Context: an optimization exercise on an open-source flow, tuned for small area. The choices shown serve that exercise and are no tape-out recipe. Where RTL was checked, it was by simulation tests only, not by an equivalence proof against the original. Not every run is shown, and edits may drop behaviour that the tests do not exercise. No functional check of the RTL was part of run 2. Power and IR drop assume default switching activity.

run_1/pdn.png
Bar = 200 um. Pins as bars on the die edge.
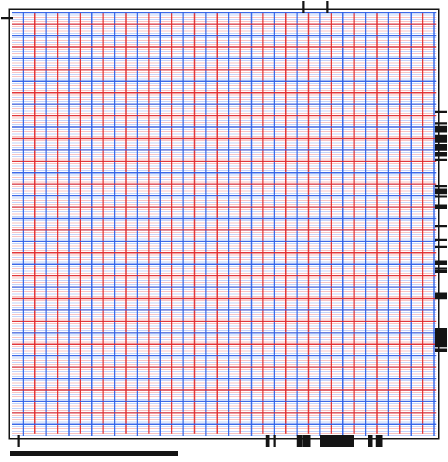
run_1/cell_classes.png
Bar = 200 um. Fill, decap, tap and diode cells in gray.
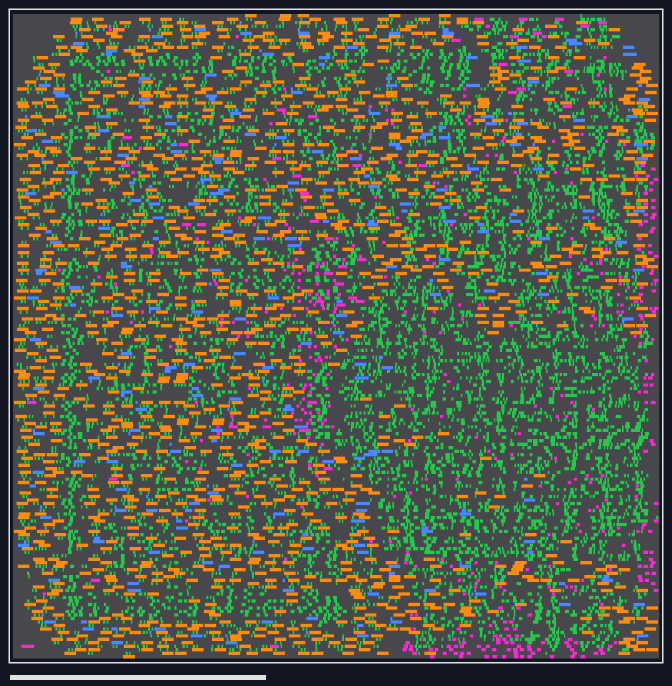
run_1/clock_map.png
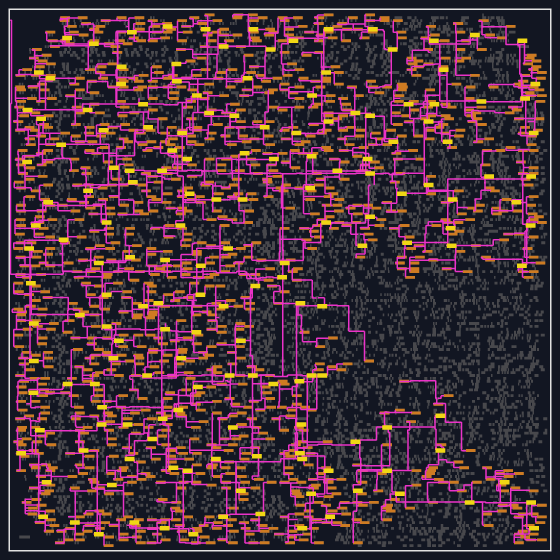
===== flow/design.v =====
module mux2(
    input           sel         ,
    input   [31:0]  data0_in    ,
    input   [31:0]  data1_in    ,
    output  [31:0]  data_out    
);
assign  data_out = (sel == 1'b1) ? data1_in : data0_in;  
endmodule
module mux3(
    input           [1:0]   sel         ,
    input           [31:0]  data0_in    ,
    input           [31:0]  data1_in    ,
    input           [31:0]  data2_in    ,
    output  reg     [31:0]  data_out    
);
always @(*)begin
    case(sel)
        2'b00 : data_out = data0_in;
        2'b01 : data_out = data1_in;
        2'b10 : data_out = data2_in;
        default : data_out = 32'd0;
    endcase
end
endmodule
module alu_add(
    input           [31:0]  data0       ,
    input           [31:0]  data1       ,
    output          [31:0]  ALU_result  
);
assign  ALU_result = data0 + data1;
endmodule
module  alu_ctrl(
    input           [3:0]   data_in     ,
    input           [1:0]   ALUOp       ,
    output  reg     [4:0]   ALU_ctl     
);
localparam  ALU_ADD     = 4'b0000   ; 
localparam  ALU_SUB     = 4'b1000   ; 
localparam  ALU_SLL     = 4'b0001   ; 
localparam  ALU_SLT     = 4'b0010   ; 
localparam  ALU_SLTU    = 4'b0011   ; 
localparam  ALU_XOR     = 4'b0100   ; 
localparam  ALU_SRL     = 4'b0101   ; 
localparam  ALU_SRA     = 4'b1101   ; 
localparam  ALU_OR      = 4'b0110   ; 
localparam  ALU_AND     = 4'b0111   ; 
localparam  R_ADD       = 5'b00000  ; 
localparam  R_SUB       = 5'b01000  ; 
localparam  R_SLL       = 5'b00001  ; 
localparam  R_SLT       = 5'b00010  ; 
localparam  R_SLTU      = 5'b00011  ; 
localparam  R_XOR       = 5'b00100  ; 
localparam  R_SRL       = 5'b00101  ; 
localparam  R_SRA       = 5'b01101  ; 
localparam  R_OR        = 5'b00110  ; 
localparam  R_AND       = 5'b00111  ; 
localparam  I_ADD       = 5'b10000  ; 
localparam  I_SUB       = 5'b11000  ; 
localparam  I_SLL       = 5'b10001  ; 
localparam  I_SLT       = 5'b10010  ; 
localparam  I_SLTU      = 5'b10011  ; 
localparam  I_XOR       = 5'b10100  ; 
localparam  I_SRL       = 5'b10101  ; 
localparam  I_SRA       = 5'b11101  ; 
localparam  I_OR        = 5'b10110  ; 
localparam  I_AND       = 5'b10111  ; 
always @(*) begin
    case(ALUOp)
        2'b00 : ALU_ctl = ALU_ADD;
        2'b01 : ALU_ctl = ALU_SUB;
        2'b10 : begin
                    if      (data_in == ALU_ADD ) ALU_ctl = R_ADD ;
                    else if (data_in == ALU_SUB ) ALU_ctl = R_SUB ;
                    else if (data_in == ALU_SLL ) ALU_ctl = R_SLL ;
                    else if (data_in == ALU_SLT ) ALU_ctl = R_SLT ;
                    else if (data_in == ALU_SLTU) ALU_ctl = R_SLTU;
                    else if (data_in == ALU_XOR ) ALU_ctl = R_XOR ;
                    else if (data_in == ALU_SRL ) ALU_ctl = R_SRL ;
                    else if (data_in == ALU_SRA ) ALU_ctl = R_SRA ;
                    else if (data_in == ALU_OR  ) ALU_ctl = R_OR  ;
                    else if (data_in == ALU_AND ) ALU_ctl = R_AND ;
                    else ALU_ctl = 4'd0;
        end
        2'b11 : begin
                    if      (data_in == ALU_ADD ) ALU_ctl = I_ADD ;
                    else if (data_in == ALU_SLL ) ALU_ctl = I_SLL ;
                    else if (data_in == ALU_SLT ) ALU_ctl = I_SLT ;
                    else if (data_in == ALU_SLTU) ALU_ctl = I_SLTU;
                    else if (data_in == ALU_XOR ) ALU_ctl = I_XOR ;
                    else if (data_in == ALU_SRL ) ALU_ctl = I_SRL ;
                    else if (data_in == ALU_SRA ) ALU_ctl = I_SRA ;
                    else if (data_in == ALU_OR  ) ALU_ctl = I_OR  ;
                    else if (data_in == ALU_AND ) ALU_ctl = I_AND ;
                    else ALU_ctl = 4'd0;
        end
        default : ALU_ctl = 4'd0;
    endcase
end
endmodule
module alu_ex(
    input           [4:0]    alu_ctl    ,
    input           [31:0]  data0       ,
    input           [31:0]  data1       ,
    input           [4:0]   shamt       ,
    output  reg     [31:0]  ALU_result  ,
    output                  Zero        
);
localparam  ALU_ADD     = 4'b0000   ; 
localparam  ALU_SUB     = 4'b1000   ; 
localparam  ALU_SLL     = 4'b0001   ; 
localparam  ALU_SLT     = 4'b0010   ; 
localparam  ALU_SLTU    = 4'b0011   ; 
localparam  ALU_XOR     = 4'b0100   ; 
localparam  ALU_SRL     = 4'b0101   ; 
localparam  ALU_SRA     = 4'b1101   ; 
localparam  ALU_OR      = 4'b0110   ; 
localparam  ALU_AND     = 4'b0111   ; 
localparam  R_ADD       = 5'b00000  ; 
localparam  R_SUB       = 5'b01000  ; 
localparam  R_SLL       = 5'b00001  ; 
localparam  R_SLT       = 5'b00010  ; 
localparam  R_SLTU      = 5'b00011  ; 
localparam  R_XOR       = 5'b00100  ; 
localparam  R_SRL       = 5'b00101  ; 
localparam  R_SRA       = 5'b01101  ; 
localparam  R_OR        = 5'b00110  ; 
localparam  R_AND       = 5'b00111  ; 
localparam  I_ADD       = 5'b10000  ; 
localparam  I_SUB       = 5'b11000  ; 
localparam  I_SLL       = 5'b10001  ; 
localparam  I_SLT       = 5'b10010  ; 
localparam  I_SLTU      = 5'b10011  ; 
localparam  I_XOR       = 5'b10100  ; 
localparam  I_SRL       = 5'b10101  ; 
localparam  I_SRA       = 5'b11101  ; 
localparam  I_OR        = 5'b10110  ; 
localparam  I_AND       = 5'b10111  ; 
wire    con_flag = (data0[31] == data1[31]) ? 1'b1 : 1'b0;
always @(*)begin
    case(alu_ctl)
        R_ADD, I_ADD : ALU_result = data0 + data1;
        R_SUB, I_SUB : ALU_result = data0 - data1;
        R_SLL : ALU_result = data0 << data1[4:0];
        I_SLL : ALU_result = data0 << shamt;
        R_SLT, I_SLT : begin
                    if(con_flag == 1'b1) begin
                        if(data0[30:0] < data1[30:0])
                            ALU_result = 32'd1;
                        else
                            ALU_result = 32'd0;
                    end
                    else begin
                        if(data0[31] == 1'b1)
                            ALU_result = 32'd1;
                        else
                            ALU_result = 32'd0;
                    end
                end
        R_SLTU, I_SLTU : begin 
                    if(data0[31:0] < data1[31:0])
                        ALU_result = 32'd1;
                    else
                        ALU_result = 32'd0;
                end
        R_XOR, I_XOR : ALU_result = data0 ^ data1;
        R_SRL : ALU_result = data0 >> data1[4:0];
        I_SRL : ALU_result = data0 >> shamt;
        R_SRA : ALU_result = ($signed(data0)) >> data1[4:0];
        I_SRA : ALU_result = ($signed(data0)) >> shamt;
        R_OR, I_OR : ALU_result = data0 | data1;
        R_AND, I_AND : ALU_result = data0 & data1;
    default : ALU_result = 32'd0;
    endcase
end
assign Zero = (ALU_result == 32'd0);
endmodule
module imm_gen(
    input       [31:0]      data_in     ,
    output  reg [31:0]      data_out    
);
localparam  I_TYPE  = 7'b0010011    ;
localparam  ID_TYPE = 7'b0000011    ;    
localparam  S_TYPE  = 7'b0100011    ;    
localparam  U_TYPE  = 7'b0110111    ;    
localparam  UA_TYPE = 7'b0010111    ;    
localparam  B_TYPE  = 7'b1100011    ;
localparam  J_TYPE  = 7'b1101111    ;    
localparam  JR_TYPE = 7'b1100111    ;    
wire    [6:0]   opcode  ;
assign opcode = data_in[6:0];
always  @(*) begin
    case (opcode)
        I_TYPE, ID_TYPE : data_out = {{20{data_in[31]}}, data_in[31:20] };
        S_TYPE          : data_out = {{20{data_in[31]}}, data_in[31:25], data_in[11:7]};
        U_TYPE, UA_TYPE : data_out = {data_in[31:12], 12'd0};
        B_TYPE          : data_out = {{19{data_in[31]}}, data_in[31], data_in[7], data_in[30:25], data_in[11:8], 1'b0};
        J_TYPE          : data_out = {{11{data_in[31]}}, data_in[31], data_in[19:12],  data_in[20], data_in[30:21], 1'b0};
        JR_TYPE         : data_out = {{20{data_in[31]}}, data_in[31:20] };
        default : data_out = 32'd0;
    endcase
end
endmodule
module  main_ctrl(
    input       [6:0]   instruct_op         ,
    input       [2:0]   instruct_func3      ,
    output  reg [1:0]   imm_add_data0_sel   ,
    output  reg [1:0]   rd_data_sel         ,
    output  reg         rd_addr_sel         ,
    output  reg         reg_wr_imm          ,
    output  reg         reg_wr_wb           ,
    output  reg         mem2reg_sel         ,
    output  reg [1:0]   exAlu_op            ,
    output  reg         mem_wr              ,
    output  reg         mem_rd              ,
    output  reg [2:0]   mem_op              ,
    output  reg         exAlu_data1_sel     
);
localparam      R_OP        = 7'b0110011    ;
localparam      LD_OP       = 7'b0000011    ;
localparam      I_OP        = 7'b0010011    ;
localparam      S_OP        = 7'b0100011    ;
localparam      B_OP        = 7'b1100011    ;
localparam      JAL_OP      = 7'b1101111    ;
localparam      JALR_OP     = 7'b1100111    ;
localparam      LUI_OP      = 7'b0110111    ;
localparam      AUIPC_OP    = 7'b0010111    ;
always @(instruct_op) begin
    case(instruct_op)
        R_OP :  begin
            reg_wr_imm        = 1'b0;
            imm_add_data0_sel = 2'b00;
            rd_data_sel       = 2'b00;
            rd_addr_sel       = 1'b0;
            reg_wr_wb         = 1'b1;
            mem2reg_sel       = 1'b1;
            exAlu_op          = 2'b10;
            mem_wr            = 1'b0;
            mem_rd            = 1'b0;
            exAlu_data1_sel   = 1'b0;
        end
        LD_OP : begin
            reg_wr_imm        = 1'b0;
            imm_add_data0_sel = 2'b00;
            rd_data_sel       = 2'b00;
            rd_addr_sel       = 1'b0;
            reg_wr_wb         = 1'b1;
            mem2reg_sel       = 1'b0;
            exAlu_op          = 2'b00;
            mem_wr            = 1'b0;
            mem_rd            = 1'b1;
            exAlu_data1_sel   = 1'b1;
        end
        I_OP : begin
            reg_wr_imm        = 1'b0;
            imm_add_data0_sel = 2'b00;
            rd_data_sel       = 2'b00;
            rd_addr_sel       = 1'b0;
            reg_wr_wb         = 1'b1;
            mem2reg_sel       = 1'b1;
            exAlu_op          = 2'b11;
            mem_wr            = 1'b0;
            mem_rd            = 1'b0;
            exAlu_data1_sel   = 1'b1;
        end
        S_OP : begin
            reg_wr_imm        = 1'b0;
            imm_add_data0_sel = 2'b00;
            rd_data_sel       = 2'b00;
            rd_addr_sel       = 1'b0;
            reg_wr_wb         = 1'b0;
            mem2reg_sel       = 1'b0;
            exAlu_op          = 2'b00;
            mem_wr            = 1'b1;
            mem_rd            = 1'b0;
            exAlu_data1_sel   = 1'b1;
        end
        B_OP : begin
            reg_wr_imm        = 1'b0;
            imm_add_data0_sel = 2'b00;
            rd_data_sel       = 2'b00;
            rd_addr_sel       = 1'b0;
            reg_wr_wb         = 1'b0;
            mem2reg_sel       = 1'b0;
            exAlu_op          = 2'b01;
            mem_wr            = 1'b0;
            mem_rd            = 1'b0;
            exAlu_data1_sel   = 1'b0;
        end
        JAL_OP : begin
            reg_wr_imm        = 1'b1;
            imm_add_data0_sel = 2'b00;
            rd_data_sel       = 2'b01;
            rd_addr_sel       = 1'b1;
            reg_wr_wb         = 1'b0;
            mem2reg_sel       = 1'b0;
            exAlu_op          = 2'b00;
            mem_wr            = 1'b0;
            mem_rd            = 1'b0;
            exAlu_data1_sel   = 1'b0;
        end
        JALR_OP : begin
            reg_wr_imm        = 1'b1;
            imm_add_data0_sel = 2'b10;
            rd_data_sel       = 2'b10;
            rd_addr_sel       = 1'b1;
            reg_wr_wb         = 1'b0;
            mem2reg_sel       = 1'b0;
            exAlu_op          = 2'b00;
            mem_wr            = 1'b0;
            mem_rd            = 1'b0;
            exAlu_data1_sel   = 1'b0;
        end
        LUI_OP : begin
            reg_wr_imm        = 1'b1;
            imm_add_data0_sel = 2'b01;
            rd_data_sel       = 2'b10;
            rd_addr_sel       = 1'b1;
            reg_wr_wb         = 1'b0;
            mem2reg_sel       = 1'b0;
            exAlu_op          = 2'b00;
            mem_wr            = 1'b0;
            mem_rd            = 1'b0;
            exAlu_data1_sel   = 1'b0;
        end
        AUIPC_OP : begin
            reg_wr_imm        = 1'b1;
            imm_add_data0_sel = 2'b00;
            rd_data_sel       = 2'b10;
            rd_addr_sel       = 1'b1;
            reg_wr_wb         = 1'b0;
            mem2reg_sel       = 1'b0;
            exAlu_op          = 2'b00;
            mem_wr            = 1'b0;
            mem_rd            = 1'b0;
            exAlu_data1_sel   = 1'b0;
        end
        default : begin
            reg_wr_imm        = 1'b0;
            imm_add_data0_sel = 2'b00;
            rd_data_sel       = 2'b00;
            rd_addr_sel       = 1'b0;
            reg_wr_wb         = 1'b0;
            mem2reg_sel       = 1'b0;
            exAlu_op          = 2'b00;
            mem_wr            = 1'b0;
            mem_rd            = 1'b0;
            exAlu_data1_sel   = 1'b0;
        end
    endcase
end
always @(*)begin
    case(instruct_op)
        LD_OP,S_OP : mem_op = instruct_func3;
        default : mem_op = 3'd0;
    endcase
end
endmodule
module hazard_detec(
    input   [31:0]  rs_reg1_rdata       ,
    input   [31:0]  rs_reg2_rdata       ,
    input   [31:0]  instruct_data_in    ,
    output  reg     ctrl_mux_sel        ,
    output  reg     if_flush            ,
    output  reg     pc_mux_sel          ,
    output  reg     pc_stop             
);
localparam      J_TYPE  = 7'b1101111    ;
localparam      B_TYPE  = 7'b1100011    ;
localparam      BEQ     = 3'b000        ;
localparam      BNE     = 3'b001        ;
localparam      BLT     = 3'b100        ;
localparam      BGE     = 3'b101        ;
localparam      BLTU    = 3'b110        ;
localparam      BGEU    = 3'b111        ;
always @(*)begin
    if(instruct_data_in[6:0] == B_TYPE)begin
        case(instruct_data_in[14:12])
            BEQ : if(rs_reg1_rdata == rs_reg2_rdata)    begin
                ctrl_mux_sel = 1'b1;
                if_flush     = 1'b1;
                pc_mux_sel   = 1'b1;
                pc_stop      = 1'b1; 
            end
            else begin
                ctrl_mux_sel = 1'b0;
                if_flush     = 1'b0;
                pc_mux_sel   = 1'b0;
                pc_stop      = 1'b0;
            end
            BNE : if(rs_reg1_rdata != rs_reg2_rdata)    begin
                ctrl_mux_sel = 1'b1;
                if_flush     = 1'b1;
                pc_mux_sel   = 1'b1;
                pc_stop      = 1'b1;
            end
            else begin
                ctrl_mux_sel = 1'b0;
                if_flush     = 1'b0;
                pc_mux_sel   = 1'b0;
                pc_stop      = 1'b0;
            end
            BLT : if(rs_reg1_rdata < rs_reg2_rdata)    begin
                ctrl_mux_sel = 1'b1;
                if_flush     = 1'b1;
                pc_mux_sel   = 1'b1;
                pc_stop      = 1'b1;
            end
            else begin
                ctrl_mux_sel = 1'b0;
                if_flush     = 1'b0;
                pc_mux_sel   = 1'b0;
                pc_stop      = 1'b0;
            end
            BGE : if(rs_reg1_rdata > rs_reg2_rdata)    begin
                ctrl_mux_sel = 1'b1;
                if_flush     = 1'b1;
                pc_mux_sel   = 1'b1;
                pc_stop      = 1'b1;
            end
            else begin
                ctrl_mux_sel = 1'b0;
                if_flush     = 1'b0;
                pc_mux_sel   = 1'b0;
                pc_stop      = 1'b0;
            end
            BLTU : if(rs_reg1_rdata < rs_reg2_rdata)    begin
                ctrl_mux_sel = 1'b1;
                if_flush     = 1'b1;
                pc_mux_sel   = 1'b1;
                pc_stop      = 1'b1;
            end
            else begin
                ctrl_mux_sel = 1'b0;
                if_flush     = 1'b0;
                pc_mux_sel   = 1'b0;
                pc_stop      = 1'b0;
            end
            BGEU : if(rs_reg1_rdata > rs_reg2_rdata)    begin
                ctrl_mux_sel = 1'b1;
                if_flush     = 1'b1;
                pc_mux_sel   = 1'b1;
                pc_stop      = 1'b1;
            end
            else begin
                ctrl_mux_sel = 1'b0;
                if_flush     = 1'b0;
                pc_mux_sel   = 1'b0;
                pc_stop      = 1'b0;
            end
            default :  begin
                ctrl_mux_sel = 1'b0;
                if_flush     = 1'b0;
                pc_mux_sel   = 1'b0;
                pc_stop      = 1'b0;
            end
        endcase
    end
    else if(instruct_data_in[6:0] == J_TYPE ) begin
        ctrl_mux_sel = 1'b1;
        if_flush     = 1'b1;
        pc_mux_sel   = 1'b1;
        pc_stop      = 1'b1;
    end
    else begin
        ctrl_mux_sel = 1'b0;
        if_flush     = 1'b0;
        pc_mux_sel   = 1'b0;
        pc_stop      = 1'b0;
    end
end
endmodule
module forward_unit(
    input       [4:0]   rs_reg1_addr        ,
    input       [4:0]   rs_reg2_addr        ,
    input       [4:0]   id_ex_rs_reg1_addr  ,
    input       [4:0]   id_ex_rs_reg2_addr  ,
    input       [4:0]   ex_mem_wb_addr      ,
    input       [4:0]   mem_wb_addr         ,
    input       [31:0]  ex_mem_alu_result   ,
    input       [31:0]  mem_wb_alu_result   ,
    input               ex_mem_reg_wr       ,
    input               mem_wb_reg_wr       ,
    input               ex_mem_mem_wr       ,
    output  reg [1:0]   forwardA            ,
    output  reg [1:0]   forwardB            ,
    output  reg         forwardC            ,
    output  reg [1:0]   forwardD            
);
always @(*)begin
    if(ex_mem_reg_wr == 1'b1 && ex_mem_wb_addr != 5'd0 && ex_mem_wb_addr == id_ex_rs_reg1_addr)
        forwardA = 2'b10;
    else if(mem_wb_reg_wr == 1'b1 && mem_wb_addr != 5'd0 && 
          !(ex_mem_reg_wr == 1'b1 && (ex_mem_wb_addr != 5'd0) && (ex_mem_wb_addr == id_ex_rs_reg1_addr)) && 
          (mem_wb_addr == id_ex_rs_reg1_addr))
        forwardA = 2'b01;
    else
        forwardA = 2'b00;
end
always @(*)begin
    if(ex_mem_reg_wr == 1'b1 && ex_mem_wb_addr != 5'd0 && ex_mem_wb_addr == id_ex_rs_reg2_addr)
        forwardB = 2'b10;
    else if(mem_wb_reg_wr == 1'b1 && mem_wb_addr != 5'd0 && 
          !(ex_mem_reg_wr == 1'b1 && (ex_mem_wb_addr != 5'd0) && (ex_mem_wb_addr == id_ex_rs_reg2_addr)) && 
          (mem_wb_addr == id_ex_rs_reg2_addr))
        forwardB = 2'b01;
    else
        forwardB = 2'b00;
end
always @(*)begin
    if(ex_mem_mem_wr == 1'b1 && ex_mem_alu_result != 32'b0 && (ex_mem_alu_result == mem_wb_alu_result))
        forwardC = 1'b1;
    else
        forwardC = 1'b0;
end
always @(*)begin
    if(mem_wb_reg_wr == 1'b1 && mem_wb_addr != 5'd0)
        if(mem_wb_addr == rs_reg1_addr)
            forwardD = 2'b01;
        else if(mem_wb_addr == rs_reg2_addr)
            forwardD = 2'b10;
        else
            forwardD = 2'b00;
    else
        forwardD = 2'b00;
end
endmodule
module regfile(
   input                    clk             ,
   input                    rst_n           ,
   input                    wr_reg_en       ,
   input            [4:0]   wr_reg_addr     ,
   input            [31:0]  wr_wdata        ,
   input            [1:0]   forwardD        ,
   input            [4:0]   rs_reg1_addr    ,
   input            [4:0]   rs_reg2_addr    ,
   output   reg     [31:0]  rs_reg1_rdata   ,
   output   reg     [31:0]  rs_reg2_rdata   
);
reg [31:0]  reg_bank    [0:31]  ;
always @(posedge clk or negedge rst_n)begin
    if(!rst_n) begin
        reg_bank[0] <= 32'd0;
        reg_bank[1] <= 32'd0;
        reg_bank[2] <= 32'd0;
        reg_bank[3] <= 32'd0;
        reg_bank[4] <= 32'd0;
        reg_bank[5] <= 32'd0;
        reg_bank[6] <= 32'd0;
        reg_bank[7] <= 32'd0;
        reg_bank[8] <= 32'd0;
        reg_bank[9] <= 32'd0;
        reg_bank[10] <= 32'd0;
        reg_bank[11] <= 32'd0;
        reg_bank[12] <= 32'd0;
        reg_bank[13] <= 32'd0;
        reg_bank[14] <= 32'd0;
        reg_bank[15] <= 32'd0;
        reg_bank[16] <= 32'd0;
        reg_bank[17] <= 32'd0;
        reg_bank[18] <= 32'd0;
        reg_bank[19] <= 32'd0;
        reg_bank[20] <= 32'd0;
        reg_bank[21] <= 32'd0;
        reg_bank[22] <= 32'd0;
        reg_bank[23] <= 32'd0;
        reg_bank[24] <= 32'd0;
        reg_bank[25] <= 32'd0;
        reg_bank[26] <= 32'd0;
        reg_bank[27] <= 32'd0;
        reg_bank[28] <= 32'd0;
        reg_bank[29] <= 32'd0;
        reg_bank[30] <= 32'd0;
        reg_bank[31] <= 32'd0;
    end
    else if (wr_reg_en == 1'b1)begin
        case(wr_reg_addr)
            5'd0 : reg_bank[0] <= wr_wdata;
            5'd1 : reg_bank[1] <= wr_wdata;
            5'd2 : reg_bank[2] <= wr_wdata;
            5'd3 : reg_bank[3] <= wr_wdata;
            5'd4 : reg_bank[4] <= wr_wdata;
            5'd5 : reg_bank[5] <= wr_wdata;
            5'd6 : reg_bank[6] <= wr_wdata;
            5'd7 : reg_bank[7] <= wr_wdata;
            5'd8 : reg_bank[8] <= wr_wdata;
            5'd9 : reg_bank[9] <= wr_wdata;
            5'd10 : reg_bank[10] <= wr_wdata;
            5'd11 : reg_bank[11] <= wr_wdata;
            5'd12 : reg_bank[12] <= wr_wdata;
            5'd13 : reg_bank[13] <= wr_wdata;
            5'd14 : reg_bank[14] <= wr_wdata;
            5'd15 : reg_bank[15] <= wr_wdata;
            5'd16 : reg_bank[16] <= wr_wdata;
            5'd17 : reg_bank[17] <= wr_wdata;
            5'd18 : reg_bank[18] <= wr_wdata;
            5'd19 : reg_bank[19] <= wr_wdata;
            5'd20 : reg_bank[20] <= wr_wdata;
            5'd21 : reg_bank[21] <= wr_wdata;
            5'd22 : reg_bank[22] <= wr_wdata;
            5'd23 : reg_bank[23] <= wr_wdata;
            5'd24 : reg_bank[24] <= wr_wdata;
            5'd25 : reg_bank[25] <= wr_wdata;
            5'd26 : reg_bank[26] <= wr_wdata;
            5'd27 : reg_bank[27] <= wr_wdata;
            5'd28 : reg_bank[28] <= wr_wdata;
            5'd29 : reg_bank[29] <= wr_wdata;
            5'd30 : reg_bank[30] <= wr_wdata;
            5'd31 : reg_bank[31] <= wr_wdata;
        endcase
    end
end
always @(posedge clk or negedge rst_n)begin
    if(!rst_n) begin
        rs_reg1_rdata <= 32'd0;
    end
    else if(forwardD == 2'd1)
        rs_reg1_rdata <= wr_wdata;
    else
        rs_reg1_rdata <= reg_bank[rs_reg1_addr];
end
always @(posedge clk or negedge rst_n)begin
    if(!rst_n) begin
        rs_reg2_rdata <= 32'd0;
    end
    else if(forwardD == 2'd2)
        rs_reg2_rdata <= wr_wdata;
    else
        rs_reg2_rdata <= reg_bank[rs_reg2_addr];
end
endmodule
module if_id(
    input               clk                     ,
    input               rstn                    ,
    input               if_flush                ,
    input       [31:0]  PC_line_in              ,
    input       [31:0]  instruct_data_line_in   ,
    output  reg [31:0]  PC_line_out             ,
    output      [31:0]  instruct_data_line_out      
);
always @(posedge clk or negedge rstn) begin
    if(!rstn)
        PC_line_out <= 32'd0;
    else if(if_flush == 1'b1)
        PC_line_out <= 32'd0;
    else
        PC_line_out <= PC_line_in;
end
assign  instruct_data_line_out = instruct_data_line_in;
endmodule
module id_ex(
    input               clk                         ,
    input               rstn                        ,
    input               reg_wr_line_in              ,
    input               mem2reg_sel_line_in         ,
    input               mem_wr_line_in              ,
    input               mem_rd_line_in              ,
    input       [2:0]   mem_op_line_in              ,
    input       [1:0]   exAlu_op_line_in            ,
    input               exAlu_data1_sel_line_in     ,
    input       [31:0]  reg1_data_line_in           ,
    input       [31:0]  reg2_data_line_in           ,
    input       [31:0]  imm_gen_data_line_in        ,
    input       [3:0]   instruct_alu_ctrl_line_in   ,
    input       [4:0]   reg_wb_addr_line_in         ,
    input       [4:0]   rs_reg1_addr_line_in        ,
    input       [4:0]   rs_reg2_addr_line_in        ,
    output  reg         reg_wr_line_out             ,
    output  reg         mem2reg_sel_line_out        ,
    output  reg         mem_wr_line_out             ,
    output  reg         mem_rd_line_out             ,
    output  reg [2:0]   mem_op_line_out             ,
    output  reg [1:0]   exAlu_op_line_out           ,
    output  reg         exAlu_data1_sel_line_out    ,
    output      [31:0]  reg1_data_line_out          ,
    output      [31:0]  reg2_data_line_out          ,
    output  reg [31:0]  imm_gen_data_line_out       ,
    output  reg [3:0]   instruct_alu_ctrl_line_out  ,
    output  reg [4:0]   reg_wb_addr_line_out        ,
    output  reg [4:0]   rs_reg1_addr_line_out       ,
    output  reg [4:0]   rs_reg2_addr_line_out
);
always @(posedge clk or negedge rstn) begin
    if(!rstn) begin
        reg_wr_line_out          <= 1'd0;
        mem2reg_sel_line_out     <= 1'd0;
        mem_wr_line_out          <= 1'd0;
        mem_rd_line_out          <= 1'd0;
        mem_op_line_out          <= 3'd0;
        exAlu_op_line_out        <= 2'd0;
        exAlu_data1_sel_line_out <= 1'd0;
    end
    else begin
        reg_wr_line_out         <= reg_wr_line_in         ;
        mem2reg_sel_line_out    <= mem2reg_sel_line_in    ;
        mem_wr_line_out         <= mem_wr_line_in         ;
        mem_rd_line_out         <= mem_rd_line_in         ;
        mem_op_line_out         <= mem_op_line_in         ;
        exAlu_op_line_out       <= exAlu_op_line_in       ;
        exAlu_data1_sel_line_out<= exAlu_data1_sel_line_in;
    end
end
assign reg1_data_line_out = reg1_data_line_in;
assign reg2_data_line_out = reg2_data_line_in;
always @(posedge clk or negedge rstn) begin
    if(!rstn)
        imm_gen_data_line_out <= 32'd0;
    else
        imm_gen_data_line_out <= imm_gen_data_line_in;
end
always @(posedge clk or negedge rstn) begin
    if(!rstn)
        instruct_alu_ctrl_line_out <= 4'd0;
    else
        instruct_alu_ctrl_line_out <= instruct_alu_ctrl_line_in;
end
always @(posedge clk or negedge rstn) begin
    if(!rstn)
        reg_wb_addr_line_out <= 5'd0;
    else
        reg_wb_addr_line_out <= reg_wb_addr_line_in;
end
always @(posedge clk or negedge rstn) begin
    if(!rstn) begin
       rs_reg1_addr_line_out <= 5'd0;
       rs_reg2_addr_line_out <= 5'd0;
    end
    else begin
       rs_reg1_addr_line_out <= rs_reg1_addr_line_in;
       rs_reg2_addr_line_out <= rs_reg2_addr_line_in;
    end
end
endmodule
module ex_mem(
    input               clk                         ,
    input               rstn                        ,
    input               reg_wr_line_in              ,
    input               mem2reg_sel_line_in         ,
    input               mem_wr_line_in              ,
    input               mem_rd_line_in              ,
    input       [2:0]   mem_op_line_in              ,
    input       [31:0]  alu_ex_result_line_in       ,
    input       [31:0]  reg2_data_line_in           ,
    input       [4:0]   reg_wb_addr_line_in         ,
    output  reg         reg_wr_line_out             ,
    output  reg         mem2reg_sel_line_out        ,
    output  reg         mem_wr_line_out             ,
    output  reg         mem_rd_line_out             ,
    output  reg [2:0]   mem_op_line_out             ,
    output  reg [31:0]  alu_ex_result_line_out      ,
    output  reg [31:0]  reg2_data_line_out          ,
    output  reg [4:0]   reg_wb_addr_line_out        
);
always @(posedge clk or negedge rstn) begin
    if(!rstn) begin
        reg_wr_line_out     <= 1'd0;
        mem2reg_sel_line_out<= 1'd0;
        mem_wr_line_out     <= 1'd0;
        mem_rd_line_out     <= 1'd0;
        mem_op_line_out     <= 3'd0;
    end
    else begin
        reg_wr_line_out     <= reg_wr_line_in     ;
        mem2reg_sel_line_out<= mem2reg_sel_line_in;
        mem_wr_line_out     <= mem_wr_line_in     ;
        mem_rd_line_out     <= mem_rd_line_in     ;
        mem_op_line_out     <= mem_op_line_in     ;
    end
end
always @(posedge clk or negedge rstn) begin
    if(!rstn) begin
        alu_ex_result_line_out  <= 32'd0;
    end
    else begin
        alu_ex_result_line_out  <= alu_ex_result_line_in;
    end
end
always @(posedge clk or negedge rstn) begin
    if(!rstn)
        reg2_data_line_out <= 32'd0;
    else
        reg2_data_line_out <= reg2_data_line_in;
end
always @(posedge clk or negedge rstn) begin
    if(!rstn)
        reg_wb_addr_line_out <= 5'd0;
    else
        reg_wb_addr_line_out <= reg_wb_addr_line_in;
end
endmodule
module mem_wb(
    input               clk                         ,
    input               rstn                        ,
    input               reg_wr_line_in              ,
    input               mem2reg_sel_line_in         ,
    input       [31:0]  ram_data_out_line_in        ,
    input       [31:0]  alu_ex_result_line_in       ,
    input       [4:0]   reg_wb_addr_line_in         ,
    output  reg         reg_wr_line_out             ,
    output  reg         mem2reg_sel_line_out        ,
    output  reg [31:0]  ram_data_out_line_out       ,
    output  reg [31:0]  alu_ex_result_line_out      ,
    output  reg [4:0]   reg_wb_addr_line_out        
);
always @(posedge clk or negedge rstn) begin
    if(!rstn) begin
        reg_wr_line_out     <= 1'd0;
        mem2reg_sel_line_out<= 1'd0;
    end
    else begin
        reg_wr_line_out     <= reg_wr_line_in     ;
        mem2reg_sel_line_out<= mem2reg_sel_line_in;
    end
end
always @(*) begin
        ram_data_out_line_out <= ram_data_out_line_in;
end
always @(posedge clk or negedge rstn) begin
    if(!rstn)
        alu_ex_result_line_out <= 31'd0;
    else
        alu_ex_result_line_out <= alu_ex_result_line_in;
end
always @(posedge clk or negedge rstn) begin
    if(!rstn)
        reg_wb_addr_line_out <= 5'd0;
    else
        reg_wb_addr_line_out <= reg_wb_addr_line_in;
end
endmodule
module wrap_iram(
    input                   sclk        ,
    input                   mem_wr      ,
    input                   mem_rd      ,
    input           [31:0]  addr        ,
    input           [31:0]  wdata       ,
    output          [31:0]  rdata       ,
    output                  sram_cs     ,
    output          [11:0]  sram_addr   ,
    input           [31:0]  sram_rdata  
);
wire            ram_cs      ;
wire    [3:0]   ram_we      ;
wire    [11:0]   ram_addr   ;
wire    [31:0]  ram_wdata   ;
wire    [31:0]  ram_rdata   ;
assign  ram_cs  = mem_wr | mem_rd;
assign  ram_addr= addr[13:2];
assign  ram_we  = 4'b0000   ;
assign  rdata   = ram_rdata ;
assign ram_wdata = 32'd0;
assign  sram_cs    = ram_cs    ;
assign  sram_addr  = ram_addr  ;
assign  ram_rdata  = sram_rdata;
endmodule
module wrap_dram(
    input                   sclk        ,
    input                   rstn        ,
    input                   mem_wr      ,
    input                   mem_rd      ,
    input           [2:0]   mem_op      ,
    input           [31:0]  addr        ,
    input           [31:0]  wdata       ,
    output  reg     [31:0]  rdata       ,
    output                  sram_cs     ,
    output          [3:0]   sram_we     ,
    output          [11:0]  sram_addr   ,
    output          [31:0]  sram_wdata  ,
    input           [31:0]  sram_rdata  
);
localparam  SB_TYPE = 3'b000    ;
localparam  SH_TYPE = 3'b001    ;
localparam  SW_TYPE = 3'b010    ;
localparam  LB_TYPE = 3'b000    ;
localparam  LH_TYPE = 3'b001    ;
localparam  LW_TYPE = 3'b010    ;
localparam  LBU_TYPE = 3'b100   ;
localparam  LHU_TYPE = 3'b101   ;
wire            ram_cs      ;
reg     [3:0]   ram_we      ;
wire    [11:0]   ram_addr    ;
reg     [31:0]  ram_wdata   ;
wire    [31:0]  ram_rdata   ;
assign  ram_cs = mem_wr || mem_rd;
assign  ram_addr = addr[13:2];
always @(*)begin
    if(mem_wr)
        case(mem_op)
            SB_TYPE : ram_we = 4'b0001 << addr[1:0];
            SH_TYPE : ram_we = 4'b0011 << addr[1:0];
            SW_TYPE : ram_we = 4'b1111;
            default : ram_we = 4'b0000;
        endcase
    else
        ram_we = 4'b0000;
end
always @(*)begin
        case(mem_op)
            SB_TYPE : begin
                if(addr[1:0] == 2'b00)
                    ram_wdata = {24'd0, wdata[7:0]};
                else if(addr[1:0] == 2'b01)
                    ram_wdata = {16'd0, wdata[7:0],8'd0};
                else if(addr[1:0] == 2'b10)
                    ram_wdata = {8'd0, wdata[7:0],16'd0};
                else if(addr[1:0] == 2'b11)
                    ram_wdata = {wdata[7:0],24'd0};
                else 
                    ram_wdata = 32'd0;
            end
            SH_TYPE : begin
                if(addr[1:0] == 2'b00)
                    ram_wdata = {16'd0, wdata[15:0]};
                else if(addr[1:0] == 2'b10)
                    ram_wdata = {wdata[15:0],16'd0};
                else 
                    ram_wdata = 32'd0;
            end
            SW_TYPE : ram_wdata = wdata;
            default : ram_wdata = 32'd0;
        endcase
end
reg     [2:0]   mem_op_r    ;
reg     [1:0]   addr_low2_r ;
always @(posedge sclk or negedge rstn) begin
    if(!rstn) begin
        mem_op_r <= 3'd0;
        addr_low2_r <= 2'b0;
    end
    else begin
        mem_op_r <= mem_op;
        addr_low2_r <= addr[1:0];        
    end
end
always @(*)begin
    case(mem_op_r)
        LB_TYPE : begin
            if(addr_low2_r == 2'b00)
                rdata = {{24{ram_rdata[7]}},ram_rdata[7:0]};
            else if(addr_low2_r == 2'b01)
                rdata = {{24{ram_rdata[15]}},ram_rdata[15:8]};
            else if(addr_low2_r == 2'b10)
                rdata = {{24{ram_rdata[23]}},ram_rdata[23:16]};
            else if(addr_low2_r == 2'b11)
                rdata = {{24{ram_rdata[31]}},ram_rdata[31:24]};
            else
                rdata = 32'd0;
        end
        LH_TYPE : begin
            if(addr_low2_r == 2'b00)
                rdata = {{16{ram_rdata[15]}},ram_rdata[15:0]};
            else if(addr_low2_r == 2'b10)
                rdata = {{16{ram_rdata[31]}},ram_rdata[31:16]};
            else
                rdata = 32'd0;
        end
        LW_TYPE : rdata = ram_rdata;
        LBU_TYPE : begin
            if(addr_low2_r == 2'b00)
                rdata = {24'd0,ram_rdata[7:0]};
            else if(addr_low2_r == 2'b01)
                rdata = {24'd0,ram_rdata[15:8]};
            else if(addr_low2_r == 2'b10)
                rdata = {24'd0,ram_rdata[23:16]};
            else if(addr_low2_r == 2'b11)
                rdata = {24'd0,ram_rdata[31:24]};
            else
                rdata = 32'd0;
        end
        LHU_TYPE : begin
            if(addr_low2_r == 2'b00)
                rdata = {16'd0,ram_rdata[15:0]};
            else if(addr_low2_r == 2'b10)
                rdata = {16'd0,ram_rdata[31:16]};
            else
                rdata = 32'd0;
        end
        default : rdata = 32'd0;
    endcase
end
assign  sram_cs    = ram_cs    ;
assign  sram_we    = ram_we    ;
assign  sram_addr  = ram_addr  ;
assign  sram_wdata = ram_wdata ;
assign  ram_rdata  = sram_rdata;
endmodule
module riscv_core(
    input           sys_clk         ,
    input           sys_rst_n       ,
    output  reg     led_test        ,
    output          iram_cs         ,
    output  [11:0]  iram_addr       ,
    input   [31:0]  iram_rdata      ,
    output          dram_cs         ,
    output  [3:0]   dram_we         ,
    output  [11:0]  dram_addr       ,
    output  [31:0]  dram_wdata      ,
    input   [31:0]  dram_rdata      
);
reg     [31:0]  PC                          ;
wire    [31:0]  alu_add4_data               ; 
wire    [31:0]  pc_mux_data                 ;
wire    [31:0]  alu_imm_data                ;
wire    [31:0]  instruct_data               ;
wire    [31:0]  PC_line2_out                ;
wire    [31:0]  instruct_data_line2_out     ;
wire    [6:0]   instruct_op                 ;
wire    [2:0]   instruct_func3              ;
wire            ctrl_mux_sel                ;
wire            if_flush                    ;
wire            pc_mux_sel                  ;
wire            pc_stop                     ;
wire    [1:0]   imm_add_data0_sel           ;
wire    [1:0]   rd_data_sel                 ;
wire            rd_addr_sel                 ;
wire            reg_wr_imm                  ;
wire            reg_wr_wb                   ;
wire            mem2reg_sel                 ;
wire    [1:0]   exAlu_op                    ;
wire            mem_wr                      ;
wire            mem_rd                      ;
wire    [2:0]   mem_op                      ;
wire            exAlu_data1_sel             ;
wire            ctrl_mux_reg_wr             ;
wire            ctrl_mux_mem2reg_sel        ;
wire    [1:0]   ctrl_mux_exAlu_op           ;
wire            ctrl_mux_mem_wr             ;
wire            ctrl_mux_mem_rd             ;
wire    [2:0]   ctrl_mux_mem_op             ;
wire            ctrl_mux_exAlu_data1_sel    ;
wire    [4:0]   rs_reg1_addr                ;  
wire    [4:0]   rs_reg2_addr                ;  
wire    [31:0]  rs_reg1_rdata               ;
wire    [31:0]  rs_reg2_rdata               ;
wire    [31:0]  rd_wdata_mux                ;
wire    [4:0]   rd_addr_mux                 ;
wire            reg_wr_mux                  ;
wire    [31:0]  imm_gen_data                ;
wire    [3:0]   instruct_alu_ctrl           ;
wire    [4:0]   instruct_reg_wb_addr        ;
wire            reg_wr_line3_out            ;
wire            mem2reg_sel_line3_out       ;
wire            mem_wr_line3_out            ;
wire            mem_rd_line3_out            ;
wire    [2:0]   mem_op_line3_out            ;
wire    [1:0]   exAlu_op_line3_out          ;
wire            exAlu_data1_sel_line3_out   ;
wire    [31:0]  reg1_data_line3_out         ;
wire    [31:0]  reg2_data_line3_out         ;
wire    [31:0]  imm_gen_data_line3_out      ;
wire    [3:0]   instruct_alu_ctrl_line3_out ;
wire    [4:0]   reg_wb_addr_line3_out       ;
wire    [4:0]   rs_reg1_addr_line3_out      ;
wire    [4:0]   rs_reg2_addr_line3_out      ;
wire    [31:0]  forwardA_mux_out            ;
wire    [31:0]  forwardB_mux_out            ;
wire    [31:0]  alu_data2_mux               ;
wire    [31:0]  alu_ex_result               ;
wire    [4:0]   ALU_ctl                     ;
wire            reg_wr_line4_out            ;
wire            mem2reg_sel_line4_out       ;
wire            mem_wr_line4_out            ;
wire            mem_rd_line4_out            ;
wire    [2:0]   mem_op_line4_out            ;
wire    [31:0]  alu_ex_result_line4_out     ;
wire    [31:0]  reg2_data_line4_out         ;
wire    [4:0]   reg_wb_addr_line4_out       ;
wire    [31:0]  ram_data_out                ;
wire            reg_wr_line5_out            ;
wire            mem2reg_sel_line5_out       ;
wire    [31:0]  ram_data_out_line5_out      ;
wire    [31:0]  alu_ex_result_line5_out     ;
wire    [4:0]   reg_wb_addr_line5_out       ;
wire    [31:0]  mem2reg_data_back           ;
wire            alu_ex_zero                 ;
wire    [1:0]   forwardA                    ;
wire    [1:0]   forwardB                    ;
wire            forwardC                    ;
wire    [1:0]   forwardD                    ;
always @(posedge sys_clk or negedge sys_rst_n) begin
    if(!sys_rst_n)
        led_test <= 1'b1  ;
    else if(PC == 32'h1000)
        led_test <= ~led_test  ;
end
mux2     u_mux_imm(
    .sel                        ( pc_mux_sel                    ),
    .data0_in                   ( alu_add4_data                 ),
    .data1_in                   ( alu_imm_data                  ),
    .data_out                   ( pc_mux_data                   )
);
always @(posedge sys_clk or negedge sys_rst_n) begin
    if(!sys_rst_n)
        PC <= 32'd0;
    else
        PC <= pc_mux_data;
end
alu_add     u_alu_add_4(
    .data0                      ( 32'd4                         ),
    .data1                      ( PC                            ),
    .ALU_result                 ( alu_add4_data                 )
);
wrap_iram   u_wrap_iram(
    .sclk                       ( sys_clk                       ),
    .mem_wr                     ( 1'b0                          ),
    .mem_rd                     ( !if_flush                     ),
    .addr                       ( PC                            ),
    .wdata                      ( 32'd0                         ),
    .rdata                      ( instruct_data                 ),
    .sram_cs                    ( iram_cs                       ),
    .sram_addr                  ( iram_addr                     ),
    .sram_rdata                 ( iram_rdata                    )
);
if_id       u_if_id(
    .clk                        ( sys_clk                       ),
    .rstn                       ( sys_rst_n                     ),
    .if_flush                   ( if_flush                      ),
    .PC_line_in                 ( PC                            ),
    .instruct_data_line_in      ( instruct_data                 ),
    .PC_line_out                ( PC_line2_out                  ),
    .instruct_data_line_out     ( instruct_data_line2_out       )    
);
wire    [31:0]  imm_add_mux_data    ;        
hazard_detec        u_hazard_detec(
    .rs_reg1_rdata              ( rs_reg1_rdata                 ),
    .rs_reg2_rdata              ( rs_reg2_rdata                 ),
    .instruct_data_in           ( instruct_data_line2_out       ),
    .ctrl_mux_sel               ( ctrl_mux_sel                  ),
    .if_flush                   ( if_flush                      ),
    .pc_mux_sel                 ( pc_mux_sel                    ),
    .pc_stop                    ( pc_stop                       )
);
mux3        u_mux_imm_add(
    .sel                        ( imm_add_data0_sel             ),
    .data0_in                   ( PC_line2_out                  ),
    .data1_in                   ( 32'd0                         ),
    .data2_in                   ( rs_reg1_rdata                 ),
    .data_out                   ( imm_add_mux_data              )
);
alu_add     u_alu_add_imm(
    .data0                      ( imm_add_mux_data              ),
    .data1                      ( imm_gen_data                  ),
    .ALU_result                 ( alu_imm_data                  )
);
assign  instruct_op = instruct_data_line2_out[6:0];
assign  instruct_func3 = instruct_data_line2_out[14:12];
main_ctrl    u_main_ctrl(
    .instruct_op                ( instruct_op                   ),
    .instruct_func3             ( instruct_func3                ),
    .imm_add_data0_sel          ( imm_add_data0_sel             ),
    .rd_data_sel                ( rd_data_sel                   ),
    .rd_addr_sel                ( rd_addr_sel                   ),
    .reg_wr_imm                 ( reg_wr_imm                    ),
    .reg_wr_wb                  ( reg_wr_wb                     ),
    .mem2reg_sel                ( mem2reg_sel                   ),
    .exAlu_op                   ( exAlu_op                      ),
    .mem_wr                     ( mem_wr                        ),
    .mem_rd                     ( mem_rd                        ),
    .mem_op                     ( mem_op                        ),
    .exAlu_data1_sel            ( exAlu_data1_sel               ) 
);
wire    [31:0]  ctrl_mux_data0_in   = {22'd0,reg_wr_wb, mem2reg_sel, exAlu_op, mem_wr, mem_rd, mem_op, exAlu_data1_sel};
wire    [31:0]  ctrl_mux_data_out   ;
mux2 u_crtl_mux(
    .sel                        ( ctrl_mux_sel                  ),
    .data0_in                   ( ctrl_mux_data0_in             ),
    .data1_in                   ( 32'd0                         ),
    .data_out                   ( ctrl_mux_data_out             )
);
assign ctrl_mux_reg_wr           = ctrl_mux_data_out[9]  ;
assign ctrl_mux_mem2reg_sel      = ctrl_mux_data_out[8]  ;
assign ctrl_mux_exAlu_op         = ctrl_mux_data_out[7:6];
assign ctrl_mux_mem_wr           = ctrl_mux_data_out[5]  ;
assign ctrl_mux_mem_rd           = ctrl_mux_data_out[4]  ;
assign ctrl_mux_mem_op           = ctrl_mux_data_out[3:1];
assign ctrl_mux_exAlu_data1_sel  = ctrl_mux_data_out[0]  ;
assign rs_reg1_addr = instruct_data_line2_out[19:15];
assign rs_reg2_addr = instruct_data_line2_out[24:20];
mux3     u_mux_rd_data(
    .sel                        ( rd_data_sel               ),
    .data0_in                   ( mem2reg_data_back         ),
    .data1_in                   ( PC                        ),
    .data2_in                   ( alu_imm_data              ),
    .data_out                   ( rd_wdata_mux              )
);
assign rd_addr_mux = rd_addr_sel ? instruct_reg_wb_addr : reg_wb_addr_line5_out;
assign  reg_wr_mux = reg_wr_imm || reg_wr_line5_out;
regfile     u_regfile(
   .clk                         ( sys_clk                       ),
   .rst_n                       ( sys_rst_n                     ),
   .wr_reg_en                   ( reg_wr_mux                    ),
   .wr_reg_addr                 ( rd_addr_mux                   ),
   .wr_wdata                    ( rd_wdata_mux                  ),
   .forwardD                    ( forwardD                      ),
   .rs_reg1_addr                ( rs_reg1_addr                  ),
   .rs_reg2_addr                ( rs_reg2_addr                  ),
   .rs_reg1_rdata               ( rs_reg1_rdata                 ),
   .rs_reg2_rdata               ( rs_reg2_rdata                 )
);
imm_gen     u_imm_gen(
    .data_in                    (instruct_data_line2_out        ),
    .data_out                   (imm_gen_data                   )
);
assign  instruct_alu_ctrl   = {instruct_data_line2_out[30], instruct_data_line2_out[14:12]};
assign  instruct_reg_wb_addr= instruct_data_line2_out[11:7];
id_ex       u_id_ex(
    .clk                        ( sys_clk                       ),
    .rstn                       ( sys_rst_n                     ),
    .reg_wr_line_in             ( ctrl_mux_reg_wr               ),
    .mem2reg_sel_line_in        ( ctrl_mux_mem2reg_sel          ),
    .mem_wr_line_in             ( ctrl_mux_mem_wr               ),
    .mem_rd_line_in             ( ctrl_mux_mem_rd               ),
    .mem_op_line_in             ( ctrl_mux_mem_op               ),
    .exAlu_op_line_in           ( ctrl_mux_exAlu_op             ),
    .exAlu_data1_sel_line_in    ( ctrl_mux_exAlu_data1_sel      ),
    .reg1_data_line_in          ( rs_reg1_rdata                 ),
    .reg2_data_line_in          ( rs_reg2_rdata                 ),
    .imm_gen_data_line_in       ( imm_gen_data                  ),
    .instruct_alu_ctrl_line_in  ( instruct_alu_ctrl             ),
    .reg_wb_addr_line_in        ( instruct_reg_wb_addr          ),
    .rs_reg1_addr_line_in       ( rs_reg1_addr                  ),
    .rs_reg2_addr_line_in       ( rs_reg2_addr                  ),
    .reg_wr_line_out            ( reg_wr_line3_out              ),
    .mem2reg_sel_line_out       ( mem2reg_sel_line3_out         ),
    .mem_wr_line_out            ( mem_wr_line3_out              ),
    .mem_rd_line_out            ( mem_rd_line3_out              ),
    .mem_op_line_out            ( mem_op_line3_out              ),
    .exAlu_op_line_out          ( exAlu_op_line3_out            ),
    .exAlu_data1_sel_line_out   ( exAlu_data1_sel_line3_out     ),
    .reg1_data_line_out         ( reg1_data_line3_out           ),
    .reg2_data_line_out         ( reg2_data_line3_out           ),
    .imm_gen_data_line_out      ( imm_gen_data_line3_out        ),
    .instruct_alu_ctrl_line_out ( instruct_alu_ctrl_line3_out   ),
    .reg_wb_addr_line_out       ( reg_wb_addr_line3_out         ),
    .rs_reg1_addr_line_out      ( rs_reg1_addr_line3_out        ),
    .rs_reg2_addr_line_out      ( rs_reg2_addr_line3_out        )
);
wire    [4:0]   shamt_data = rs_reg2_addr_line3_out ;
mux3    u_forwardA_mux(
    .sel                        ( forwardA                  ),
    .data0_in                   ( reg1_data_line3_out       ),
    .data1_in                   ( mem2reg_data_back         ),
    .data2_in                   ( alu_ex_result_line4_out   ),
    .data_out                   ( forwardA_mux_out          )
);
mux3    u_forwardB_mux(
    .sel                        ( forwardB                  ),
    .data0_in                   ( reg2_data_line3_out       ),
    .data1_in                   ( mem2reg_data_back         ),
    .data2_in                   ( alu_ex_result_line4_out   ),
    .data_out                   ( forwardB_mux_out          )
);
mux2     u_mux_alu_d2(
    .sel                        ( exAlu_data1_sel_line3_out ),
    .data0_in                   ( forwardB_mux_out          ),
    .data1_in                   ( imm_gen_data_line3_out    ),
    .data_out                   ( alu_data2_mux             )
);
alu_ctrl u_alu_ctrl(
    .data_in                    ( instruct_alu_ctrl_line3_out   ),
    .ALUOp                      ( exAlu_op_line3_out            ),
    .ALU_ctl                    ( ALU_ctl                       )
);
alu_ex     u_alu_ex(
    .alu_ctl                    ( ALU_ctl                   ),
    .data0                      ( forwardA_mux_out          ),
    .data1                      ( alu_data2_mux             ),
    .shamt                      ( shamt_data                ),
    .ALU_result                 ( alu_ex_result             ),
    .Zero                       ( alu_ex_zero               )
);
ex_mem      u_ex_mem(
    .clk                        ( sys_clk                   ),
    .rstn                       ( sys_rst_n                 ),
    .reg_wr_line_in             ( reg_wr_line3_out          ),
    .mem2reg_sel_line_in        ( mem2reg_sel_line3_out     ),
    .mem_wr_line_in             ( mem_wr_line3_out          ),
    .mem_rd_line_in             ( mem_rd_line3_out          ),
    .mem_op_line_in             ( mem_op_line3_out          ),
    .alu_ex_result_line_in      ( alu_ex_result             ),
    .reg2_data_line_in          ( reg2_data_line3_out       ),
    .reg_wb_addr_line_in        ( reg_wb_addr_line3_out     ),
    .reg_wr_line_out            ( reg_wr_line4_out          ),
    .mem2reg_sel_line_out       ( mem2reg_sel_line4_out     ),
    .mem_wr_line_out            ( mem_wr_line4_out          ),
    .mem_rd_line_out            ( mem_rd_line4_out          ),
    .mem_op_line_out            ( mem_op_line4_out          ),
    .alu_ex_result_line_out     ( alu_ex_result_line4_out   ),
    .reg2_data_line_out         ( reg2_data_line4_out       ),
    .reg_wb_addr_line_out       ( reg_wb_addr_line4_out     )
);
wire    [31:0]      dram_wdata_mux  ;
mux2     u_mux_dram_wdata(
    .sel                        ( forwardC                  ),
    .data0_in                   ( reg2_data_line4_out       ),
    .data1_in                   ( mem2reg_data_back         ),
    .data_out                   ( dram_wdata_mux            )
);
wrap_dram   u_wrap_dram(
    .sclk                       ( sys_clk                   ),
    .rstn                       ( sys_rst_n                 ),
    .mem_wr                     ( mem_wr_line4_out          ),
    .mem_rd                     ( mem_rd_line4_out          ),
    .mem_op                     ( mem_op_line4_out          ),
    .addr                       ( alu_ex_result_line4_out   ),
    .wdata                      ( dram_wdata_mux            ),
    .rdata                      ( ram_data_out              ),
    .sram_cs                    ( dram_cs                   ),
    .sram_we                    ( dram_we                   ),
    .sram_addr                  ( dram_addr                 ),
    .sram_wdata                 ( dram_wdata                ),
    .sram_rdata                 ( dram_rdata                )
);
mem_wb  u_mem_wb(
    .clk                        ( sys_clk                   ),
    .rstn                       ( sys_rst_n                 ),
    .reg_wr_line_in             ( reg_wr_line4_out          ),
    .mem2reg_sel_line_in        ( mem2reg_sel_line4_out     ),
    .ram_data_out_line_in       ( ram_data_out              ),
    .alu_ex_result_line_in      ( alu_ex_result_line4_out   ),
    .reg_wb_addr_line_in        ( reg_wb_addr_line4_out     ),
    .reg_wr_line_out            ( reg_wr_line5_out          ),
    .mem2reg_sel_line_out       ( mem2reg_sel_line5_out     ),
    .ram_data_out_line_out      ( ram_data_out_line5_out    ),
    .alu_ex_result_line_out     ( alu_ex_result_line5_out   ),
    .reg_wb_addr_line_out       ( reg_wb_addr_line5_out     )
);
mux2     u_mux_mem2reg(
    .sel                        ( mem2reg_sel_line5_out     ),
    .data0_in                   ( ram_data_out_line5_out    ),
    .data1_in                   ( alu_ex_result_line5_out   ),
    .data_out                   ( mem2reg_data_back         )
);
forward_unit    u_forward_unit(
    .rs_reg1_addr               ( rs_reg1_addr              ),
    .rs_reg2_addr               ( rs_reg2_addr              ),
    .id_ex_rs_reg1_addr         ( rs_reg1_addr_line3_out    ),
    .id_ex_rs_reg2_addr         ( rs_reg2_addr_line3_out    ),
    .ex_mem_wb_addr             ( reg_wb_addr_line4_out     ),
    .mem_wb_addr                ( reg_wb_addr_line5_out     ),
    .ex_mem_alu_result          ( alu_ex_result_line4_out   ),
    .mem_wb_alu_result          ( alu_ex_result_line5_out   ),
    .ex_mem_reg_wr              ( reg_wr_line4_out          ),
    .mem_wb_reg_wr              ( reg_wr_line5_out          ),
    .ex_mem_mem_wr              ( mem_wr_line4_out          ),
    .forwardA                   ( forwardA                  ),
    .forwardB                   ( forwardB                  ),
    .forwardC                   ( forwardC                  ),
    .forwardD                   ( forwardD                  )
);
endmodule

===== flow/config.mk =====
export PLATFORM = sky130hd
export DESIGN_NAME = riscv_core
export DESIGN_NICKNAME = riscv_core
export VERILOG_FILES = /design/flow/design.v
export SDC_FILE = /design/flow/constraint.sdc
export NUM_CORES = 4
export LEC_CHECK = 0
export CAP_MARGIN = 20
export CELL_PAD_IN_SITES_DETAIL_PLACEMENT = 1
export CELL_PAD_IN_SITES_GLOBAL_PLACEMENT = 1
export CORE_MARGIN = 2
export CORE_UTILIZATION = 30
export GPL_ROUTABILITY_DRIVEN = 1
export PLACE_DENSITY = 0.45
export SLEW_MARGIN = 20

===== flow/constraint.sdc =====
create_clock -name core_clock -period 10.0 [get_ports {sys_clk}]
set_input_delay 2.0000 -clock core_clock [delete_from_list [all_inputs] [get_ports {sys_clk}]]
set_output_delay 2.0000 -clock core_clock [all_outputs]
set_load 0.01 [all_outputs]

===== flow/run.sh =====
#!/bin/bash
# synth_recipe.tcl (not shown) runs the flow's synth.tcl, then flattens the netlist and writes it again
# the make line also repeats each setting of config.mk as NAME=value (left out here)
make -C /OpenROAD-flow-scripts/flow DESIGN_CONFIG=/design/flow/config.mk WORK_HOME=/design/flow/orfs CLKGATE_MAP_FILE= SYNTH_SCRIPT=/design/flow/synth_recipe.tcl finish

==> impl_metrics.csv, run 1 <==
group,metric,value,unit
status,status,"finished clean",
cells_and_area,multi_input_area_share,45.6,%
floorplanning,die_w,509,um
yosys,yosysMostFrequentCell,"sky130_fd_sc_hd__dfrtp_1",
min_path,holdPathStages,0,
yosys,post-synth-top-area-fraction,43.5,%
cells_and_area,finish.utilization,35.0,%
critical_path,crit_required,10660,ps
floorplanning,io-pin-count,129,
cts,h-tree-depth,4,
cells_and_area,layout-area-overhead-vs-synth,16.2,%
sta,fin_crit,7850,ps
detailed_routing,first_iter_violations,9645,
min_path,hold_class,"register to register",
floorplanning,die-height,509,um
yosys,synth_enable_flop_cells,0,
sta,final_critical_path_setup_slack,2150,ps
cells_and_area,final_common_cell,"sky130_fd_sc_hd__dfrtp_1",
critical_path,cp_slowest_cell,"sky130_fd_sc_hd__o21ai_1",
critical_path,rr_endpoint,"u_ex_mem.alu_ex_result_line_out[28]",
floorplanning,core.rowCount,185,
yosys,netlist_top_cells_count,"1331 x sky130_fd_sc_hd__dfrtp_1, 1223 x sky130_fd_sc_hd__nor2_1, 1065 x sky130_fd_sc_hd__a21oi_1, 644 x sky130_fd_sc_hd__clkbuf_1, 517 x sky130_fd_sc_hd__nand2_1",
yosys,synthTopCellsByArea,"sky130_fd_sc_hd__dfrtp_1 44%, sky130_fd_sc_hd__a21oi_1 7.0%, sky130_fd_sc_hd__nor2_1 6.0%",
critical_path,r2r.worst_path.cells,20,
sta,finalSetupViolations,0,
detailed_routing,drt-total-wl,527,mm
cells_and_area,mostFrequentLayoutCells,"1330 x sky130_fd_sc_hd__dfrtp_1, 1130 x sky130_fd_sc_hd__nor2_1, 1056 x sky130_fd_sc_hd__a21oi_1, 517 x sky130_fd_sc_hd__nand2_1, 382 x sky130_fd_sc_hd__o21ai_0",
sta,rsz0062_at_grt,"no",
cts,cts-buffers-inserted,169,
detailed_routing,via_count,77800,
yosys,count_of_mapped_cells_out_of_synthesis,8546,
global_routing,grt_max_degree,146,
cts,clock_insertion_delay_at_the_later_pin_of_the_skew_report,860,ps
cts,cts_tree,"yes",
critical_path,path_max_fanout,8,
cells_and_area,clock_tree_area_fraction,6.50,%
floorplanning,fp.dieArea,259000,um2
detailed_routing,routed_via_density,6.52,
placement,dpl_worst_slack,1480,ps
critical_path,worst_path_dominant_cell_family,"compound AO/OA/AOI/OAI gates",
cells_and_area,final_design_area_no_fill,88900,um2
cts,cts_sinks,1332,
yosys,postSynthRegisterBits,1332,
yosys,synth_area,76500,um2
cts,post_cts_hold_buffer_count,0,
yosys,synth-async-reset-ratio,100,%
sta,finalHoldViolations,0,
cells_and_area,seq_area_share,37.5,%
min_path,worstHoldEndpoint,"u_ex_mem.mem2reg_sel_line_out",
sta,setup_total_negative_slack,0,ps
critical_path,setup.worst_path.end,"u_ex_mem.alu_ex_result_line_out[28]",
cells_and_area,biggestCellCategory,"multi-input gates",
placement,dp_hpwl,344,mm
sta,final_cycle_utilization_of_the_critical_path,78.5,%
global_routing,antenna_found_initial,33,
yosys,post_synth_num_cell_types,101,
global_routing,grt_first_pass_wirelength,702,mm
placement,numPortBuffers,128,
global_routing,first_global_vias,75900,
detailed_routing,drc,0,
cells_and_area,ff_latch_area,33300,um2
critical_path,critical_path.startpoint,"dram_rdata[25]",
placement,finalWeightedCongestion,0.994,
cts,buffers_inserted_by_post_cts_timing_repair,0,
critical_path,data_arrival_at_the_endpoint_of_the_critical_path,8500,ps
cells_and_area,multiInputGateArea,40500,um2
cells_and_area,bufAreaShareNonClock,4.94,%
cells_and_area,multi_input_gates,6266,
critical_path,worst-r2r-setup-slack,2320,ps
yosys,synth_top_flop_cell,"sky130_fd_sc_hd__dfrtp_1",
cells_and_area,filler_cell_count,28800,
yosys,yosys.area.top_type,"sky130_fd_sc_hd__dfrtp_1",
global_routing,globalRoute.totalOverflow,0,
power,power.leakage,38.4,nW
critical_path,critPathLaunchType,"primary input",
yosys,synth_seq_area_share,43.5,%
critical_path,endpoint_kind,"register",
cts,clkTransAtPathRegs,50,ps
critical_path,critPathKind,"primary input to register",
sta,timing.final.max_slew_violations,0,
power,cellPowerDensity,196,nW/um2
placement,placed_area,83100,um2
cells_and_area,count_of_buffers_not_belonging_to_the_clock_network_in_the_layout,466,
global_routing,track_usage,39.7,%
critical_path,max_incr_delay_on_cp,880,ps
critical_path,cp_num_buf_inv,3,
cts,ctsResizeCount,0,
floorplanning,n_tap_cell,3366,
detailed_routing,number_of_antenna_violating_nets_in_the_routed_design,0,
power,vdd.ir_drop.worst,0.000185,V
yosys,ys.warnings.count,15,
cells_and_area,final.signal_inverter_count,165,
cells_and_area,antenna_cells,22,
detailed_routing,wl_cell,44.2,um
sta,clock.fmax,127,MHz
critical_path,worst-path-stages,20,
floorplanning,initial_core_utilization,30.1,%
yosys,syn_avg_cell_area,8.96,um2
power,power,17.5,mW
cells_and_area,clock_buf_count,251,
detailed_routing,detail_route.first_pass.iterations,6,
cells_and_area,numSequentialCells,1332,
cts,max_root_sink_buffers,3,
min_path,hold_path.startpoint,"u_id_ex.mem2reg_sel_line_out",
sta,worst_slew_pin_slew,1210,ps
About pdn.png:
- VSS: blue
- VDD: red
- rows: 185
- met4 straps: 37

About cell_classes.png:
- flops: orange (cells 1332)
- other buffers and delay cells: magenta (cells 466)
- clock drivers and dummy loads: blue (cells 310)
- all other logic: green (cells 6431)

About clock_map.png:
- flip-flops: orange (count 1332)
- clock wires: magenta (length 23.0 mm)
- cells driving clock nets: yellow (count 169)
- flops lie: widely spread

-- run 1: stage by stage --
stage	hold slack, ps	cells
2_1_floorplan	331	8546
3_3_place_gp	332	11600
3_5_place_dp	337	11600
4_1_cts	349	11900
5_1_grt	358	11900
6_report	346	11900
-- run 1: worst reg2reg max path: cells and delay by family (launching register included) --
family,cells,cell delay [ps]
adder cells (fa/ha/maj),1,550
multiplexers,1,190
flip-flops,1,620
buffers and inverters,3,1160
XOR/XNOR,1,200
AND/OR/NAND/NOR,4,1380
AO/OA/AOI/OAI,10,3390
-- run 1: routing by layer --
| metal | part of all wire [%] | vias up | GRT usage, % | wire (um) |
|---|---|---|---|---|
| met5 | 0.024 | - | 0 | 124 |
| met4 | 7.0 | 18 | 24.3 | 37100 |
| met3 | 8.3 | 1288 | 8.35 | 43800 |
| met2 | 43 | 4509 | 59.1 | 226000 |
| met1 | 42 | 40700 | 52.7 | 220000 |
| li1 | - | 31300 | - | - |
-- run 1: logic make-up after synthesis --
logic type      share of synthesized area [%]
buf+inv                                  5.06
xor+xnor                                 1.50
simple gates                             13.9
flops                                    43.5
compound gates                           27.4
mux                                      5.80
fa+ha+maj                                2.74
-- run 1: power breakdown --
part / internal (mW) / switching [mW] / total [mW]
combinational: 1.25 / 2.98 / 4.24
sequential: 5.91 / 0.786 / 6.70
clock: 3.77 / 2.76 / 6.52
total: 10.9 / 6.52 / 17.5
-- run 1: state kept, by name, summed over array words and instances, names as in the netlist, 2 cells and up --
register                            count
u_id_ex.rs_reg2_addr_line_out           5
u_mem_wb.alu_ex_result_line_out        32
u_id_ex.reg_wb_addr_line_out            5
u_regfile.rs_reg1_rdata                32
u_id_ex.exAlu_op_line_out               2
u_ex_mem.reg2_data_line_out            32
PC                                     32
u_mem_wb.reg_wb_addr_line_out           5
u_wrap_dram.mem_op_r                    3
u_regfile.rs_reg2_rdata                32
u_ex_mem.mem_op_line_out                3
u_id_ex.imm_gen_data_line_out          32
u_ex_mem.alu_ex_result_line_out        32
u_if_id.PC_line_out                    32
u_regfile.reg_bank                   1024
u_ex_mem.reg_wb_addr_line_out           5
u_id_ex.mem_op_line_out                 3
u_id_ex.rs_reg1_addr_line_out           5
u_id_ex.instruct_alu_ctrl_line_out      4
==> run 2: a larger rewrite; changed files in full <==
==> flow/design.v <==
module fa1(input a, input b, input ci, output s, output co);
assign {co, s} = a + b + ci;
endmodule
module hm_mux2(input a0, input a1, input s, output y);
assign y = s ? a1 : a0;
endmodule
module add_rc #(parameter W = 32) (input [W-1:0] a, input [W-1:0] b, input ci, output [W-1:0] s, output co);
wire [W:0] c;
assign c[0] = ci;
genvar i;
generate for (i = 0; i < W; i = i + 1) begin : g
    fa1 u(.a(a[i]), .b(b[i]), .ci(c[i]), .s(s[i]), .co(c[i+1]));
end endgenerate
assign co = c[W];
endmodule
module add_cs #(parameter W = 32, parameter L = 16) (input [W-1:0] a, input [W-1:0] b, input ci, output [W-1:0] s, output co);
wire cl, c0, c1;
wire [W-L-1:0] s0, s1;
add_rc #(.W(L))   ul(.a(a[L-1:0]), .b(b[L-1:0]), .ci(ci), .s(s[L-1:0]), .co(cl));
add_rc #(.W(W-L)) u0(.a(a[W-1:L]), .b(b[W-1:L]), .ci(1'b0), .s(s0), .co(c0));
add_rc #(.W(W-L)) u1(.a(a[W-1:L]), .b(b[W-1:L]), .ci(1'b1), .s(s1), .co(c1));
genvar i;
generate for (i = 0; i < W-L; i = i + 1) begin : g
    hm_mux2 m(.a0(s0[i]), .a1(s1[i]), .s(cl), .y(s[L+i]));
end endgenerate
hm_mux2 mc(.a0(c0), .a1(c1), .s(cl), .y(co));
endmodule
module alu_core(
    input   [31:0]  A       ,
    input   [31:0]  B       ,
    input           sub     ,    
    input           e_sum   ,
    input           e_x     ,    
    input           e_a     ,    
    input           e_shr   ,
    input           e_shl   ,
    input           e_slt   ,
    input           e_sltu  ,
    output  [31:0]  r
);
wire [31:0] sum;
wire        co;
add_cs #(.W(32), .L(16)) u_add(.a(A), .b(B ^ {32{sub}}), .ci(sub), .s(sum), .co(co));
wire ltu = !co;
wire lts = (A[31] ^ B[31]) ? A[31] : ltu;
wire [31:0] arev;
wire [31:0] shr;
genvar i;
generate for (i = 0; i < 32; i = i + 1) begin : g
    assign arev[i] = e_shl ? A[31-i] : A[i];
end endgenerate
assign shr = arev >> B[4:0];
generate for (i = 0; i < 32; i = i + 1) begin : o
    if (i == 0) begin : b0
        assign r[i] = (e_sum & sum[i]) | (e_x & (A[i] ^ B[i])) | (e_a & A[i] & B[i]) |
                      (e_shr & shr[i]) | (e_shl & shr[31-i]) | (e_slt & lts) | (e_sltu & ltu);
    end else begin : bn
        assign r[i] = (e_sum & sum[i]) | (e_x & (A[i] ^ B[i])) | (e_a & A[i] & B[i]) |
                      (e_shr & shr[i]) | (e_shl & shr[31-i]);
    end
end endgenerate
endmodule
module hm_aoi222(input a1, input a2, input b1, input b2, input c1, input c2, output y);
assign y = ~((a1 & a2) | (b1 & b2) | (c1 & c2));
endmodule
module hm_nand4(input a, input b, input c, input d, output y);
assign y = ~(a & b & c & d);
endmodule
module hm_nand3(input a, input b, input c, output y);
assign y = ~(a & b & c);
endmodule
module hm_or3(input a, input b, input c, output y);
assign y = a | b | c;
endmodule
module rf_rdbit(input [32:0] d, input [32:0] s, output y);
wire [10:0] n;
genvar i;
generate for (i = 0; i < 11; i = i + 1) begin : g
    hm_aoi222 u(.a1(d[3*i]), .a2(s[3*i]), .b1(d[3*i+1]), .b2(s[3*i+1]),
                .c1(d[3*i+2]), .c2(s[3*i+2]), .y(n[i]));
end endgenerate
wire p0, p1, p2;
hm_nand4 u0(.a(n[0]), .b(n[1]), .c(n[2]), .d(n[3]), .y(p0));
hm_nand4 u1(.a(n[4]), .b(n[5]), .c(n[6]), .d(n[7]), .y(p1));
hm_nand3 u2(.a(n[8]), .b(n[9]), .c(n[10]), .y(p2));
hm_or3   u3(.a(p0), .b(p1), .c(p2), .y(y));
endmodule
module rf_dec(input [4:0] ra, input [31:0] valid, input fwd, output [32:0] s);
genvar i;
generate for (i = 0; i < 32; i = i + 1) begin : g
    assign s[i] = !fwd && valid[i] && ra == i;
end endgenerate
assign s[32] = fwd;
endmodule
module riscv_core(
    input               sys_clk     ,
    input               sys_rst_n   ,
    output  reg         led_test    ,
    output              iram_cs     ,
    output  [11:0]      iram_addr   ,
    input   [31:0]      iram_rdata  ,
    output              dram_cs     ,
    output  [3:0]       dram_we     ,
    output  [11:0]      dram_addr   ,
    output  [31:0]      dram_wdata  ,
    input   [31:0]      dram_rdata
);
reg  [31:0] pc;          
reg         zflag;       
reg  [31:0] bank [0:31];
reg  [31:0] valid;       
reg         bwe;
reg  [4:0]  bwa;
reg  [31:0] bwd;
reg         fwd1_r, fwd2_r;
reg  [4:0]  ra1, ra2;    
reg         memrd_3, memwr_3, m2r_3, alu0_3;
reg  [2:0]  f3_3;
reg  [6:0]  f7_3;
reg  [4:0]  rd3;
reg         memrd_4, memwr_4, m2r_4;
reg  [2:0]  mop_4;
reg  [31:0] alu4;
reg  [31:0] reg2_4;
reg  [4:0]  rd4;
reg         memrd_5, m2r_5;
reg  [31:0] alu5;
reg  [4:0]  rd5;
reg  [2:0]  mop_5;
reg  [1:0]  a_5;
wire [32:0] sel1, sel2;
wire [31:0] rs1d, rs2d;
rf_dec u_dec1(.ra(ra1), .valid(valid), .fwd(fwd1_r), .s(sel1));
rf_dec u_dec2(.ra(ra2), .valid(valid), .fwd(fwd2_r), .s(sel2));
genvar gb, gr;
generate for (gb = 0; gb < 32; gb = gb + 1) begin : rp
    wire [32:0] col;
    for (gr = 0; gr < 32; gr = gr + 1) begin : c
        assign col[gr] = bank[gr][gb];
    end
    assign col[32] = bwd[gb];
    rf_rdbit u1(.d(col), .s(sel1), .y(rs1d[gb]));
    rf_rdbit u2(.d(col), .s(sel2), .y(rs2d[gb]));
end endgenerate
wire [31:0] ins = iram_rdata;
wire [6:0]  op  = ins[6:0];
wire [2:0]  f3  = ins[14:12];
wire [4:0]  rs1 = ins[19:15];
wire [4:0]  rs2 = ins[24:20];
wire [4:0]  rd  = ins[11:7];
wire op_r     = op == 7'b0110011;
wire op_ld    = op == 7'b0000011;
wire op_i     = op == 7'b0010011;
wire op_s     = op == 7'b0100011;
wire op_b     = op == 7'b1100011;
wire op_jal   = op == 7'b1101111;
wire op_jalr  = op == 7'b1100111;
wire op_lui   = op == 7'b0110111;
wire op_auipc = op == 7'b0010111;
wire wr_imm   = op_jal | op_jalr | op_lui | op_auipc;
wire eq  = rs1d == rs2d;
wire ltu = rs1d < rs2d;
reg  cond;
always @(*) begin
    case (f3)
        3'b000 : cond = eq;
        3'b001 : cond = !eq;
        3'b100,
        3'b110 : cond = ltu;
        3'b101,
        3'b111 : cond = !ltu && !eq;
        default: cond = 1'b0;
    endcase
end
wire taken = (op_b & cond) | op_jal;
wire [31:0] imm_d = op_b    ? {{20{ins[31]}}, ins[7], ins[30:25], ins[11:8], 1'b0} :
                    op_jal  ? {{12{ins[31]}}, ins[19:12], ins[20], ins[30:21], 1'b0} :
                    op_jalr ? {{20{ins[31]}}, ins[31:20]} :
                              {ins[31:12], 12'd0};
wire [31:0] pcd   = zflag ? 32'd0 : {pc[31:2] - 30'd1, pc[1:0]};
wire [31:0] base  = op_lui ? 32'd0 : op_jalr ? rs1d : pcd;
wire [31:0] alu_imm;
wire        alu_imm_co;
add_cs #(.W(32), .L(16)) u_imm_add(.a(base), .b(imm_d), .ci(1'b0), .s(alu_imm), .co(alu_imm_co));
wire        m2r_sel;
wire [31:0] m2r;
wire        reg_wr_5 = m2r_5 | memrd_5;
wire        we = wr_imm | reg_wr_5;
wire [4:0]  wa = wr_imm ? rd : rd5;
wire [31:0] wd = op_jal ? pc : wr_imm ? alu_imm : m2r;
wire        wb_hit = reg_wr_5 && rd5 != 5'd0;
wire        fwd1 = wb_hit && rd5 == rs1;
wire        fwd2 = wb_hit && rd5 != rs1 && rd5 == rs2;
assign iram_cs   = !taken;
assign iram_addr = pc[13:2];
always @(posedge sys_clk or negedge sys_rst_n) begin
    if (!sys_rst_n) begin
        pc       <= 32'd0;
        zflag    <= 1'b1;
        led_test <= 1'b1;
    end else begin
        pc       <= taken ? alu_imm : {pc[31:2] + 30'd1, pc[1:0]};
        zflag    <= taken;
        if (pc == 32'h1000)
            led_test <= !led_test;
    end
end
always @(posedge sys_clk) begin
    if (bwe)
        bank[bwa] <= bwd;
end
always @(posedge sys_clk or negedge sys_rst_n) begin
    if (!sys_rst_n) begin
        valid  <= 32'd0;
        bwe    <= 1'b0;
        fwd1_r <= 1'b0;
        fwd2_r <= 1'b0;
    end else begin
        if (bwe)
            valid[bwa] <= 1'b1;
        bwe    <= we;
        fwd1_r <= fwd1;
        fwd2_r <= fwd2;
    end
end
always @(posedge sys_clk) begin
    bwa <= wa;
    bwd <= wd;
    ra1 <= rs1;
    ra2 <= rs2;
end
always @(posedge sys_clk or negedge sys_rst_n) begin
    if (!sys_rst_n) begin
        memrd_3 <= 1'b0;
        memwr_3 <= 1'b0;
        m2r_3   <= 1'b0;
        alu0_3  <= 1'b0;
    end else begin
        memrd_3 <= op_ld;
        memwr_3 <= op_s;
        m2r_3   <= op_r | op_i;
        alu0_3  <= op_i | (op_b & !taken);
    end
end
always @(posedge sys_clk) begin
    f3_3 <= f3;
    f7_3 <= ins[31:25];
    rd3  <= rd;
end
wire reg_wr_4 = m2r_4 | memrd_4;
wire fA2 = reg_wr_4 && rd4 != 5'd0 && rd4 == ra1;
wire fA1 = reg_wr_5 && rd5 != 5'd0 && rd5 == ra1;
wire fB2 = reg_wr_4 && rd4 != 5'd0 && rd4 == ra2;
wire fB1 = reg_wr_5 && rd5 != 5'd0 && rd5 == ra2;
wire [31:0] A  = fA2 ? alu4 : fA1 ? m2r : rs1d;
wire [31:0] Bf = fB2 ? alu4 : fB1 ? m2r : rs2d;
wire        imm_sel = memrd_3 | memwr_3 | (m2r_3 & alu0_3);
wire [31:0] imm3 = {{20{f7_3[6]}}, f7_3, memwr_3 ? rd3 : ra2};
wire [31:0] B = imm_sel ? imm3 : Bf;
wire rtype = m2r_3;              
wire i30   = f7_3[5];
wire k_sll  = rtype && !i30 && f3_3 == 3'b001;
wire k_slt  = rtype && !i30 && f3_3 == 3'b010;
wire k_sltu = rtype && !i30 && f3_3 == 3'b011;
wire k_xor  = rtype && !i30 && f3_3 == 3'b100;
wire k_srl  = rtype &&         f3_3 == 3'b101;
wire k_or   = rtype && !i30 && f3_3 == 3'b110;
wire k_and  = rtype && !i30 && f3_3 == 3'b111;
wire sub    = (!rtype && alu0_3) || (rtype && !alu0_3 && i30 && f3_3 == 3'b000) || k_slt || k_sltu;
wire [31:0] alu;
alu_core u_alu(.A(A), .B(B), .sub(sub),
    .e_sum(!(k_sll | k_slt | k_sltu | k_xor | k_srl | k_or | k_and)),
    .e_x(k_xor | k_or), .e_a(k_and | k_or), .e_shr(k_srl), .e_shl(k_sll),
    .e_slt(k_slt), .e_sltu(k_sltu), .r(alu));
always @(posedge sys_clk or negedge sys_rst_n) begin
    if (!sys_rst_n) begin
        memrd_4 <= 1'b0;
        memwr_4 <= 1'b0;
        m2r_4   <= 1'b0;
    end else begin
        memrd_4 <= memrd_3;
        memwr_4 <= memwr_3;
        m2r_4   <= m2r_3;
    end
end
always @(posedge sys_clk) begin
    mop_4  <= (memrd_3 | memwr_3) ? f3_3 : 3'd0;
    alu4   <= alu;
    reg2_4 <= rs2d;
    rd4    <= rd3;
end
wire        fwdC = memwr_4 && alu4 != 32'd0 && alu4 == alu5;
wire [31:0] sd   = fwdC ? m2r : reg2_4;
wire [1:0]  a    = alu4[1:0];
assign dram_cs   = memwr_4 | memrd_4;
assign dram_addr = alu4[13:2];
assign dram_we   = !memwr_4            ? 4'b0000 :
                   mop_4 == 3'b000     ? (4'b0001 << a) :
                   mop_4 == 3'b001     ? (4'b0011 << a) :
                   mop_4 == 3'b010     ? 4'b1111 : 4'b0000;
wire sh = mop_4 == 3'b001;
wire sw = mop_4 == 3'b010;
assign dram_wdata[7:0]   = sd[7:0];
assign dram_wdata[15:8]  = sw ? sd[15:8] : sh ? (a[0] ? 8'd0 : sd[15:8]) : sd[7:0];
assign dram_wdata[23:16] = sw ? sd[23:16] : (sh && a[0]) ? 8'd0 : sd[7:0];
assign dram_wdata[31:24] = sw ? sd[31:24] : sh ? (a[0] ? 8'd0 : sd[15:8]) : sd[7:0];
always @(posedge sys_clk or negedge sys_rst_n) begin
    if (!sys_rst_n) begin
        memrd_5 <= 1'b0;
        m2r_5   <= 1'b0;
    end else begin
        memrd_5 <= memrd_4;
        m2r_5   <= m2r_4;
    end
end
always @(posedge sys_clk) begin
    alu5  <= alu4;
    rd5   <= rd4;
    mop_5 <= mop_4;
    a_5   <= alu4[1:0];
end
reg [31:0] ld;
always @(*) begin
    case (mop_5)
        3'b000 : case (a_5)
                    2'b00 : ld = {{24{dram_rdata[7]}},  dram_rdata[7:0]};
                    2'b01 : ld = {{24{dram_rdata[15]}}, dram_rdata[15:8]};
                    2'b10 : ld = {{24{dram_rdata[23]}}, dram_rdata[23:16]};
                    default: ld = {{24{dram_rdata[31]}}, dram_rdata[31:24]};
                 endcase
        3'b001 : case (a_5)
                    2'b00 : ld = {{16{dram_rdata[15]}}, dram_rdata[15:0]};
                    2'b10 : ld = {{16{dram_rdata[31]}}, dram_rdata[31:16]};
                    default: ld = 32'd0;
                 endcase
        3'b010 : ld = dram_rdata;
        3'b100 : case (a_5)
                    2'b00 : ld = {24'd0, dram_rdata[7:0]};
                    2'b01 : ld = {24'd0, dram_rdata[15:8]};
                    2'b10 : ld = {24'd0, dram_rdata[23:16]};
                    default: ld = {24'd0, dram_rdata[31:24]};
                 endcase
        3'b101 : case (a_5)
                    2'b00 : ld = {16'd0, dram_rdata[15:0]};
                    2'b10 : ld = {16'd0, dram_rdata[31:16]};
                    default: ld = 32'd0;
                 endcase
        default: ld = 32'd0;
    endcase
end
assign m2r = m2r_5 ? alu5 : ld;
endmodule
==> flow/config.mk <==
export PLATFORM = sky130hd
export DESIGN_NAME = riscv_core
export DESIGN_NICKNAME = riscv_core
export VERILOG_FILES = /design/flow/design.v
export SDC_FILE = /design/flow/constraint.sdc
export NUM_CORES = 4
export LEC_CHECK = 0
export CAP_MARGIN = 20
export CELL_PAD_IN_SITES_DETAIL_PLACEMENT = 1
export CELL_PAD_IN_SITES_GLOBAL_PLACEMENT = 1
export CORE_MARGIN = 2
export CORE_UTILIZATION = 50
export GPL_ROUTABILITY_DRIVEN = 1
export PLACE_DENSITY = 0.6
export SLEW_MARGIN = 20
export SYNTH_HIERARCHICAL = 1
==> impl_metrics.csv, run 2 <==
group,metric,value,unit
min_path,hold_path.startpoint,"rd3[3]",
critical_path,r2r.worst_path.cells,32,
critical_path,cp_slowest_cell,"sky130_fd_sc_hd__or3_4",
power,power,15.0,mW
placement,numPortBuffers,128,
floorplanning,initial_core_utilization,50.3,%
status,failed_layout_checks,"negative setup slack",
sta,timing.final.max_slew_violations,0,
power,power.leakage,25.5,nW
detailed_routing,number_of_antenna_violating_nets_in_the_routed_design,0,
critical_path,rr_endpoint,"alu4[25]",
critical_path,data_arrival_at_the_endpoint_of_the_critical_path,10860,ps
detailed_routing,wl_cell,41.8,um
cts,clkTransAtPathRegs,70,ps
placement,finalWeightedCongestion,1.04,
detailed_routing,via_count,51600,
cells_and_area,layout-area-overhead-vs-synth,18.2,%
min_path,hold_class,"register to register",
cts,cts_sinks,1276,
cts,max_root_sink_buffers,3,
critical_path,path_max_fanout,18,
cts,cts-buffers-inserted,139,
global_routing,busiest_layer,"met2",
cts,cts-root-buf,"sky130_fd_sc_hd__clkbuf_16",
global_routing,grt_max_degree,65,
critical_path,crit_required,10650,ps
global_routing,first_global_vias,51300,
power,cellPowerDensity,208,nW/um2
yosys,count_of_mapped_cells_out_of_synthesis,4485,
floorplanning,io-pin-count,129,
global_routing,gr-usage-met1,55.3,%
sta,worst_slew_pin_slew,1190,ps
global_routing,met2_usage,66.5,%
global_routing,grt_first_pass_wirelength,390,mm
detailed_routing,routed_via_density,7.67,
cts,post_cts_hold_buffer_count,0,
global_routing,antenna_found_initial,11,
sta,rsz0062_at_grt,"yes",
detailed_routing,first_iter_violations,10000,
yosys,synth_area,61100,um2
critical_path,critPathKind,"register to register",
cells_and_area,number_of_flip_flops_under_the_largest_register_name,1024,
yosys,syn_avg_cell_area,13.6,um2
critical_path,max_incr_delay_on_cp,540,ps
critical_path,worst-r2r-setup-slack,-210,ps
global_routing,track_usage,43.8,%
cts,cts_tree,"yes",
sta,slew_headroom,19.8,%
detailed_routing,detail_route.first_pass.iterations,13,
floorplanning,core.rowCount,128,
critical_path,critPathLaunchType,"register",
global_routing,globalRoute.totalOverflow,0,
yosys,ys.warnings.count,7,
critical_path,startpoint_of_the_worst_register_to_register_path,"fwd2_r",
critical_path,endpoint_kind,"register",
min_path,worstHoldEndpoint,"rd4[3]",
detailed_routing,drc,0,
global_routing,groute.layer.met3.usage,10.4,%
detailed_routing,drt-total-wl,281,mm
sta,final_cycle_utilization_of_the_critical_path,102,%
cells_and_area,final_common_cell,"sky130_fd_sc_hd__edfxtp_1",
sta,final_critical_path_setup_slack,-215,ps
placement,dpl.cell_count,6442,
critical_path,timing.critical_path.mode_cell,"sky130_fd_sc_hd__fa_2",
floorplanning,fp.dieArea,125000,um2
cells_and_area,mostFrequentLayoutCells,"1024 x sky130_fd_sc_hd__edfxtp_1, 712 x sky130_fd_sc_hd__a222oi_1, 384 x sky130_fd_sc_hd__buf_4, 238 x sky130_fd_sc_hd__nand2_1, 176 x sky130_fd_sc_hd__nor2_1",
min_path,holdPathStages,0,
cells_and_area,max_flop_register,"bank",
cells_and_area,drive_gt1_share,19.0,%
sta,finalSetupViolations,16,
placement,dp_hpwl,188,mm
status,status,"complete, but fails checks",
cts,h-tree-depth,4,
cells_and_area,nets,5176,
sta,finalHoldViolations,0,
sta,fin_crit,10210,ps
sta,clock.fmax,97.9,MHz
job,timing.max_cap.violations,0,
-- run 2: power by group --
part / switching [mW] / internal [mW]
clock network: 2.31 / 2.90
registers: 0.526 / 6.37
logic: 1.89 / 1.05
-- run 2: critical path, delay by kind of cell (launching register included) --
family | cells | cell delay [ps]
AND/OR/NAND/NOR | 5 | 1560
flip-flops | 1 | 480
adder cells (fa/ha/maj) | 15 | 5570
buffers and inverters | 4 | 710
XOR/XNOR | 1 | 170
multiplexers | 2 | 430
AO/OA/AOI/OAI | 5 | 1100
-- run 2: per-stage QoR --
step           setup WS [ps]  hold slack [ps]  area [um2]  TNS (ps)
3_5_place_dp           -1180              338       67100    -32570
6_report                -215              351       72200     -1800
4_1_cts                 1.73              351       71800         0
3_3_place_gp           -1030              332       67100    -26620
2_1_floorplan           -537              331       61300     -4910
5_1_grt                 -285              361       72200     -3100
-- run 2: layout make-up --
type | count | area [um2]
Fill cell | 11600 | 49300
Sequential cell | 1276 | 36200
Multi-Input combinational cell | 2916 | 24400
Timing Repair Buffer | 539 | 4570
Clock buffer | 181 | 3720
Tap cell | 1625 | 2030
Clock inverter | 71 | 853
Inverter | 99 | 372
Antenna cell | 11 | 27.5
-- run 2: repair_timing --
action                                  in CTS  in global routing
resized for setup                           42                 82
endpoints found under the setup margin      15                 46
buffers inserted                             4                 11
pin swaps                                   14                 30
-- run 2: worst max-delay path by stage --
stage,start,cells after the start,to
after global routing,ra2[4],33,alu4[23]
after floorplan,dram_rdata[24],30,alu4[25]
final,fwd2_r,32,alu4[25]
after detailed placement,dram_rdata[15],29,alu4[31]
after global placement,dram_rdata[15],29,alu4[31]
after CTS,ra2[1],32,alu4[30]
-- run 2: per-layer routing --
layer	routed length, um	share of wire, %
met4	23600	8.4
met1	98200	35
met2	125000	45
met3	33800	12
met5	15	0.0053
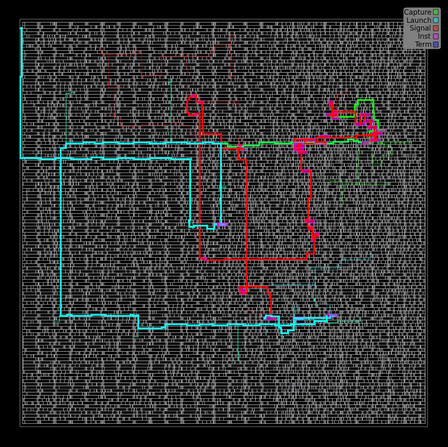
run_2/final_worst_path.png
total negative setup slack: -1800 ps
post-route non-filler standard cell count: 6718

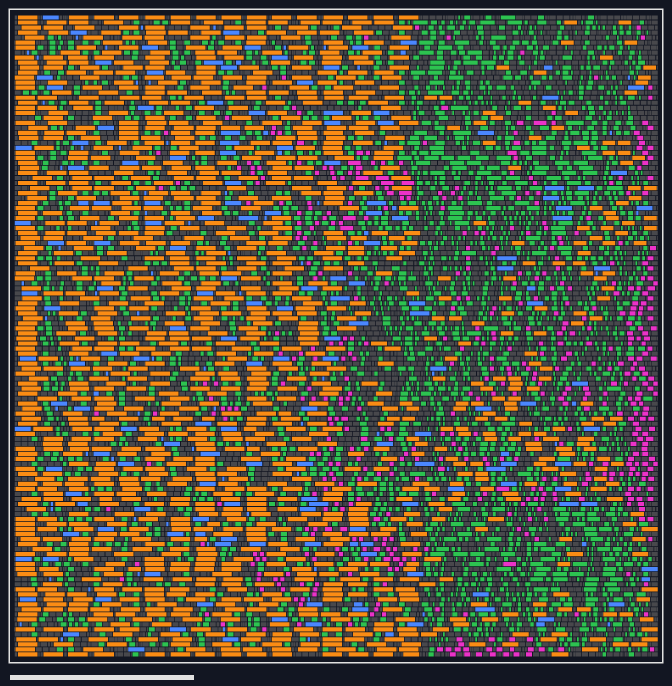
run_2/cell_classes.png
Bar = 100 um. Fill, decap, tap and diode cells in gray.
register share of the cell area: 50.1%
Final Core Density: 59.4%

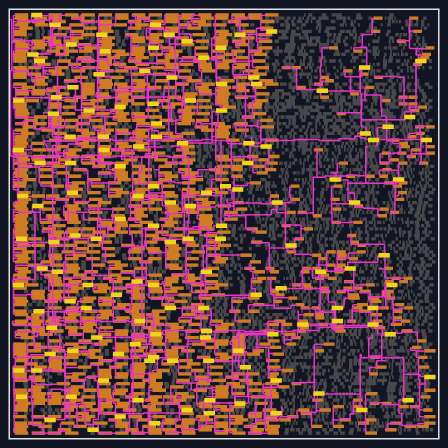
run_2/clock_map.png
- flip-flops: orange (count 1276)
- cells driving clock nets: yellow (count 139)
- clock wires: magenta (length 16100 um)
- routed clock nets: 140
- flops lie: widely spread
clock insertion delay at the later pin of the skew report: 810 ps
worst setup skew after layout: 68.2 ps

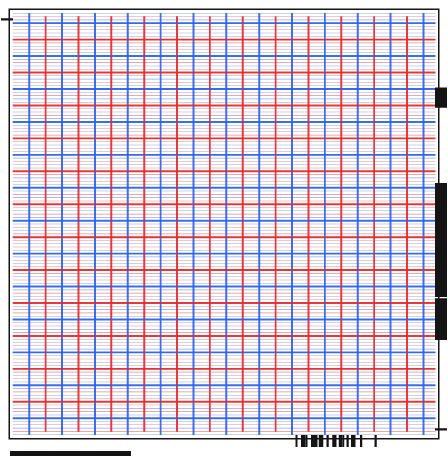
run_2/pdn.png
Bar = 100 um. Pins as bars on the die edge.
- VDD: red
- VSS: blue
- signal pins: 129
- met5 straps: 25
- met1 rails: 129
- rows: 128
height of the chip: 354 um
core area: 122000 um2
width of the die: 354 um
peak supply drop: 0.000190 V

==> run 3: too many edits to list; what changed since run 2 <==
flow/design.v: 352 -> 523 lines; modules unchanged: 8
  hm_inv: new, 1 lines
  hm_nand2: new, 1 lines
  hm_nor2: new, 1 lines
  hm_or2: new, 1 lines
  hm_and2: new, 1 lines
  hm_xor2: new, 1 lines
  hm_xnor2: new, 1 lines
  hm_a22o: new, 1 lines
  hm_ao222: new, 1 lines
  hm_mux2i: new, 1 lines
  hm_mux4: new, 1 lines
  hm_ha: new, 1 lines
  add_cs: edited, 12 -> 27 lines
  alu_lt: new, 4 lines
  alu_core: edited, 35 -> 52 lines
  immgen: new, 37 lines
  bcmp: new, 4 lines
  fwdmux: new, 37 lines
  pcu: new, 13 lines
  dec30: new, 3 lines
  stfmt: new, 27 lines
  ldfmt: new, 39 lines
  eqnz: new, 3 lines
  riscv_core: edited, 258 -> 221 lines
  removed: hm_mux2
==> module hm_nand2 as of run 3 <==
module hm_nand2(input a, input b, output y); assign y = ~(a & b); endmodule
==> module hm_or2 as of run 3 <==
module hm_or2(input a, input b, output y); assign y = a | b; endmodule
==> module alu_lt as of run 3 <==
module alu_lt(input a31, input b31, input co, input slt_s, output y);
wire ltu = !co;
assign y = (slt_s && (a31 ^ b31)) ? a31 : ltu;
endmodule
==> module hm_a22o as of run 3 <==
module hm_a22o(input a1, input a2, input b1, input b2, output y); assign y = (a1 & a2) | (b1 & b2); endmodule
==> module pcu as of run 3 <==
module pcu(input [31:0] pc, output [31:0] pc4, output [31:0] pcm4);
wire [29:0] x = pc[31:2];
wire [30:0] c;
hm_inv ui(.a(x[0]), .y(pc4[2]));
assign c[1] = x[0];
genvar j;
generate for (j = 1; j < 30; j = j + 1) begin : inc
    hm_ha u(.a(x[j]), .b(c[j]), .s(pc4[j+2]), .co(c[j+1]));
end endgenerate
dec30 ud(.x(x), .y(pcm4[31:2]));
assign pc4[1:0]  = pc[1:0];
assign pcm4[1:0] = pc[1:0];
endmodule
==> module hm_nor2 as of run 3 <==
module hm_nor2(input a, input b, output y); assign y = ~(a | b); endmodule
==> module hm_mux2i as of run 3 <==
module hm_mux2i(input a0, input a1, input s, output y); assign y = ~(s ? a1 : a0); endmodule
==> module eqnz as of run 3 <==
module eqnz(input [31:0] a, input [31:0] b, output y);
assign y = a == b && a != 32'd0;
endmodule
==> module hm_mux4 as of run 3 <==
module hm_mux4(input a0, input a1, input a2, input a3, input s0, input s1, output y); assign y = s1 ? (s0 ? a3 : a2) : (s0 ? a1 : a0); endmodule
==> module fwdmux as of run 3 <==
module fwdmux(
    input   [31:0]  alu4    ,
    input   [31:0]  m2r     ,
    input   [31:0]  rs1d    ,
    input   [31:0]  rs2d    ,
    input           fA2     ,
    input           fA1     ,
    input           fB2     ,
    input           fB1     ,
    input           imm_sel ,
    input   [6:0]   f7      ,
    input   [4:0]   imm_lo  ,
    output  [31:0]  A       ,
    output  [31:0]  B
);
wire [11:0] imm = {f7, imm_lo};
wire sA2 = fA2;
wire sA1 = fA1 & !fA2;
wire sA0 = !fA1 & !fA2;
wire sB2 = fB2 & !imm_sel;
wire sB1 = fB1 & !fB2 & !imm_sel;
wire sB0 = !fB1 & !fB2 & !imm_sel;
wire nsgn = !(imm_sel & f7[6]);
genvar i;
generate for (i = 0; i < 32; i = i + 1) begin : g
    hm_ao222 ua(.a1(alu4[i]), .a2(sA2), .b1(m2r[i]), .b2(sA1), .c1(rs1d[i]), .c2(sA0), .y(A[i]));
    wire n;
    hm_aoi222 ub(.a1(alu4[i]), .a2(sB2), .b1(m2r[i]), .b2(sB1), .c1(rs2d[i]), .c2(sB0), .y(n));
    if (i < 12) begin : lo
        wire t;
        hm_nand2 ut(.a(imm[i]), .b(imm_sel), .y(t));
        hm_nand2 uo(.a(n), .b(t), .y(B[i]));
    end else begin : hi
        hm_nand2 uo(.a(n), .b(nsgn), .y(B[i]));
    end
end endgenerate
endmodule
==> module stfmt as of run 3 <==
module stfmt(
    input   [31:0]  m2r     ,
    input   [31:0]  reg2    ,
    input           fwdC    ,
    input   [2:0]   mop     ,
    input   [1:0]   a       ,
    output  [31:0]  wdata
);
wire [31:0] sd;
wire nfwdC = !fwdC;
wire sh = mop == 3'b001;
wire sw = mop == 3'b010;
wire c_hi  = sw | (sh & !a[0]);      
wire c_b   = !sw & !sh;              
wire c_lo2 = c_b | (sh & !a[0]);     
wire c_h3  = sh & !a[0];             
genvar i;
generate for (i = 0; i < 32; i = i + 1) begin : s
    hm_a22o u(.a1(m2r[i]), .a2(fwdC), .b1(reg2[i]), .b2(nfwdC), .y(sd[i]));
end endgenerate
generate for (i = 0; i < 8; i = i + 1) begin : w
    assign wdata[i] = sd[i];
    hm_a22o  u1(.a1(sd[8+i]),  .a2(c_hi), .b1(sd[i]), .b2(c_b),   .y(wdata[8+i]));
    hm_a22o  u2(.a1(sd[16+i]), .a2(sw),   .b1(sd[i]), .b2(c_lo2), .y(wdata[16+i]));
    hm_ao222 u3(.a1(sd[24+i]), .a2(sw),   .b1(sd[8+i]), .b2(c_h3), .c1(sd[i]), .c2(c_b), .y(wdata[24+i]));
end endgenerate
endmodule
==> module hm_inv as of run 3 <==
module hm_inv(input a, output y); assign y = ~a; endmodule
==> module add_cs as of run 3 <==
module add_cs #(parameter W = 32, parameter L = 10, parameter M = 11) (
    input   [W-1:0] a   ,
    input   [W-1:0] b   ,
    input           ci  ,
    output  [W-1:0] s   ,
    output          co
);
localparam NB = (W - L + M - 1) / M;     
wire [NB:0] c;                           
add_rc #(.W(L)) ul(.a(a[L-1:0]), .b(b[L-1:0]), .ci(ci), .s(s[L-1:0]), .co(c[0]));
genvar k, i;
generate for (k = 0; k < NB; k = k + 1) begin : blk
    localparam LO = L + k * M;
    localparam HI = (LO + M > W) ? W : LO + M;
    localparam N  = HI - LO;
    wire [N-1:0] s0, s1;
    wire c0, c1, cn;
    add_rc #(.W(N)) u0(.a(a[HI-1:LO]), .b(b[HI-1:LO]), .ci(1'b0), .s(s0), .co(c0));
    add_rc #(.W(N)) u1(.a(a[HI-1:LO]), .b(b[HI-1:LO]), .ci(1'b1), .s(s1), .co(c1));
    hm_inv ui(.a(c[k]), .y(cn));
    for (i = 0; i < N; i = i + 1) begin : m
        hm_a22o u(.a1(s1[i]), .a2(c[k]), .b1(s0[i]), .b2(cn), .y(s[LO+i]));
    end
    hm_a22o uc(.a1(c1), .a2(c[k]), .b1(c0), .b2(cn), .y(c[k+1]));
end endgenerate
assign co = c[NB];
endmodule
==> module bcmp as of run 3 <==
module bcmp(input [31:0] a, input [31:0] b, output eq, output ltu);
assign eq  = a == b;
assign ltu = a < b;
endmodule
==> module hm_ha as of run 3 <==
module hm_ha(input a, input b, output s, output co); assign {co, s} = a + b; endmodule
==> module ldfmt as of run 3 <==
module ldfmt(
    input   [31:0]  rdata   ,
    input   [2:0]   mop     ,
    input   [1:0]   a       ,
    input           m2r_sel ,
    input   [31:0]  alu     ,
    output  [31:0]  m2r
);
wire isB  = mop[1:0] == 2'b00;
wire isH  = mop[1:0] == 2'b01;
wire isW  = mop == 3'b010;
wire hv   = isH & !a[0];
wire sgnd = !mop[2];
wire nm   = !m2r_sel;
wire en_lo = (isW | isB | hv) & nm;
wire s0 = a[0] & !isW;
wire s1 = a[1] & !isW;
wire sgn;
hm_mux4 us(.a0(rdata[7]), .a1(rdata[15]), .a2(rdata[23]), .a3(rdata[31]), .s0(a[0] | isH), .s1(a[1]), .y(sgn));
wire c1  = (isW | (hv & !a[1])) & nm;        
wire c3  = hv & a[1] & nm;                   
wire nt1 = !(sgn & isB & sgnd & nm);         
wire cw  = isW & nm;                         
wire en2 = (isB | hv) & sgnd & nm;          
genvar i;
generate for (i = 0; i < 8; i = i + 1) begin : lo
    wire b;
    hm_mux4 um(.a0(rdata[i]), .a1(rdata[8+i]), .a2(rdata[16+i]), .a3(rdata[24+i]), .s0(s0), .s1(s1), .y(b));
    hm_a22o uo(.a1(alu[i]), .a2(m2r_sel), .b1(b), .b2(en_lo), .y(m2r[i]));
end endgenerate
generate for (i = 8; i < 16; i = i + 1) begin : b1
    wire n;
    hm_aoi222 ua(.a1(rdata[i]), .a2(c1), .b1(rdata[16+i]), .b2(c3), .c1(alu[i]), .c2(m2r_sel), .y(n));
    hm_nand2 uo(.a(n), .b(nt1), .y(m2r[i]));
end endgenerate
generate for (i = 16; i < 32; i = i + 1) begin : hi
    hm_ao222 ua(.a1(rdata[i]), .a2(cw), .b1(alu[i]), .b2(m2r_sel), .c1(sgn), .c2(en2), .y(m2r[i]));
end endgenerate
endmodule
==> module hm_xnor2 as of run 3 <==
module hm_xnor2(input a, input b, output y); assign y = ~(a ^ b); endmodule
==> module dec30 as of run 3 <==
module dec30(input [29:0] x, output [29:0] y);
assign y = x - 30'd1;
endmodule
==> module hm_xor2 as of run 3 <==
module hm_xor2(input a, input b, output y); assign y = a ^ b; endmodule
==> module hm_and2 as of run 3 <==
module hm_and2(input a, input b, output y); assign y = a & b; endmodule
==> module hm_ao222 as of run 3 <==
module hm_ao222(input a1, input a2, input b1, input b2, input c1, input c2, output y); assign y = (a1 & a2) | (b1 & b2) | (c1 & c2); endmodule
--- a/flow/config.mk
+++ b/flow/config.mk
@@ -10,7 +10,10 @@
 export CELL_PAD_IN_SITES_GLOBAL_PLACEMENT = 1
 export CORE_MARGIN = 2
-export CORE_UTILIZATION = 50
+export CORE_UTILIZATION = 45
+export CTS_BUF_LIST = sky130_fd_sc_hd__clkbuf_16
+export CTS_CLUSTER_DIAMETER = 60
+export CTS_CLUSTER_SIZE = 20
 export GPL_ROUTABILITY_DRIVEN = 1
-export PLACE_DENSITY = 0.6
+export PLACE_DENSITY = 0.55
 export SLEW_MARGIN = 20
 export SYNTH_HIERARCHICAL = 1
==> impl_metrics.csv, run 3 <==
group,metric,value,unit
critical_path,path_max_fanout,15,
cts,h-tree-depth,3,
critical_path,crit_required,8000,ps
yosys,count_of_mapped_cells_out_of_synthesis,4163,
cts,cts_tree,"yes",
floorplanning,io-pin-count,129,
job,timing.max_cap.violations,0,
power,pg_seq,6.44,mW
placement,numPortBuffers,128,
global_routing,track_usage,39.5,%
global_routing,grt_max_degree,66,
detailed_routing,drt-total-wl,277,mm
power,netSwitchingPower,4.13,mW
global_routing,grt_first_pass_wirelength,380,mm
critical_path,critPathLaunchType,"register",
cts,cts-buffers-inserted,118,
sta,finClkSkew,71.4,ps
critical_path,data_arrival_at_the_endpoint_of_the_critical_path,7570,ps
power,cell_internal_power_dissipation,9.25,mW
sta,worst_slew_pin_slew,1130,ps
power,sequentialPowerShare,48.2,%
sta,rsz0062_at_grt,"no",
sta,finalSetupViolations,0,
critical_path,endpoint_kind,"primary output",
power,combPwrFrac,15.8,%
cells_and_area,final_common_cell,"sky130_fd_sc_hd__edfxtp_1",
placement,finalWeightedCongestion,0.964,
cts,ctsResizeCount,0,
cells_and_area,drive_gt1_share,13.4,%
detailed_routing,drc,0,
detailed_routing,detail_route.first_pass.iterations,14,
sta,slew_headroom,24.1,%
detailed_routing,wl_cell,42.9,um
sta,clock.fmax,105,MHz
global_routing,first_global_vias,48100,
status,status,"finished clean",
placement,dp_hpwl,190,mm
power,top_power_group,"registers",
detailed_routing,routed_via_density,7.60,
cells_and_area,number_of_flip_flops_under_the_largest_register_name,1024,
yosys,ys.warnings.count,7,
sta,timing.final.max_slew_violations,0,
detailed_routing,number_of_antenna_violating_nets_in_the_routed_design,0,
global_routing,antenna_found_initial,22,
cts,max_root_sink_buffers,3,
cts,post_cts_hold_buffer_count,0,
yosys,synth_area,60200,um2
detailed_routing,via_count,49200,
power,power_clock,4.82,mW
sta,finalHoldViolations,0,
floorplanning,fp.dieArea,137000,um2
detailed_routing,first_iter_violations,10200,
cts,cts-root-buf,"sky130_fd_sc_hd__clkbuf_16",
cells_and_area,nets,4854,
power,p_sw_share,30.8,%
cts,clock_insertion_delay_at_the_later_pin_of_the_skew_report,800,ps
cts,clkTransAtPathRegs,80,ps
power,cellPowerDensity,192,nW/um2
critical_path,critPathKind,"register to primary output",
floorplanning,initial_core_utilization,45.3,%
cells_and_area,layout-area-overhead-vs-synth,15.9,%
sta,whs,356,ps
cts,cts_sinks,1276,
-- run 3: through the flow --
stage / cells / power [mW] / cell area [um2] / setup WS (ps)
CTS: 6447 / 13.3 / 69700 / 635
global placement: 6225 / 8.56 / 65600 / 443
floorplan: 4167 / 7.52 / 60300 / 90.5
finish: 6470 / 13.4 / 69800 / 435
detailed placement: 6225 / 8.59 / 65600 / 327
global route: 6457 / 13.7 / 69800 / 285
-- run 3: final cells by class --
cell class              count  area, um2
multi-input cells        2685      23500
clock inverters           104       1160
fillers                 12900      63300
clock buffers             118       2950
diodes                     22       55.1
well taps                1768       2210
flip-flops and latches   1276      36200
repair buffers            381       3310
inverters                 116        435
-- run 3: metal layers --
| metal | GRT usage [%] | part of all wire (%) | wire (um) | vias up |
|---|---|---|---|---|
| li1 | - | - | - | 19500 |
| met1 | 50.3 | 36 | 100000 | 25300 |
| met2 | 59.9 | 45 | 124000 | 3632 |
| met3 | 9.39 | 11 | 31700 | 731 |
| met4 | 27.0 | 7.5 | 20800 | 4 |
| met5 | 0 | 0.012 | 34 | - |
-- run 3: worst paths after layout --
check / start / end / depth (start not counted) / slack (ps)
setup / recovery: ra2[0] / iram_cs / 20 / 430
hold / removal: rd3[0] / rd4[0] / 0 / 360
setup reg to reg: ra1[4] / alu4[0] / 25 / 530
hold reg to reg: rd3[0] / rd4[0] / 0 / 360
max in group asynchronous: sys_rst_n / fwd2_r / 2 / 7580
min in group asynchronous: sys_rst_n / pc[15] / 1 / 1150
-- run 3: critical path: stages (launching register included) --
cell and delay [ps]:
sky130_fd_sc_hd__dfxtp_1 540, sky130_fd_sc_hd__nor2b_1 750, sky130_fd_sc_hd__and3_2 750, sky130_fd_sc_hd__buf_4 370, sky130_fd_sc_hd__a222oi_1 180, sky130_fd_sc_hd__nand4_1 400, sky130_fd_sc_hd__or3_1 610, sky130_fd_sc_hd__inv_1 110
sky130_fd_sc_hd__ha_1 330, sky130_fd_sc_hd__nand4_1 110, sky130_fd_sc_hd__or2_2 340, sky130_fd_sc_hd__nor2_1 160, sky130_fd_sc_hd__nand2_1 60, sky130_fd_sc_hd__nor3_1 340, sky130_fd_sc_hd__buf_4 220, sky130_fd_sc_hd__or3b_1 360
sky130_fd_sc_hd__a21oi_2 250, sky130_fd_sc_hd__o21ai_2 100, sky130_fd_sc_hd__o21ai_0 210, sky130_fd_sc_hd__nand2_1 80, sky130_fd_sc_hd__clkdlybuf4s50_1 480
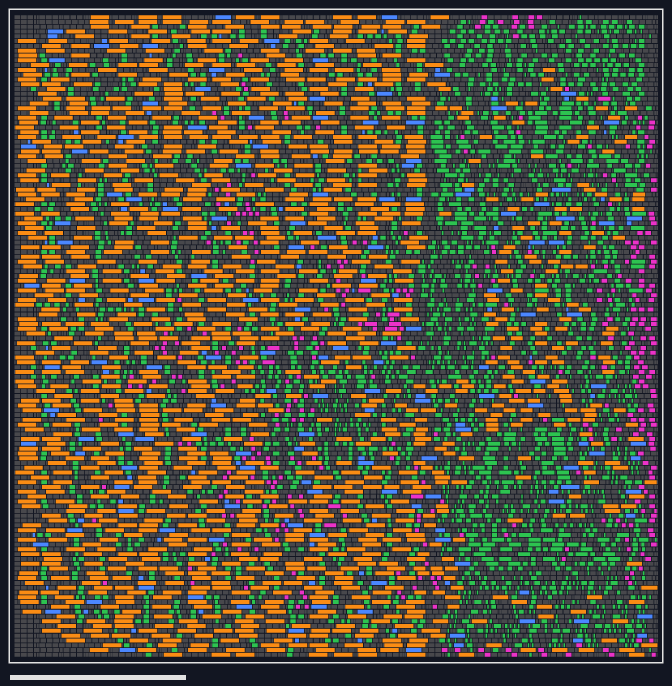
run_3/cell_classes.png
Bar = 100 um. Fill, decap, tap and diode cells in gray.
core area: 133000 um2
number of placement rows: 134
register share of the cell area: 51.9%

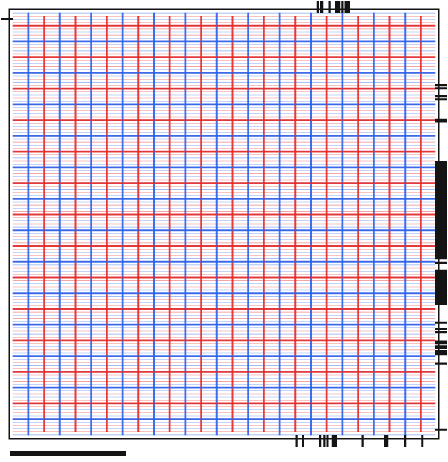
run_3/pdn.png
Bar = 100 um. Pins as bars on the die edge.
- VSS: blue
- VDD: red
- met5 straps: 26
- signal pins: 129
- met4 straps: 26
width of the die: 370 um
height of the chip: 370 um
peak supply drop: 0.000187 V

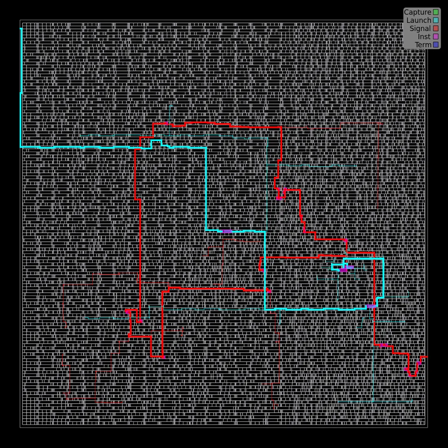
run_3/final_worst_path.png
post-route non-filler standard cell count: 6470
final critical delay including setup and external delays: 9570 ps
total negative setup slack: 0 ps
Final Core Density: 52.4%

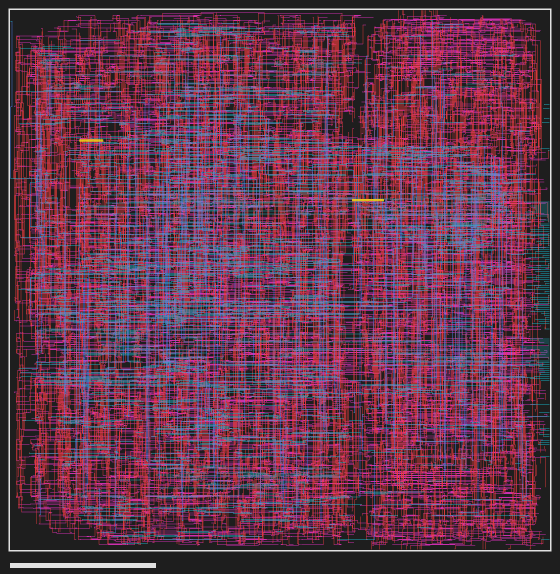
run_3/metal_stack.png
Bar = 100 um.
- met3: cyan (wire length 31.7 mm)
- met2: red (wire length 124 mm)
- met4: blue (wire length 20.8 mm)
- met5: yellow (wire length 35.0 um)
- met1: magenta (wire length 100 mm)

==> run 3 -> run 4 <==
==> flow/flow/run.sh (new file) <==
#!/bin/bash
# The standard layout (standard.sh: standard synthesis, floorplan, power grid, tap cells,
# placement, clock tree, routing), with two changes:
#  - the input and output port buffers are buf_1 cells instead of clkdlybuf4s50_1;
#  - clock tree synthesis inserts no dummy loads.
# The clock tree settings repeat config.mk's (CTS_ARGS replaces them).
set -euo pipefail
bash standard.sh \
  "BUFFER_PORTS_ARGS=-buffer_cell sky130_fd_sc_hd__buf_1" \
  "CTS_ARGS=-sink_clustering_enable -repair_clock_nets -dont_use_dummy_load -sink_clustering_size 20 -sink_clustering_max_diameter 60 -buf_list sky130_fd_sc_hd__clkbuf_16" \
  finish > flow_make.log 2>&1
==> flow/standard.sh (new file) <==
#!/bin/bash
# synth_recipe.tcl (not shown) runs the flow's synth.tcl, then flattens the netlist and writes it again
# the make line also repeats each setting of config.mk as NAME=value (left out here)
make -C /OpenROAD-flow-scripts/flow DESIGN_CONFIG=/design/flow/config.mk WORK_HOME=/design/flow/orfs CLKGATE_MAP_FILE= SYNTH_SCRIPT=/design/flow/synth_recipe.tcl "${@:-finish}"
removed: flow/run.sh
==> impl_metrics.csv, run 4 <==
group,metric,value,unit
status,status,"finished clean",
global_routing,first_global_vias,47500,
yosys,ys.warnings.count,7,
cts,cts_sinks,1276,
power,cell_internal_power_dissipation,8.78,mW
global_routing,groute.layer.met3.usage,8.90,%
floorplanning,fp.dieArea,137000,um2
detailed_routing,number_of_antenna_violating_nets_in_the_routed_design,0,
global_routing,antenna_found_initial,30,
placement,numPortBuffers,128,
detailed_routing,drc,0,
cells_and_area,number_of_flip_flops_under_the_largest_register_name,1024,
floorplanning,core.rowCount,134,
cells_and_area,mostFrequentLayoutCells,"1024 x sky130_fd_sc_hd__edfxtp_1, 865 x sky130_fd_sc_hd__a222oi_1, 229 x sky130_fd_sc_hd__buf_4, 194 x sky130_fd_sc_hd__mux2i_1, 175 x sky130_fd_sc_hd__nand2_1",
yosys,synth_area,60200,um2
placement,placed_area,64600,um2
cells_and_area,drive_gt1_share,11.3,%
floorplanning,die_w,370,um
cells_and_area,filler_cell_count,13000,
min_path,hold_class,"register to register",
global_routing,grt_max_degree,92,
critical_path,timing.critical_path.mode_cell,"sky130_fd_sc_hd__fa_1",
cts,cts-root-buf,"sky130_fd_sc_hd__clkbuf_16",
global_routing,grt_first_pass_wirelength,383,mm
cells_and_area,max_flop_register,"bank",
sta,rsz0062_at_grt,"no",
yosys,syn_avg_cell_area,14.5,um2
global_routing,gr-usage-met1,50.7,%
job,timing.max_cap.violations,0,
floorplanning,core_area,133000,um2
power,p_sw_share,29.4,%
sta,clock.fmax,103,MHz
detailed_routing,detail_route.first_pass.iterations,14,
cells_and_area,layout-area-overhead-vs-synth,12.2,%
power,power.leakage,24.2,nW
power,cellPowerDensity,184,nW/um2
sta,finalSetupViolations,0,
global_routing,met2_usage,60.5,%
critical_path,worst-r2r-setup-slack,330,ps
critical_path,critPathKind,"register to register",
sta,setup_total_negative_slack,0,ps
cts,h-tree-depth,3,
placement,finalWeightedCongestion,0.964,
critical_path,path_max_fanout,14,
detailed_routing,wl_cell,43.9,um
detailed_routing,via_count,48500,
critical_path,cp_slowest_cell,"sky130_fd_sc_hd__dfxtp_1",
detailed_routing,routed_via_density,7.63,
cts,max_root_sink_buffers,3,
power,netSwitchingPower,3.66,mW
global_routing,busiest_layer,"met2",
-- run 4: worst max-delay path: cells and delay by family (launching register included) --
family	cells	cell delay, ps
AND/OR/NAND/NOR	5	1720
flip-flops	1	670
buffers and inverters	4	720
AO/OA/AOI/OAI	5	2010
adder cells (fa/ha/maj)	10	4340
-- run 4: cell type report --
type | count | area (um2) | area share (%)
repair buffers | 361 | 2290 | 3.38
clock buffers | 115 | 2880 | 4.26
well taps | 1768 | 2210 | 3.27
inverters | 116 | 435 | 0.644
flip-flops and latches | 1276 | 36200 | 53.6
multi-input cells | 2685 | 23500 | 34.7
diodes | 36 | 90.1 | 0.133
-- run 4: per-stage QoR --
stage	setup slack [ps]	power, mW	instances
after floorplan	90.5	7.52	4167
final	330	12.4	6357
after CTS	244	12.4	6321
after global placement	442	8.57	6206
after global routing	65.2	12.8	6352
after detailed placement	243	8.60	6206
-- run 4: path summary, 6_finish.rpt --
check                                from       end  cells after the start
worst max-delay path               ra1[3]  alu4[22]                     24
worst min-delay path               rd3[2]    rd4[2]                      0
worst max register to register     ra1[3]  alu4[22]                     24
max in group asynchronous       sys_rst_n    fwd2_r                      2
worst min register to register     rd3[2]    rd4[2]                      0
min in group asynchronous       sys_rst_n    pc[15]                      1
-- run 4: power groups by stage --
| stage | registers (mW) | logic, mW | clock network (mW) |
|---|---|---|---|
| global placement | 6.59 | 1.97 | 0 |
| floorplan | 6.53 | 0.990 | 0 |
| finish | 6.50 | 2.06 | 3.88 |
| CTS | 6.48 | 2.01 | 3.92 |
| global route | 6.50 | 2.16 | 4.10 |
| detailed placement | 6.59 | 2.01 | 0 |
-- run 4: metal layers --
layer	part of all wire, %	wire length [um]
met4	8.6	24000
met1	36	101000
met5	0.010	28
met2	44	123000
met3	11	31700
-- run 4: timing repair --
item                       in CTS  in global routing
setup endpoints to repair       0                 12
gates resized for setup         0                  1
hold buffers                    0                  0
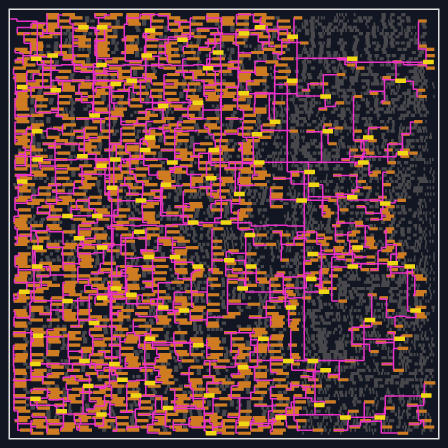
run_4/clock_map.png
- flip-flops: orange (count 1276)
- cells driving clock nets: yellow (count 115)
- clock wires: magenta (length 15500 um)
- flops lie: widely spread
- routed clock nets: 116
clock insertion delay at the later pin of the skew report: 760 ps
relative contribution of the clock network to total power: 31.2%
worst setup skew after layout: 87.3 ps

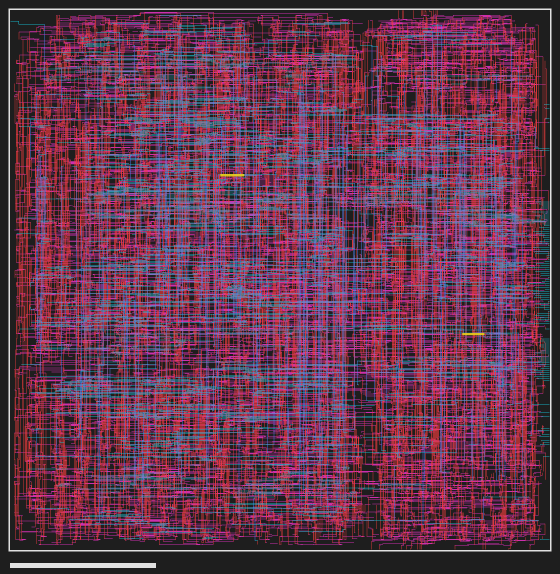
run_4/metal_stack.png
Bar = 100 um.
- met3: cyan (wire length 31.7 mm)
- met5: yellow (wire length 28.5 um)
- met2: red (wire length 123 mm)
- met1: magenta (wire length 101 mm)
- met4: blue (wire length 24.0 mm)
total track usage: 40.0%
total length of routed wires: 279 mm

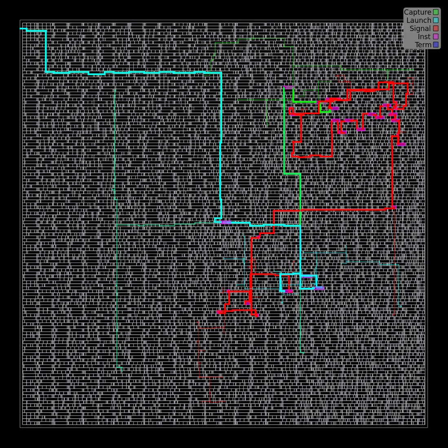
run_4/final_worst_path.png
final critical delay including setup and external delays: 9670 ps
post-route non-filler standard cell count: 6357

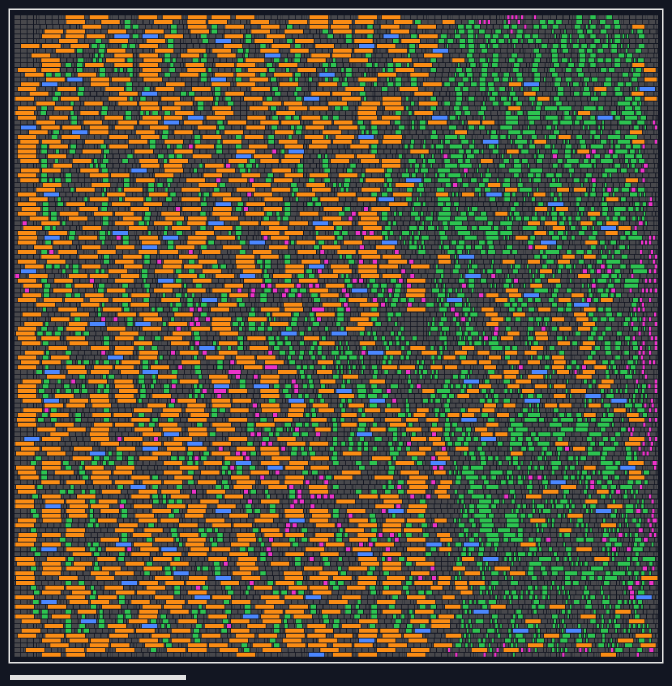
run_4/cell_classes.png
Bar = 100 um. Fill, decap, tap and diode cells in gray.
- flops: orange (cells 1276)
- all other logic: green (cells 2801)
- cells driving clock nets: blue (cells 115)
- other buffers and delay cells: magenta (cells 361)

==> run 4 -> run 5 <==
--- a/flow/design.v
+++ b/flow/design.v
@@ -394,3 +394,10 @@
 wire [4:0]  wa = wr_imm ? rd : rd5;
-wire [31:0] wd = op_jal ? pc : wr_imm ? alu_imm : m2r;
+wire [31:0] wd;
+wire        wd_pc  = op_jal;
+wire        wd_imm = wr_imm & !op_jal;
+wire        wd_m2r = !wr_imm;
+genvar gw;
+generate for (gw = 0; gw < 32; gw = gw + 1) begin : wdm
+    hm_ao222 u(.a1(pc[gw]), .a2(wd_pc), .b1(alu_imm[gw]), .b2(wd_imm), .c1(m2r[gw]), .c2(wd_m2r), .y(wd[gw]));
+end endgenerate
 wire        wb_hit = reg_wr_5 && rd5 != 5'd0;
==> flow/flow/run.sh (replaced) <==
#!/bin/bash
# The standard layout (standard.sh: standard synthesis, floorplan, power grid, tap cells,
# placement, clock tree, routing), with two changes:
#  - the input and output port buffers are buf_1 cells instead of clkdlybuf4s50_1;
#  - clock tree synthesis inserts no dummy loads.
# CTS_ARGS replaces the clock tree arguments, so it repeats config.mk's clustering and buffer.
set -euo pipefail
bash standard.sh \
  "BUFFER_PORTS_ARGS=-buffer_cell sky130_fd_sc_hd__buf_1" \
  "CTS_ARGS=-sink_clustering_enable -repair_clock_nets -dont_use_dummy_load -sink_clustering_size 24 -sink_clustering_max_diameter 100 -buf_list sky130_fd_sc_hd__clkbuf_16" \
  finish > flow_make.log 2>&1
--- a/flow/config.mk
+++ b/flow/config.mk
@@ -13,4 +13,4 @@
 export CTS_BUF_LIST = sky130_fd_sc_hd__clkbuf_16
-export CTS_CLUSTER_DIAMETER = 60
-export CTS_CLUSTER_SIZE = 20
+export CTS_CLUSTER_DIAMETER = 100
+export CTS_CLUSTER_SIZE = 24
 export GPL_ROUTABILITY_DRIVEN = 1
==> impl_metrics.csv, run 5 <==
group,metric,value,unit
status,status,"finished clean",
yosys,syn_avg_cell_area,14.7,um2
global_routing,busiest_layer,"met2",
global_routing,groute.layer.met3.usage,8.07,%
yosys,ys.warnings.count,7,
global_routing,met2_usage,58.4,%
cells_and_area,layout-area-overhead-vs-synth,10.1,%
min_path,holdPathStages,0,
global_routing,antenna_found_initial,20,
cts,clkTransAtPathRegs,100,ps
job,timing.max_cap.violations,0,
yosys,count_of_mapped_cells_out_of_synthesis,4090,
critical_path,cp_slowest_cell,"sky130_fd_sc_hd__a222oi_1",
power,power.leakage,23.2,nW
power,vdd.ir_drop.worst,0.000134,V
sta,clock.fmax,105,MHz
placement,finalWeightedCongestion,0.968,
cells_and_area,nets,4706,
detailed_routing,first_iter_violations,10700,
floorplanning,die-height,369,um
detailed_routing,detail_route.first_pass.iterations,15,
detailed_routing,detail_route.wirelength.met1,101,mm
cells_and_area,filler_cell_count,13100,
floorplanning,io-pin-count,129,
critical_path,timing.critical_path.mode_cell,"sky130_fd_sc_hd__fa_1",
cts,cts-root-buf,"sky130_fd_sc_hd__clkbuf_16",
cts,buffers_inserted_by_post_cts_timing_repair,0,
floorplanning,die_w,369,um
critical_path,data_arrival_at_the_endpoint_of_the_critical_path,10090,ps
cells_and_area,max_flop_register,"bank",
placement,dpl_worst_slack,576,ps
cts,post_cts_hold_buffer_count,0,
placement,numPortBuffers,128,
detailed_routing,via_count,47400,
min_path,worstHoldEndpoint,"rd4[3]",
global_routing,grt_max_degree,71,
critical_path,path_max_fanout,17,
placement,dp_hpwl,181,mm
sta,finalSetupViolations,0,
sta,worst_slew_pin_slew,1110,ps
global_routing,first_global_vias,46500,
cts,ctsResizeCount,0,
==> run 5: how the worst max path moves through the flow <==
| stage | slack (ps) | start | depth (start not counted) | end |
|---|---|---|---|---|
| global route | 350 | ra1[4] | 25 | alu4[25] |
| detailed placement | 580 | dram_rdata[24] | 23 | alu4[26] |
| floorplan | 90 | dram_rdata[24] | 23 | alu4[0] |
| finish | 470 | ra1[4] | 25 | alu4[26] |
| global placement | 680 | dram_rdata[24] | 23 | alu4[30] |
| CTS | 730 | ra1[4] | 25 | alu4[26] |
==> run 5: final cells by class <==
| class | count | area [um2] | area share (%) |
|---|---|---|---|
| Sequential cell | 1276 | 36200 | 54.8 |
| Antenna cell | 17 | 42.5 | 0.0643 |
| Multi-Input combinational cell | 2561 | 23200 | 35.0 |
| Inverter | 174 | 653 | 0.988 |
| Timing Repair Buffer | 349 | 2140 | 3.23 |
| Clock buffer | 68 | 1700 | 2.57 |
| Tap cell | 1768 | 2210 | 3.35 |
==> run 5: through the flow <==
stage	utilization, %	std cells	instance area [um2]
detailed placement	48.4	6126	64400
CTS	49.7	6194	66100
floorplan	-	4094	60100
global placement	48.4	6126	64400
finish	49.7	6213	66100
global route	49.7	6200	66100
==> run 5: power by group <==
| group | switching [mW] | internal, mW | leakage [nW] | total (mW) |
|---|---|---|---|---|
| registers | 0.346 | 6.17 | 11.6 | 6.51 |
| logic | 1.71 | 0.805 | 10.8 | 2.51 |
| clock network | 1.74 | 1.22 | 0.838 | 2.96 |
==> run 5: worst reg2reg max path, delay by kind of cell, from the launching register on <==
kind                       cells  cell delay (ps)
AOI/OAI and AO/OA              5             2030
and+or+nand+nor                5             1670
DFF                            1              620
adders and majority gates     10             4230
buffers and inverters          5              850
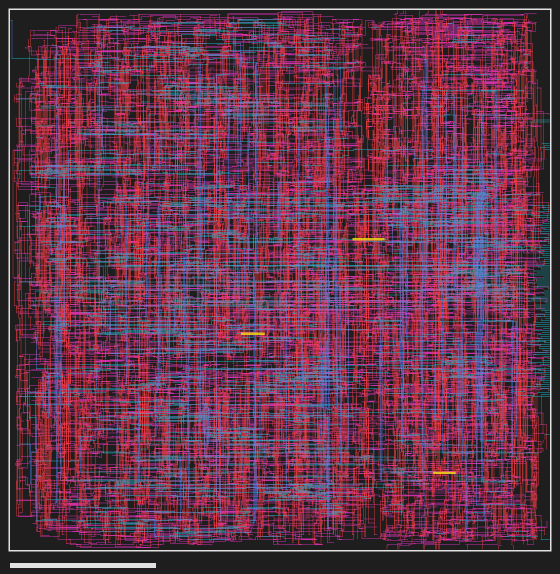
run_5/metal_stack.png
Bar = 100 um.
- met2: red (wire length 119 mm)
- met5: yellow (wire length 48.8 um)
- met3: cyan (wire length 28.6 mm)
- met4: blue (wire length 18000 um)
- met1: magenta (wire length 101 mm)

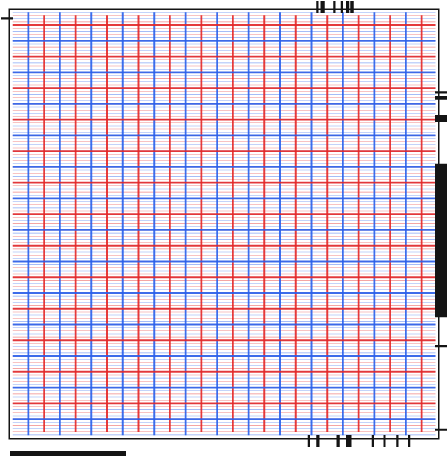
run_5/pdn.png
Bar = 100 um. Pins as bars on the die edge.
- VDD: red
- VSS: blue
- rows: 134
- met1 rails: 135
- signal pins: 129
- met5 straps: 26

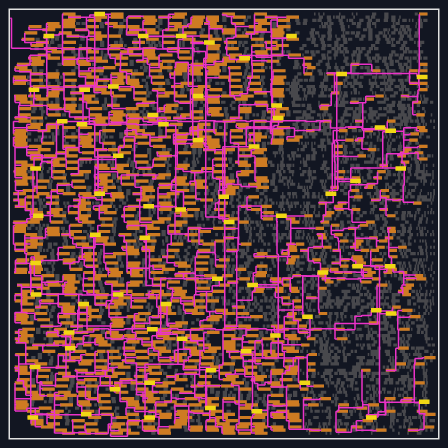
run_5/clock_map.png
- cells driving clock nets: yellow (count 68)
- flip-flops: orange (count 1276)
- clock wires: magenta (length 15200 um)
- flops lie: widely spread
- routed clock nets: 69

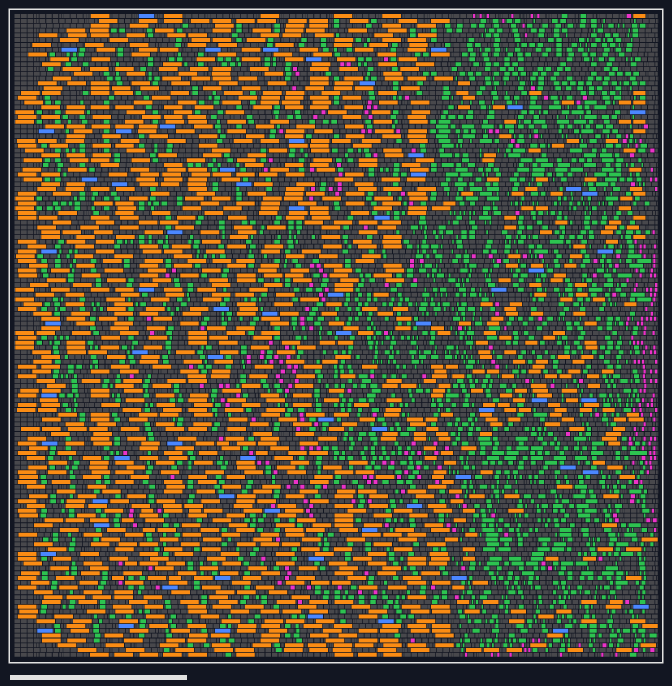
run_5/cell_classes.png
Bar = 100 um. Fill, decap, tap and diode cells in gray.
- all other logic: green (cells 2735)
- other buffers and delay cells: magenta (cells 349)
- cells driving clock nets: blue (cells 68)
- flops: orange (cells 1276)

-- re-timing with driven ports --
Ports are ideal in the flow. The routed layouts listed here were re-timed in OpenROAD.
Step 1, drivers: a clkbuf_16 drives sys_clk and a buf_2 each remaining input, both assumed.
Step 2 adds t to the input delays and takes it off the output delays; t is the mean of the earliest and latest rising clock arrival at the registers after step 1. Input paths then give back, and output paths get back, about the clock's delay inside the block.
a / b / c = no drivers / after step 1 / after step 2; a / b = the first two.
run | shift t [ns] | setup WS [ns] | hold slack, ns | worst setup path after step 2 | worst data-port slew with drivers (ns)
run 1 | 0.919 | 2.154 / 2.197 / 1.277 | 0.346 / 0.346 / 0.346 | input to register | 0.11
run 2 | 0.865 | -0.215 / -0.215 / -0.867 | 0.351 / 0.351 / 0.351 | input to register | 0.07
run 3 | 0.849 | 0.435 / 0.348 / 0.233 | 0.356 / 0.356 / 0.356 | input to register | 0.07
run 4 | 0.810 | 0.330 / 0.330 / 0.330 | 0.352 / 0.352 / 0.352 | register to register | 0.04
run 5 | 0.770 | 0.467 / 0.467 / 0.312 | 0.364 / 0.364 / 0.364 | input to register | 0.04
The setup slack of run 1, which loses most, moves by +0.043 ns with the drivers and by -0.877 ns with both steps.
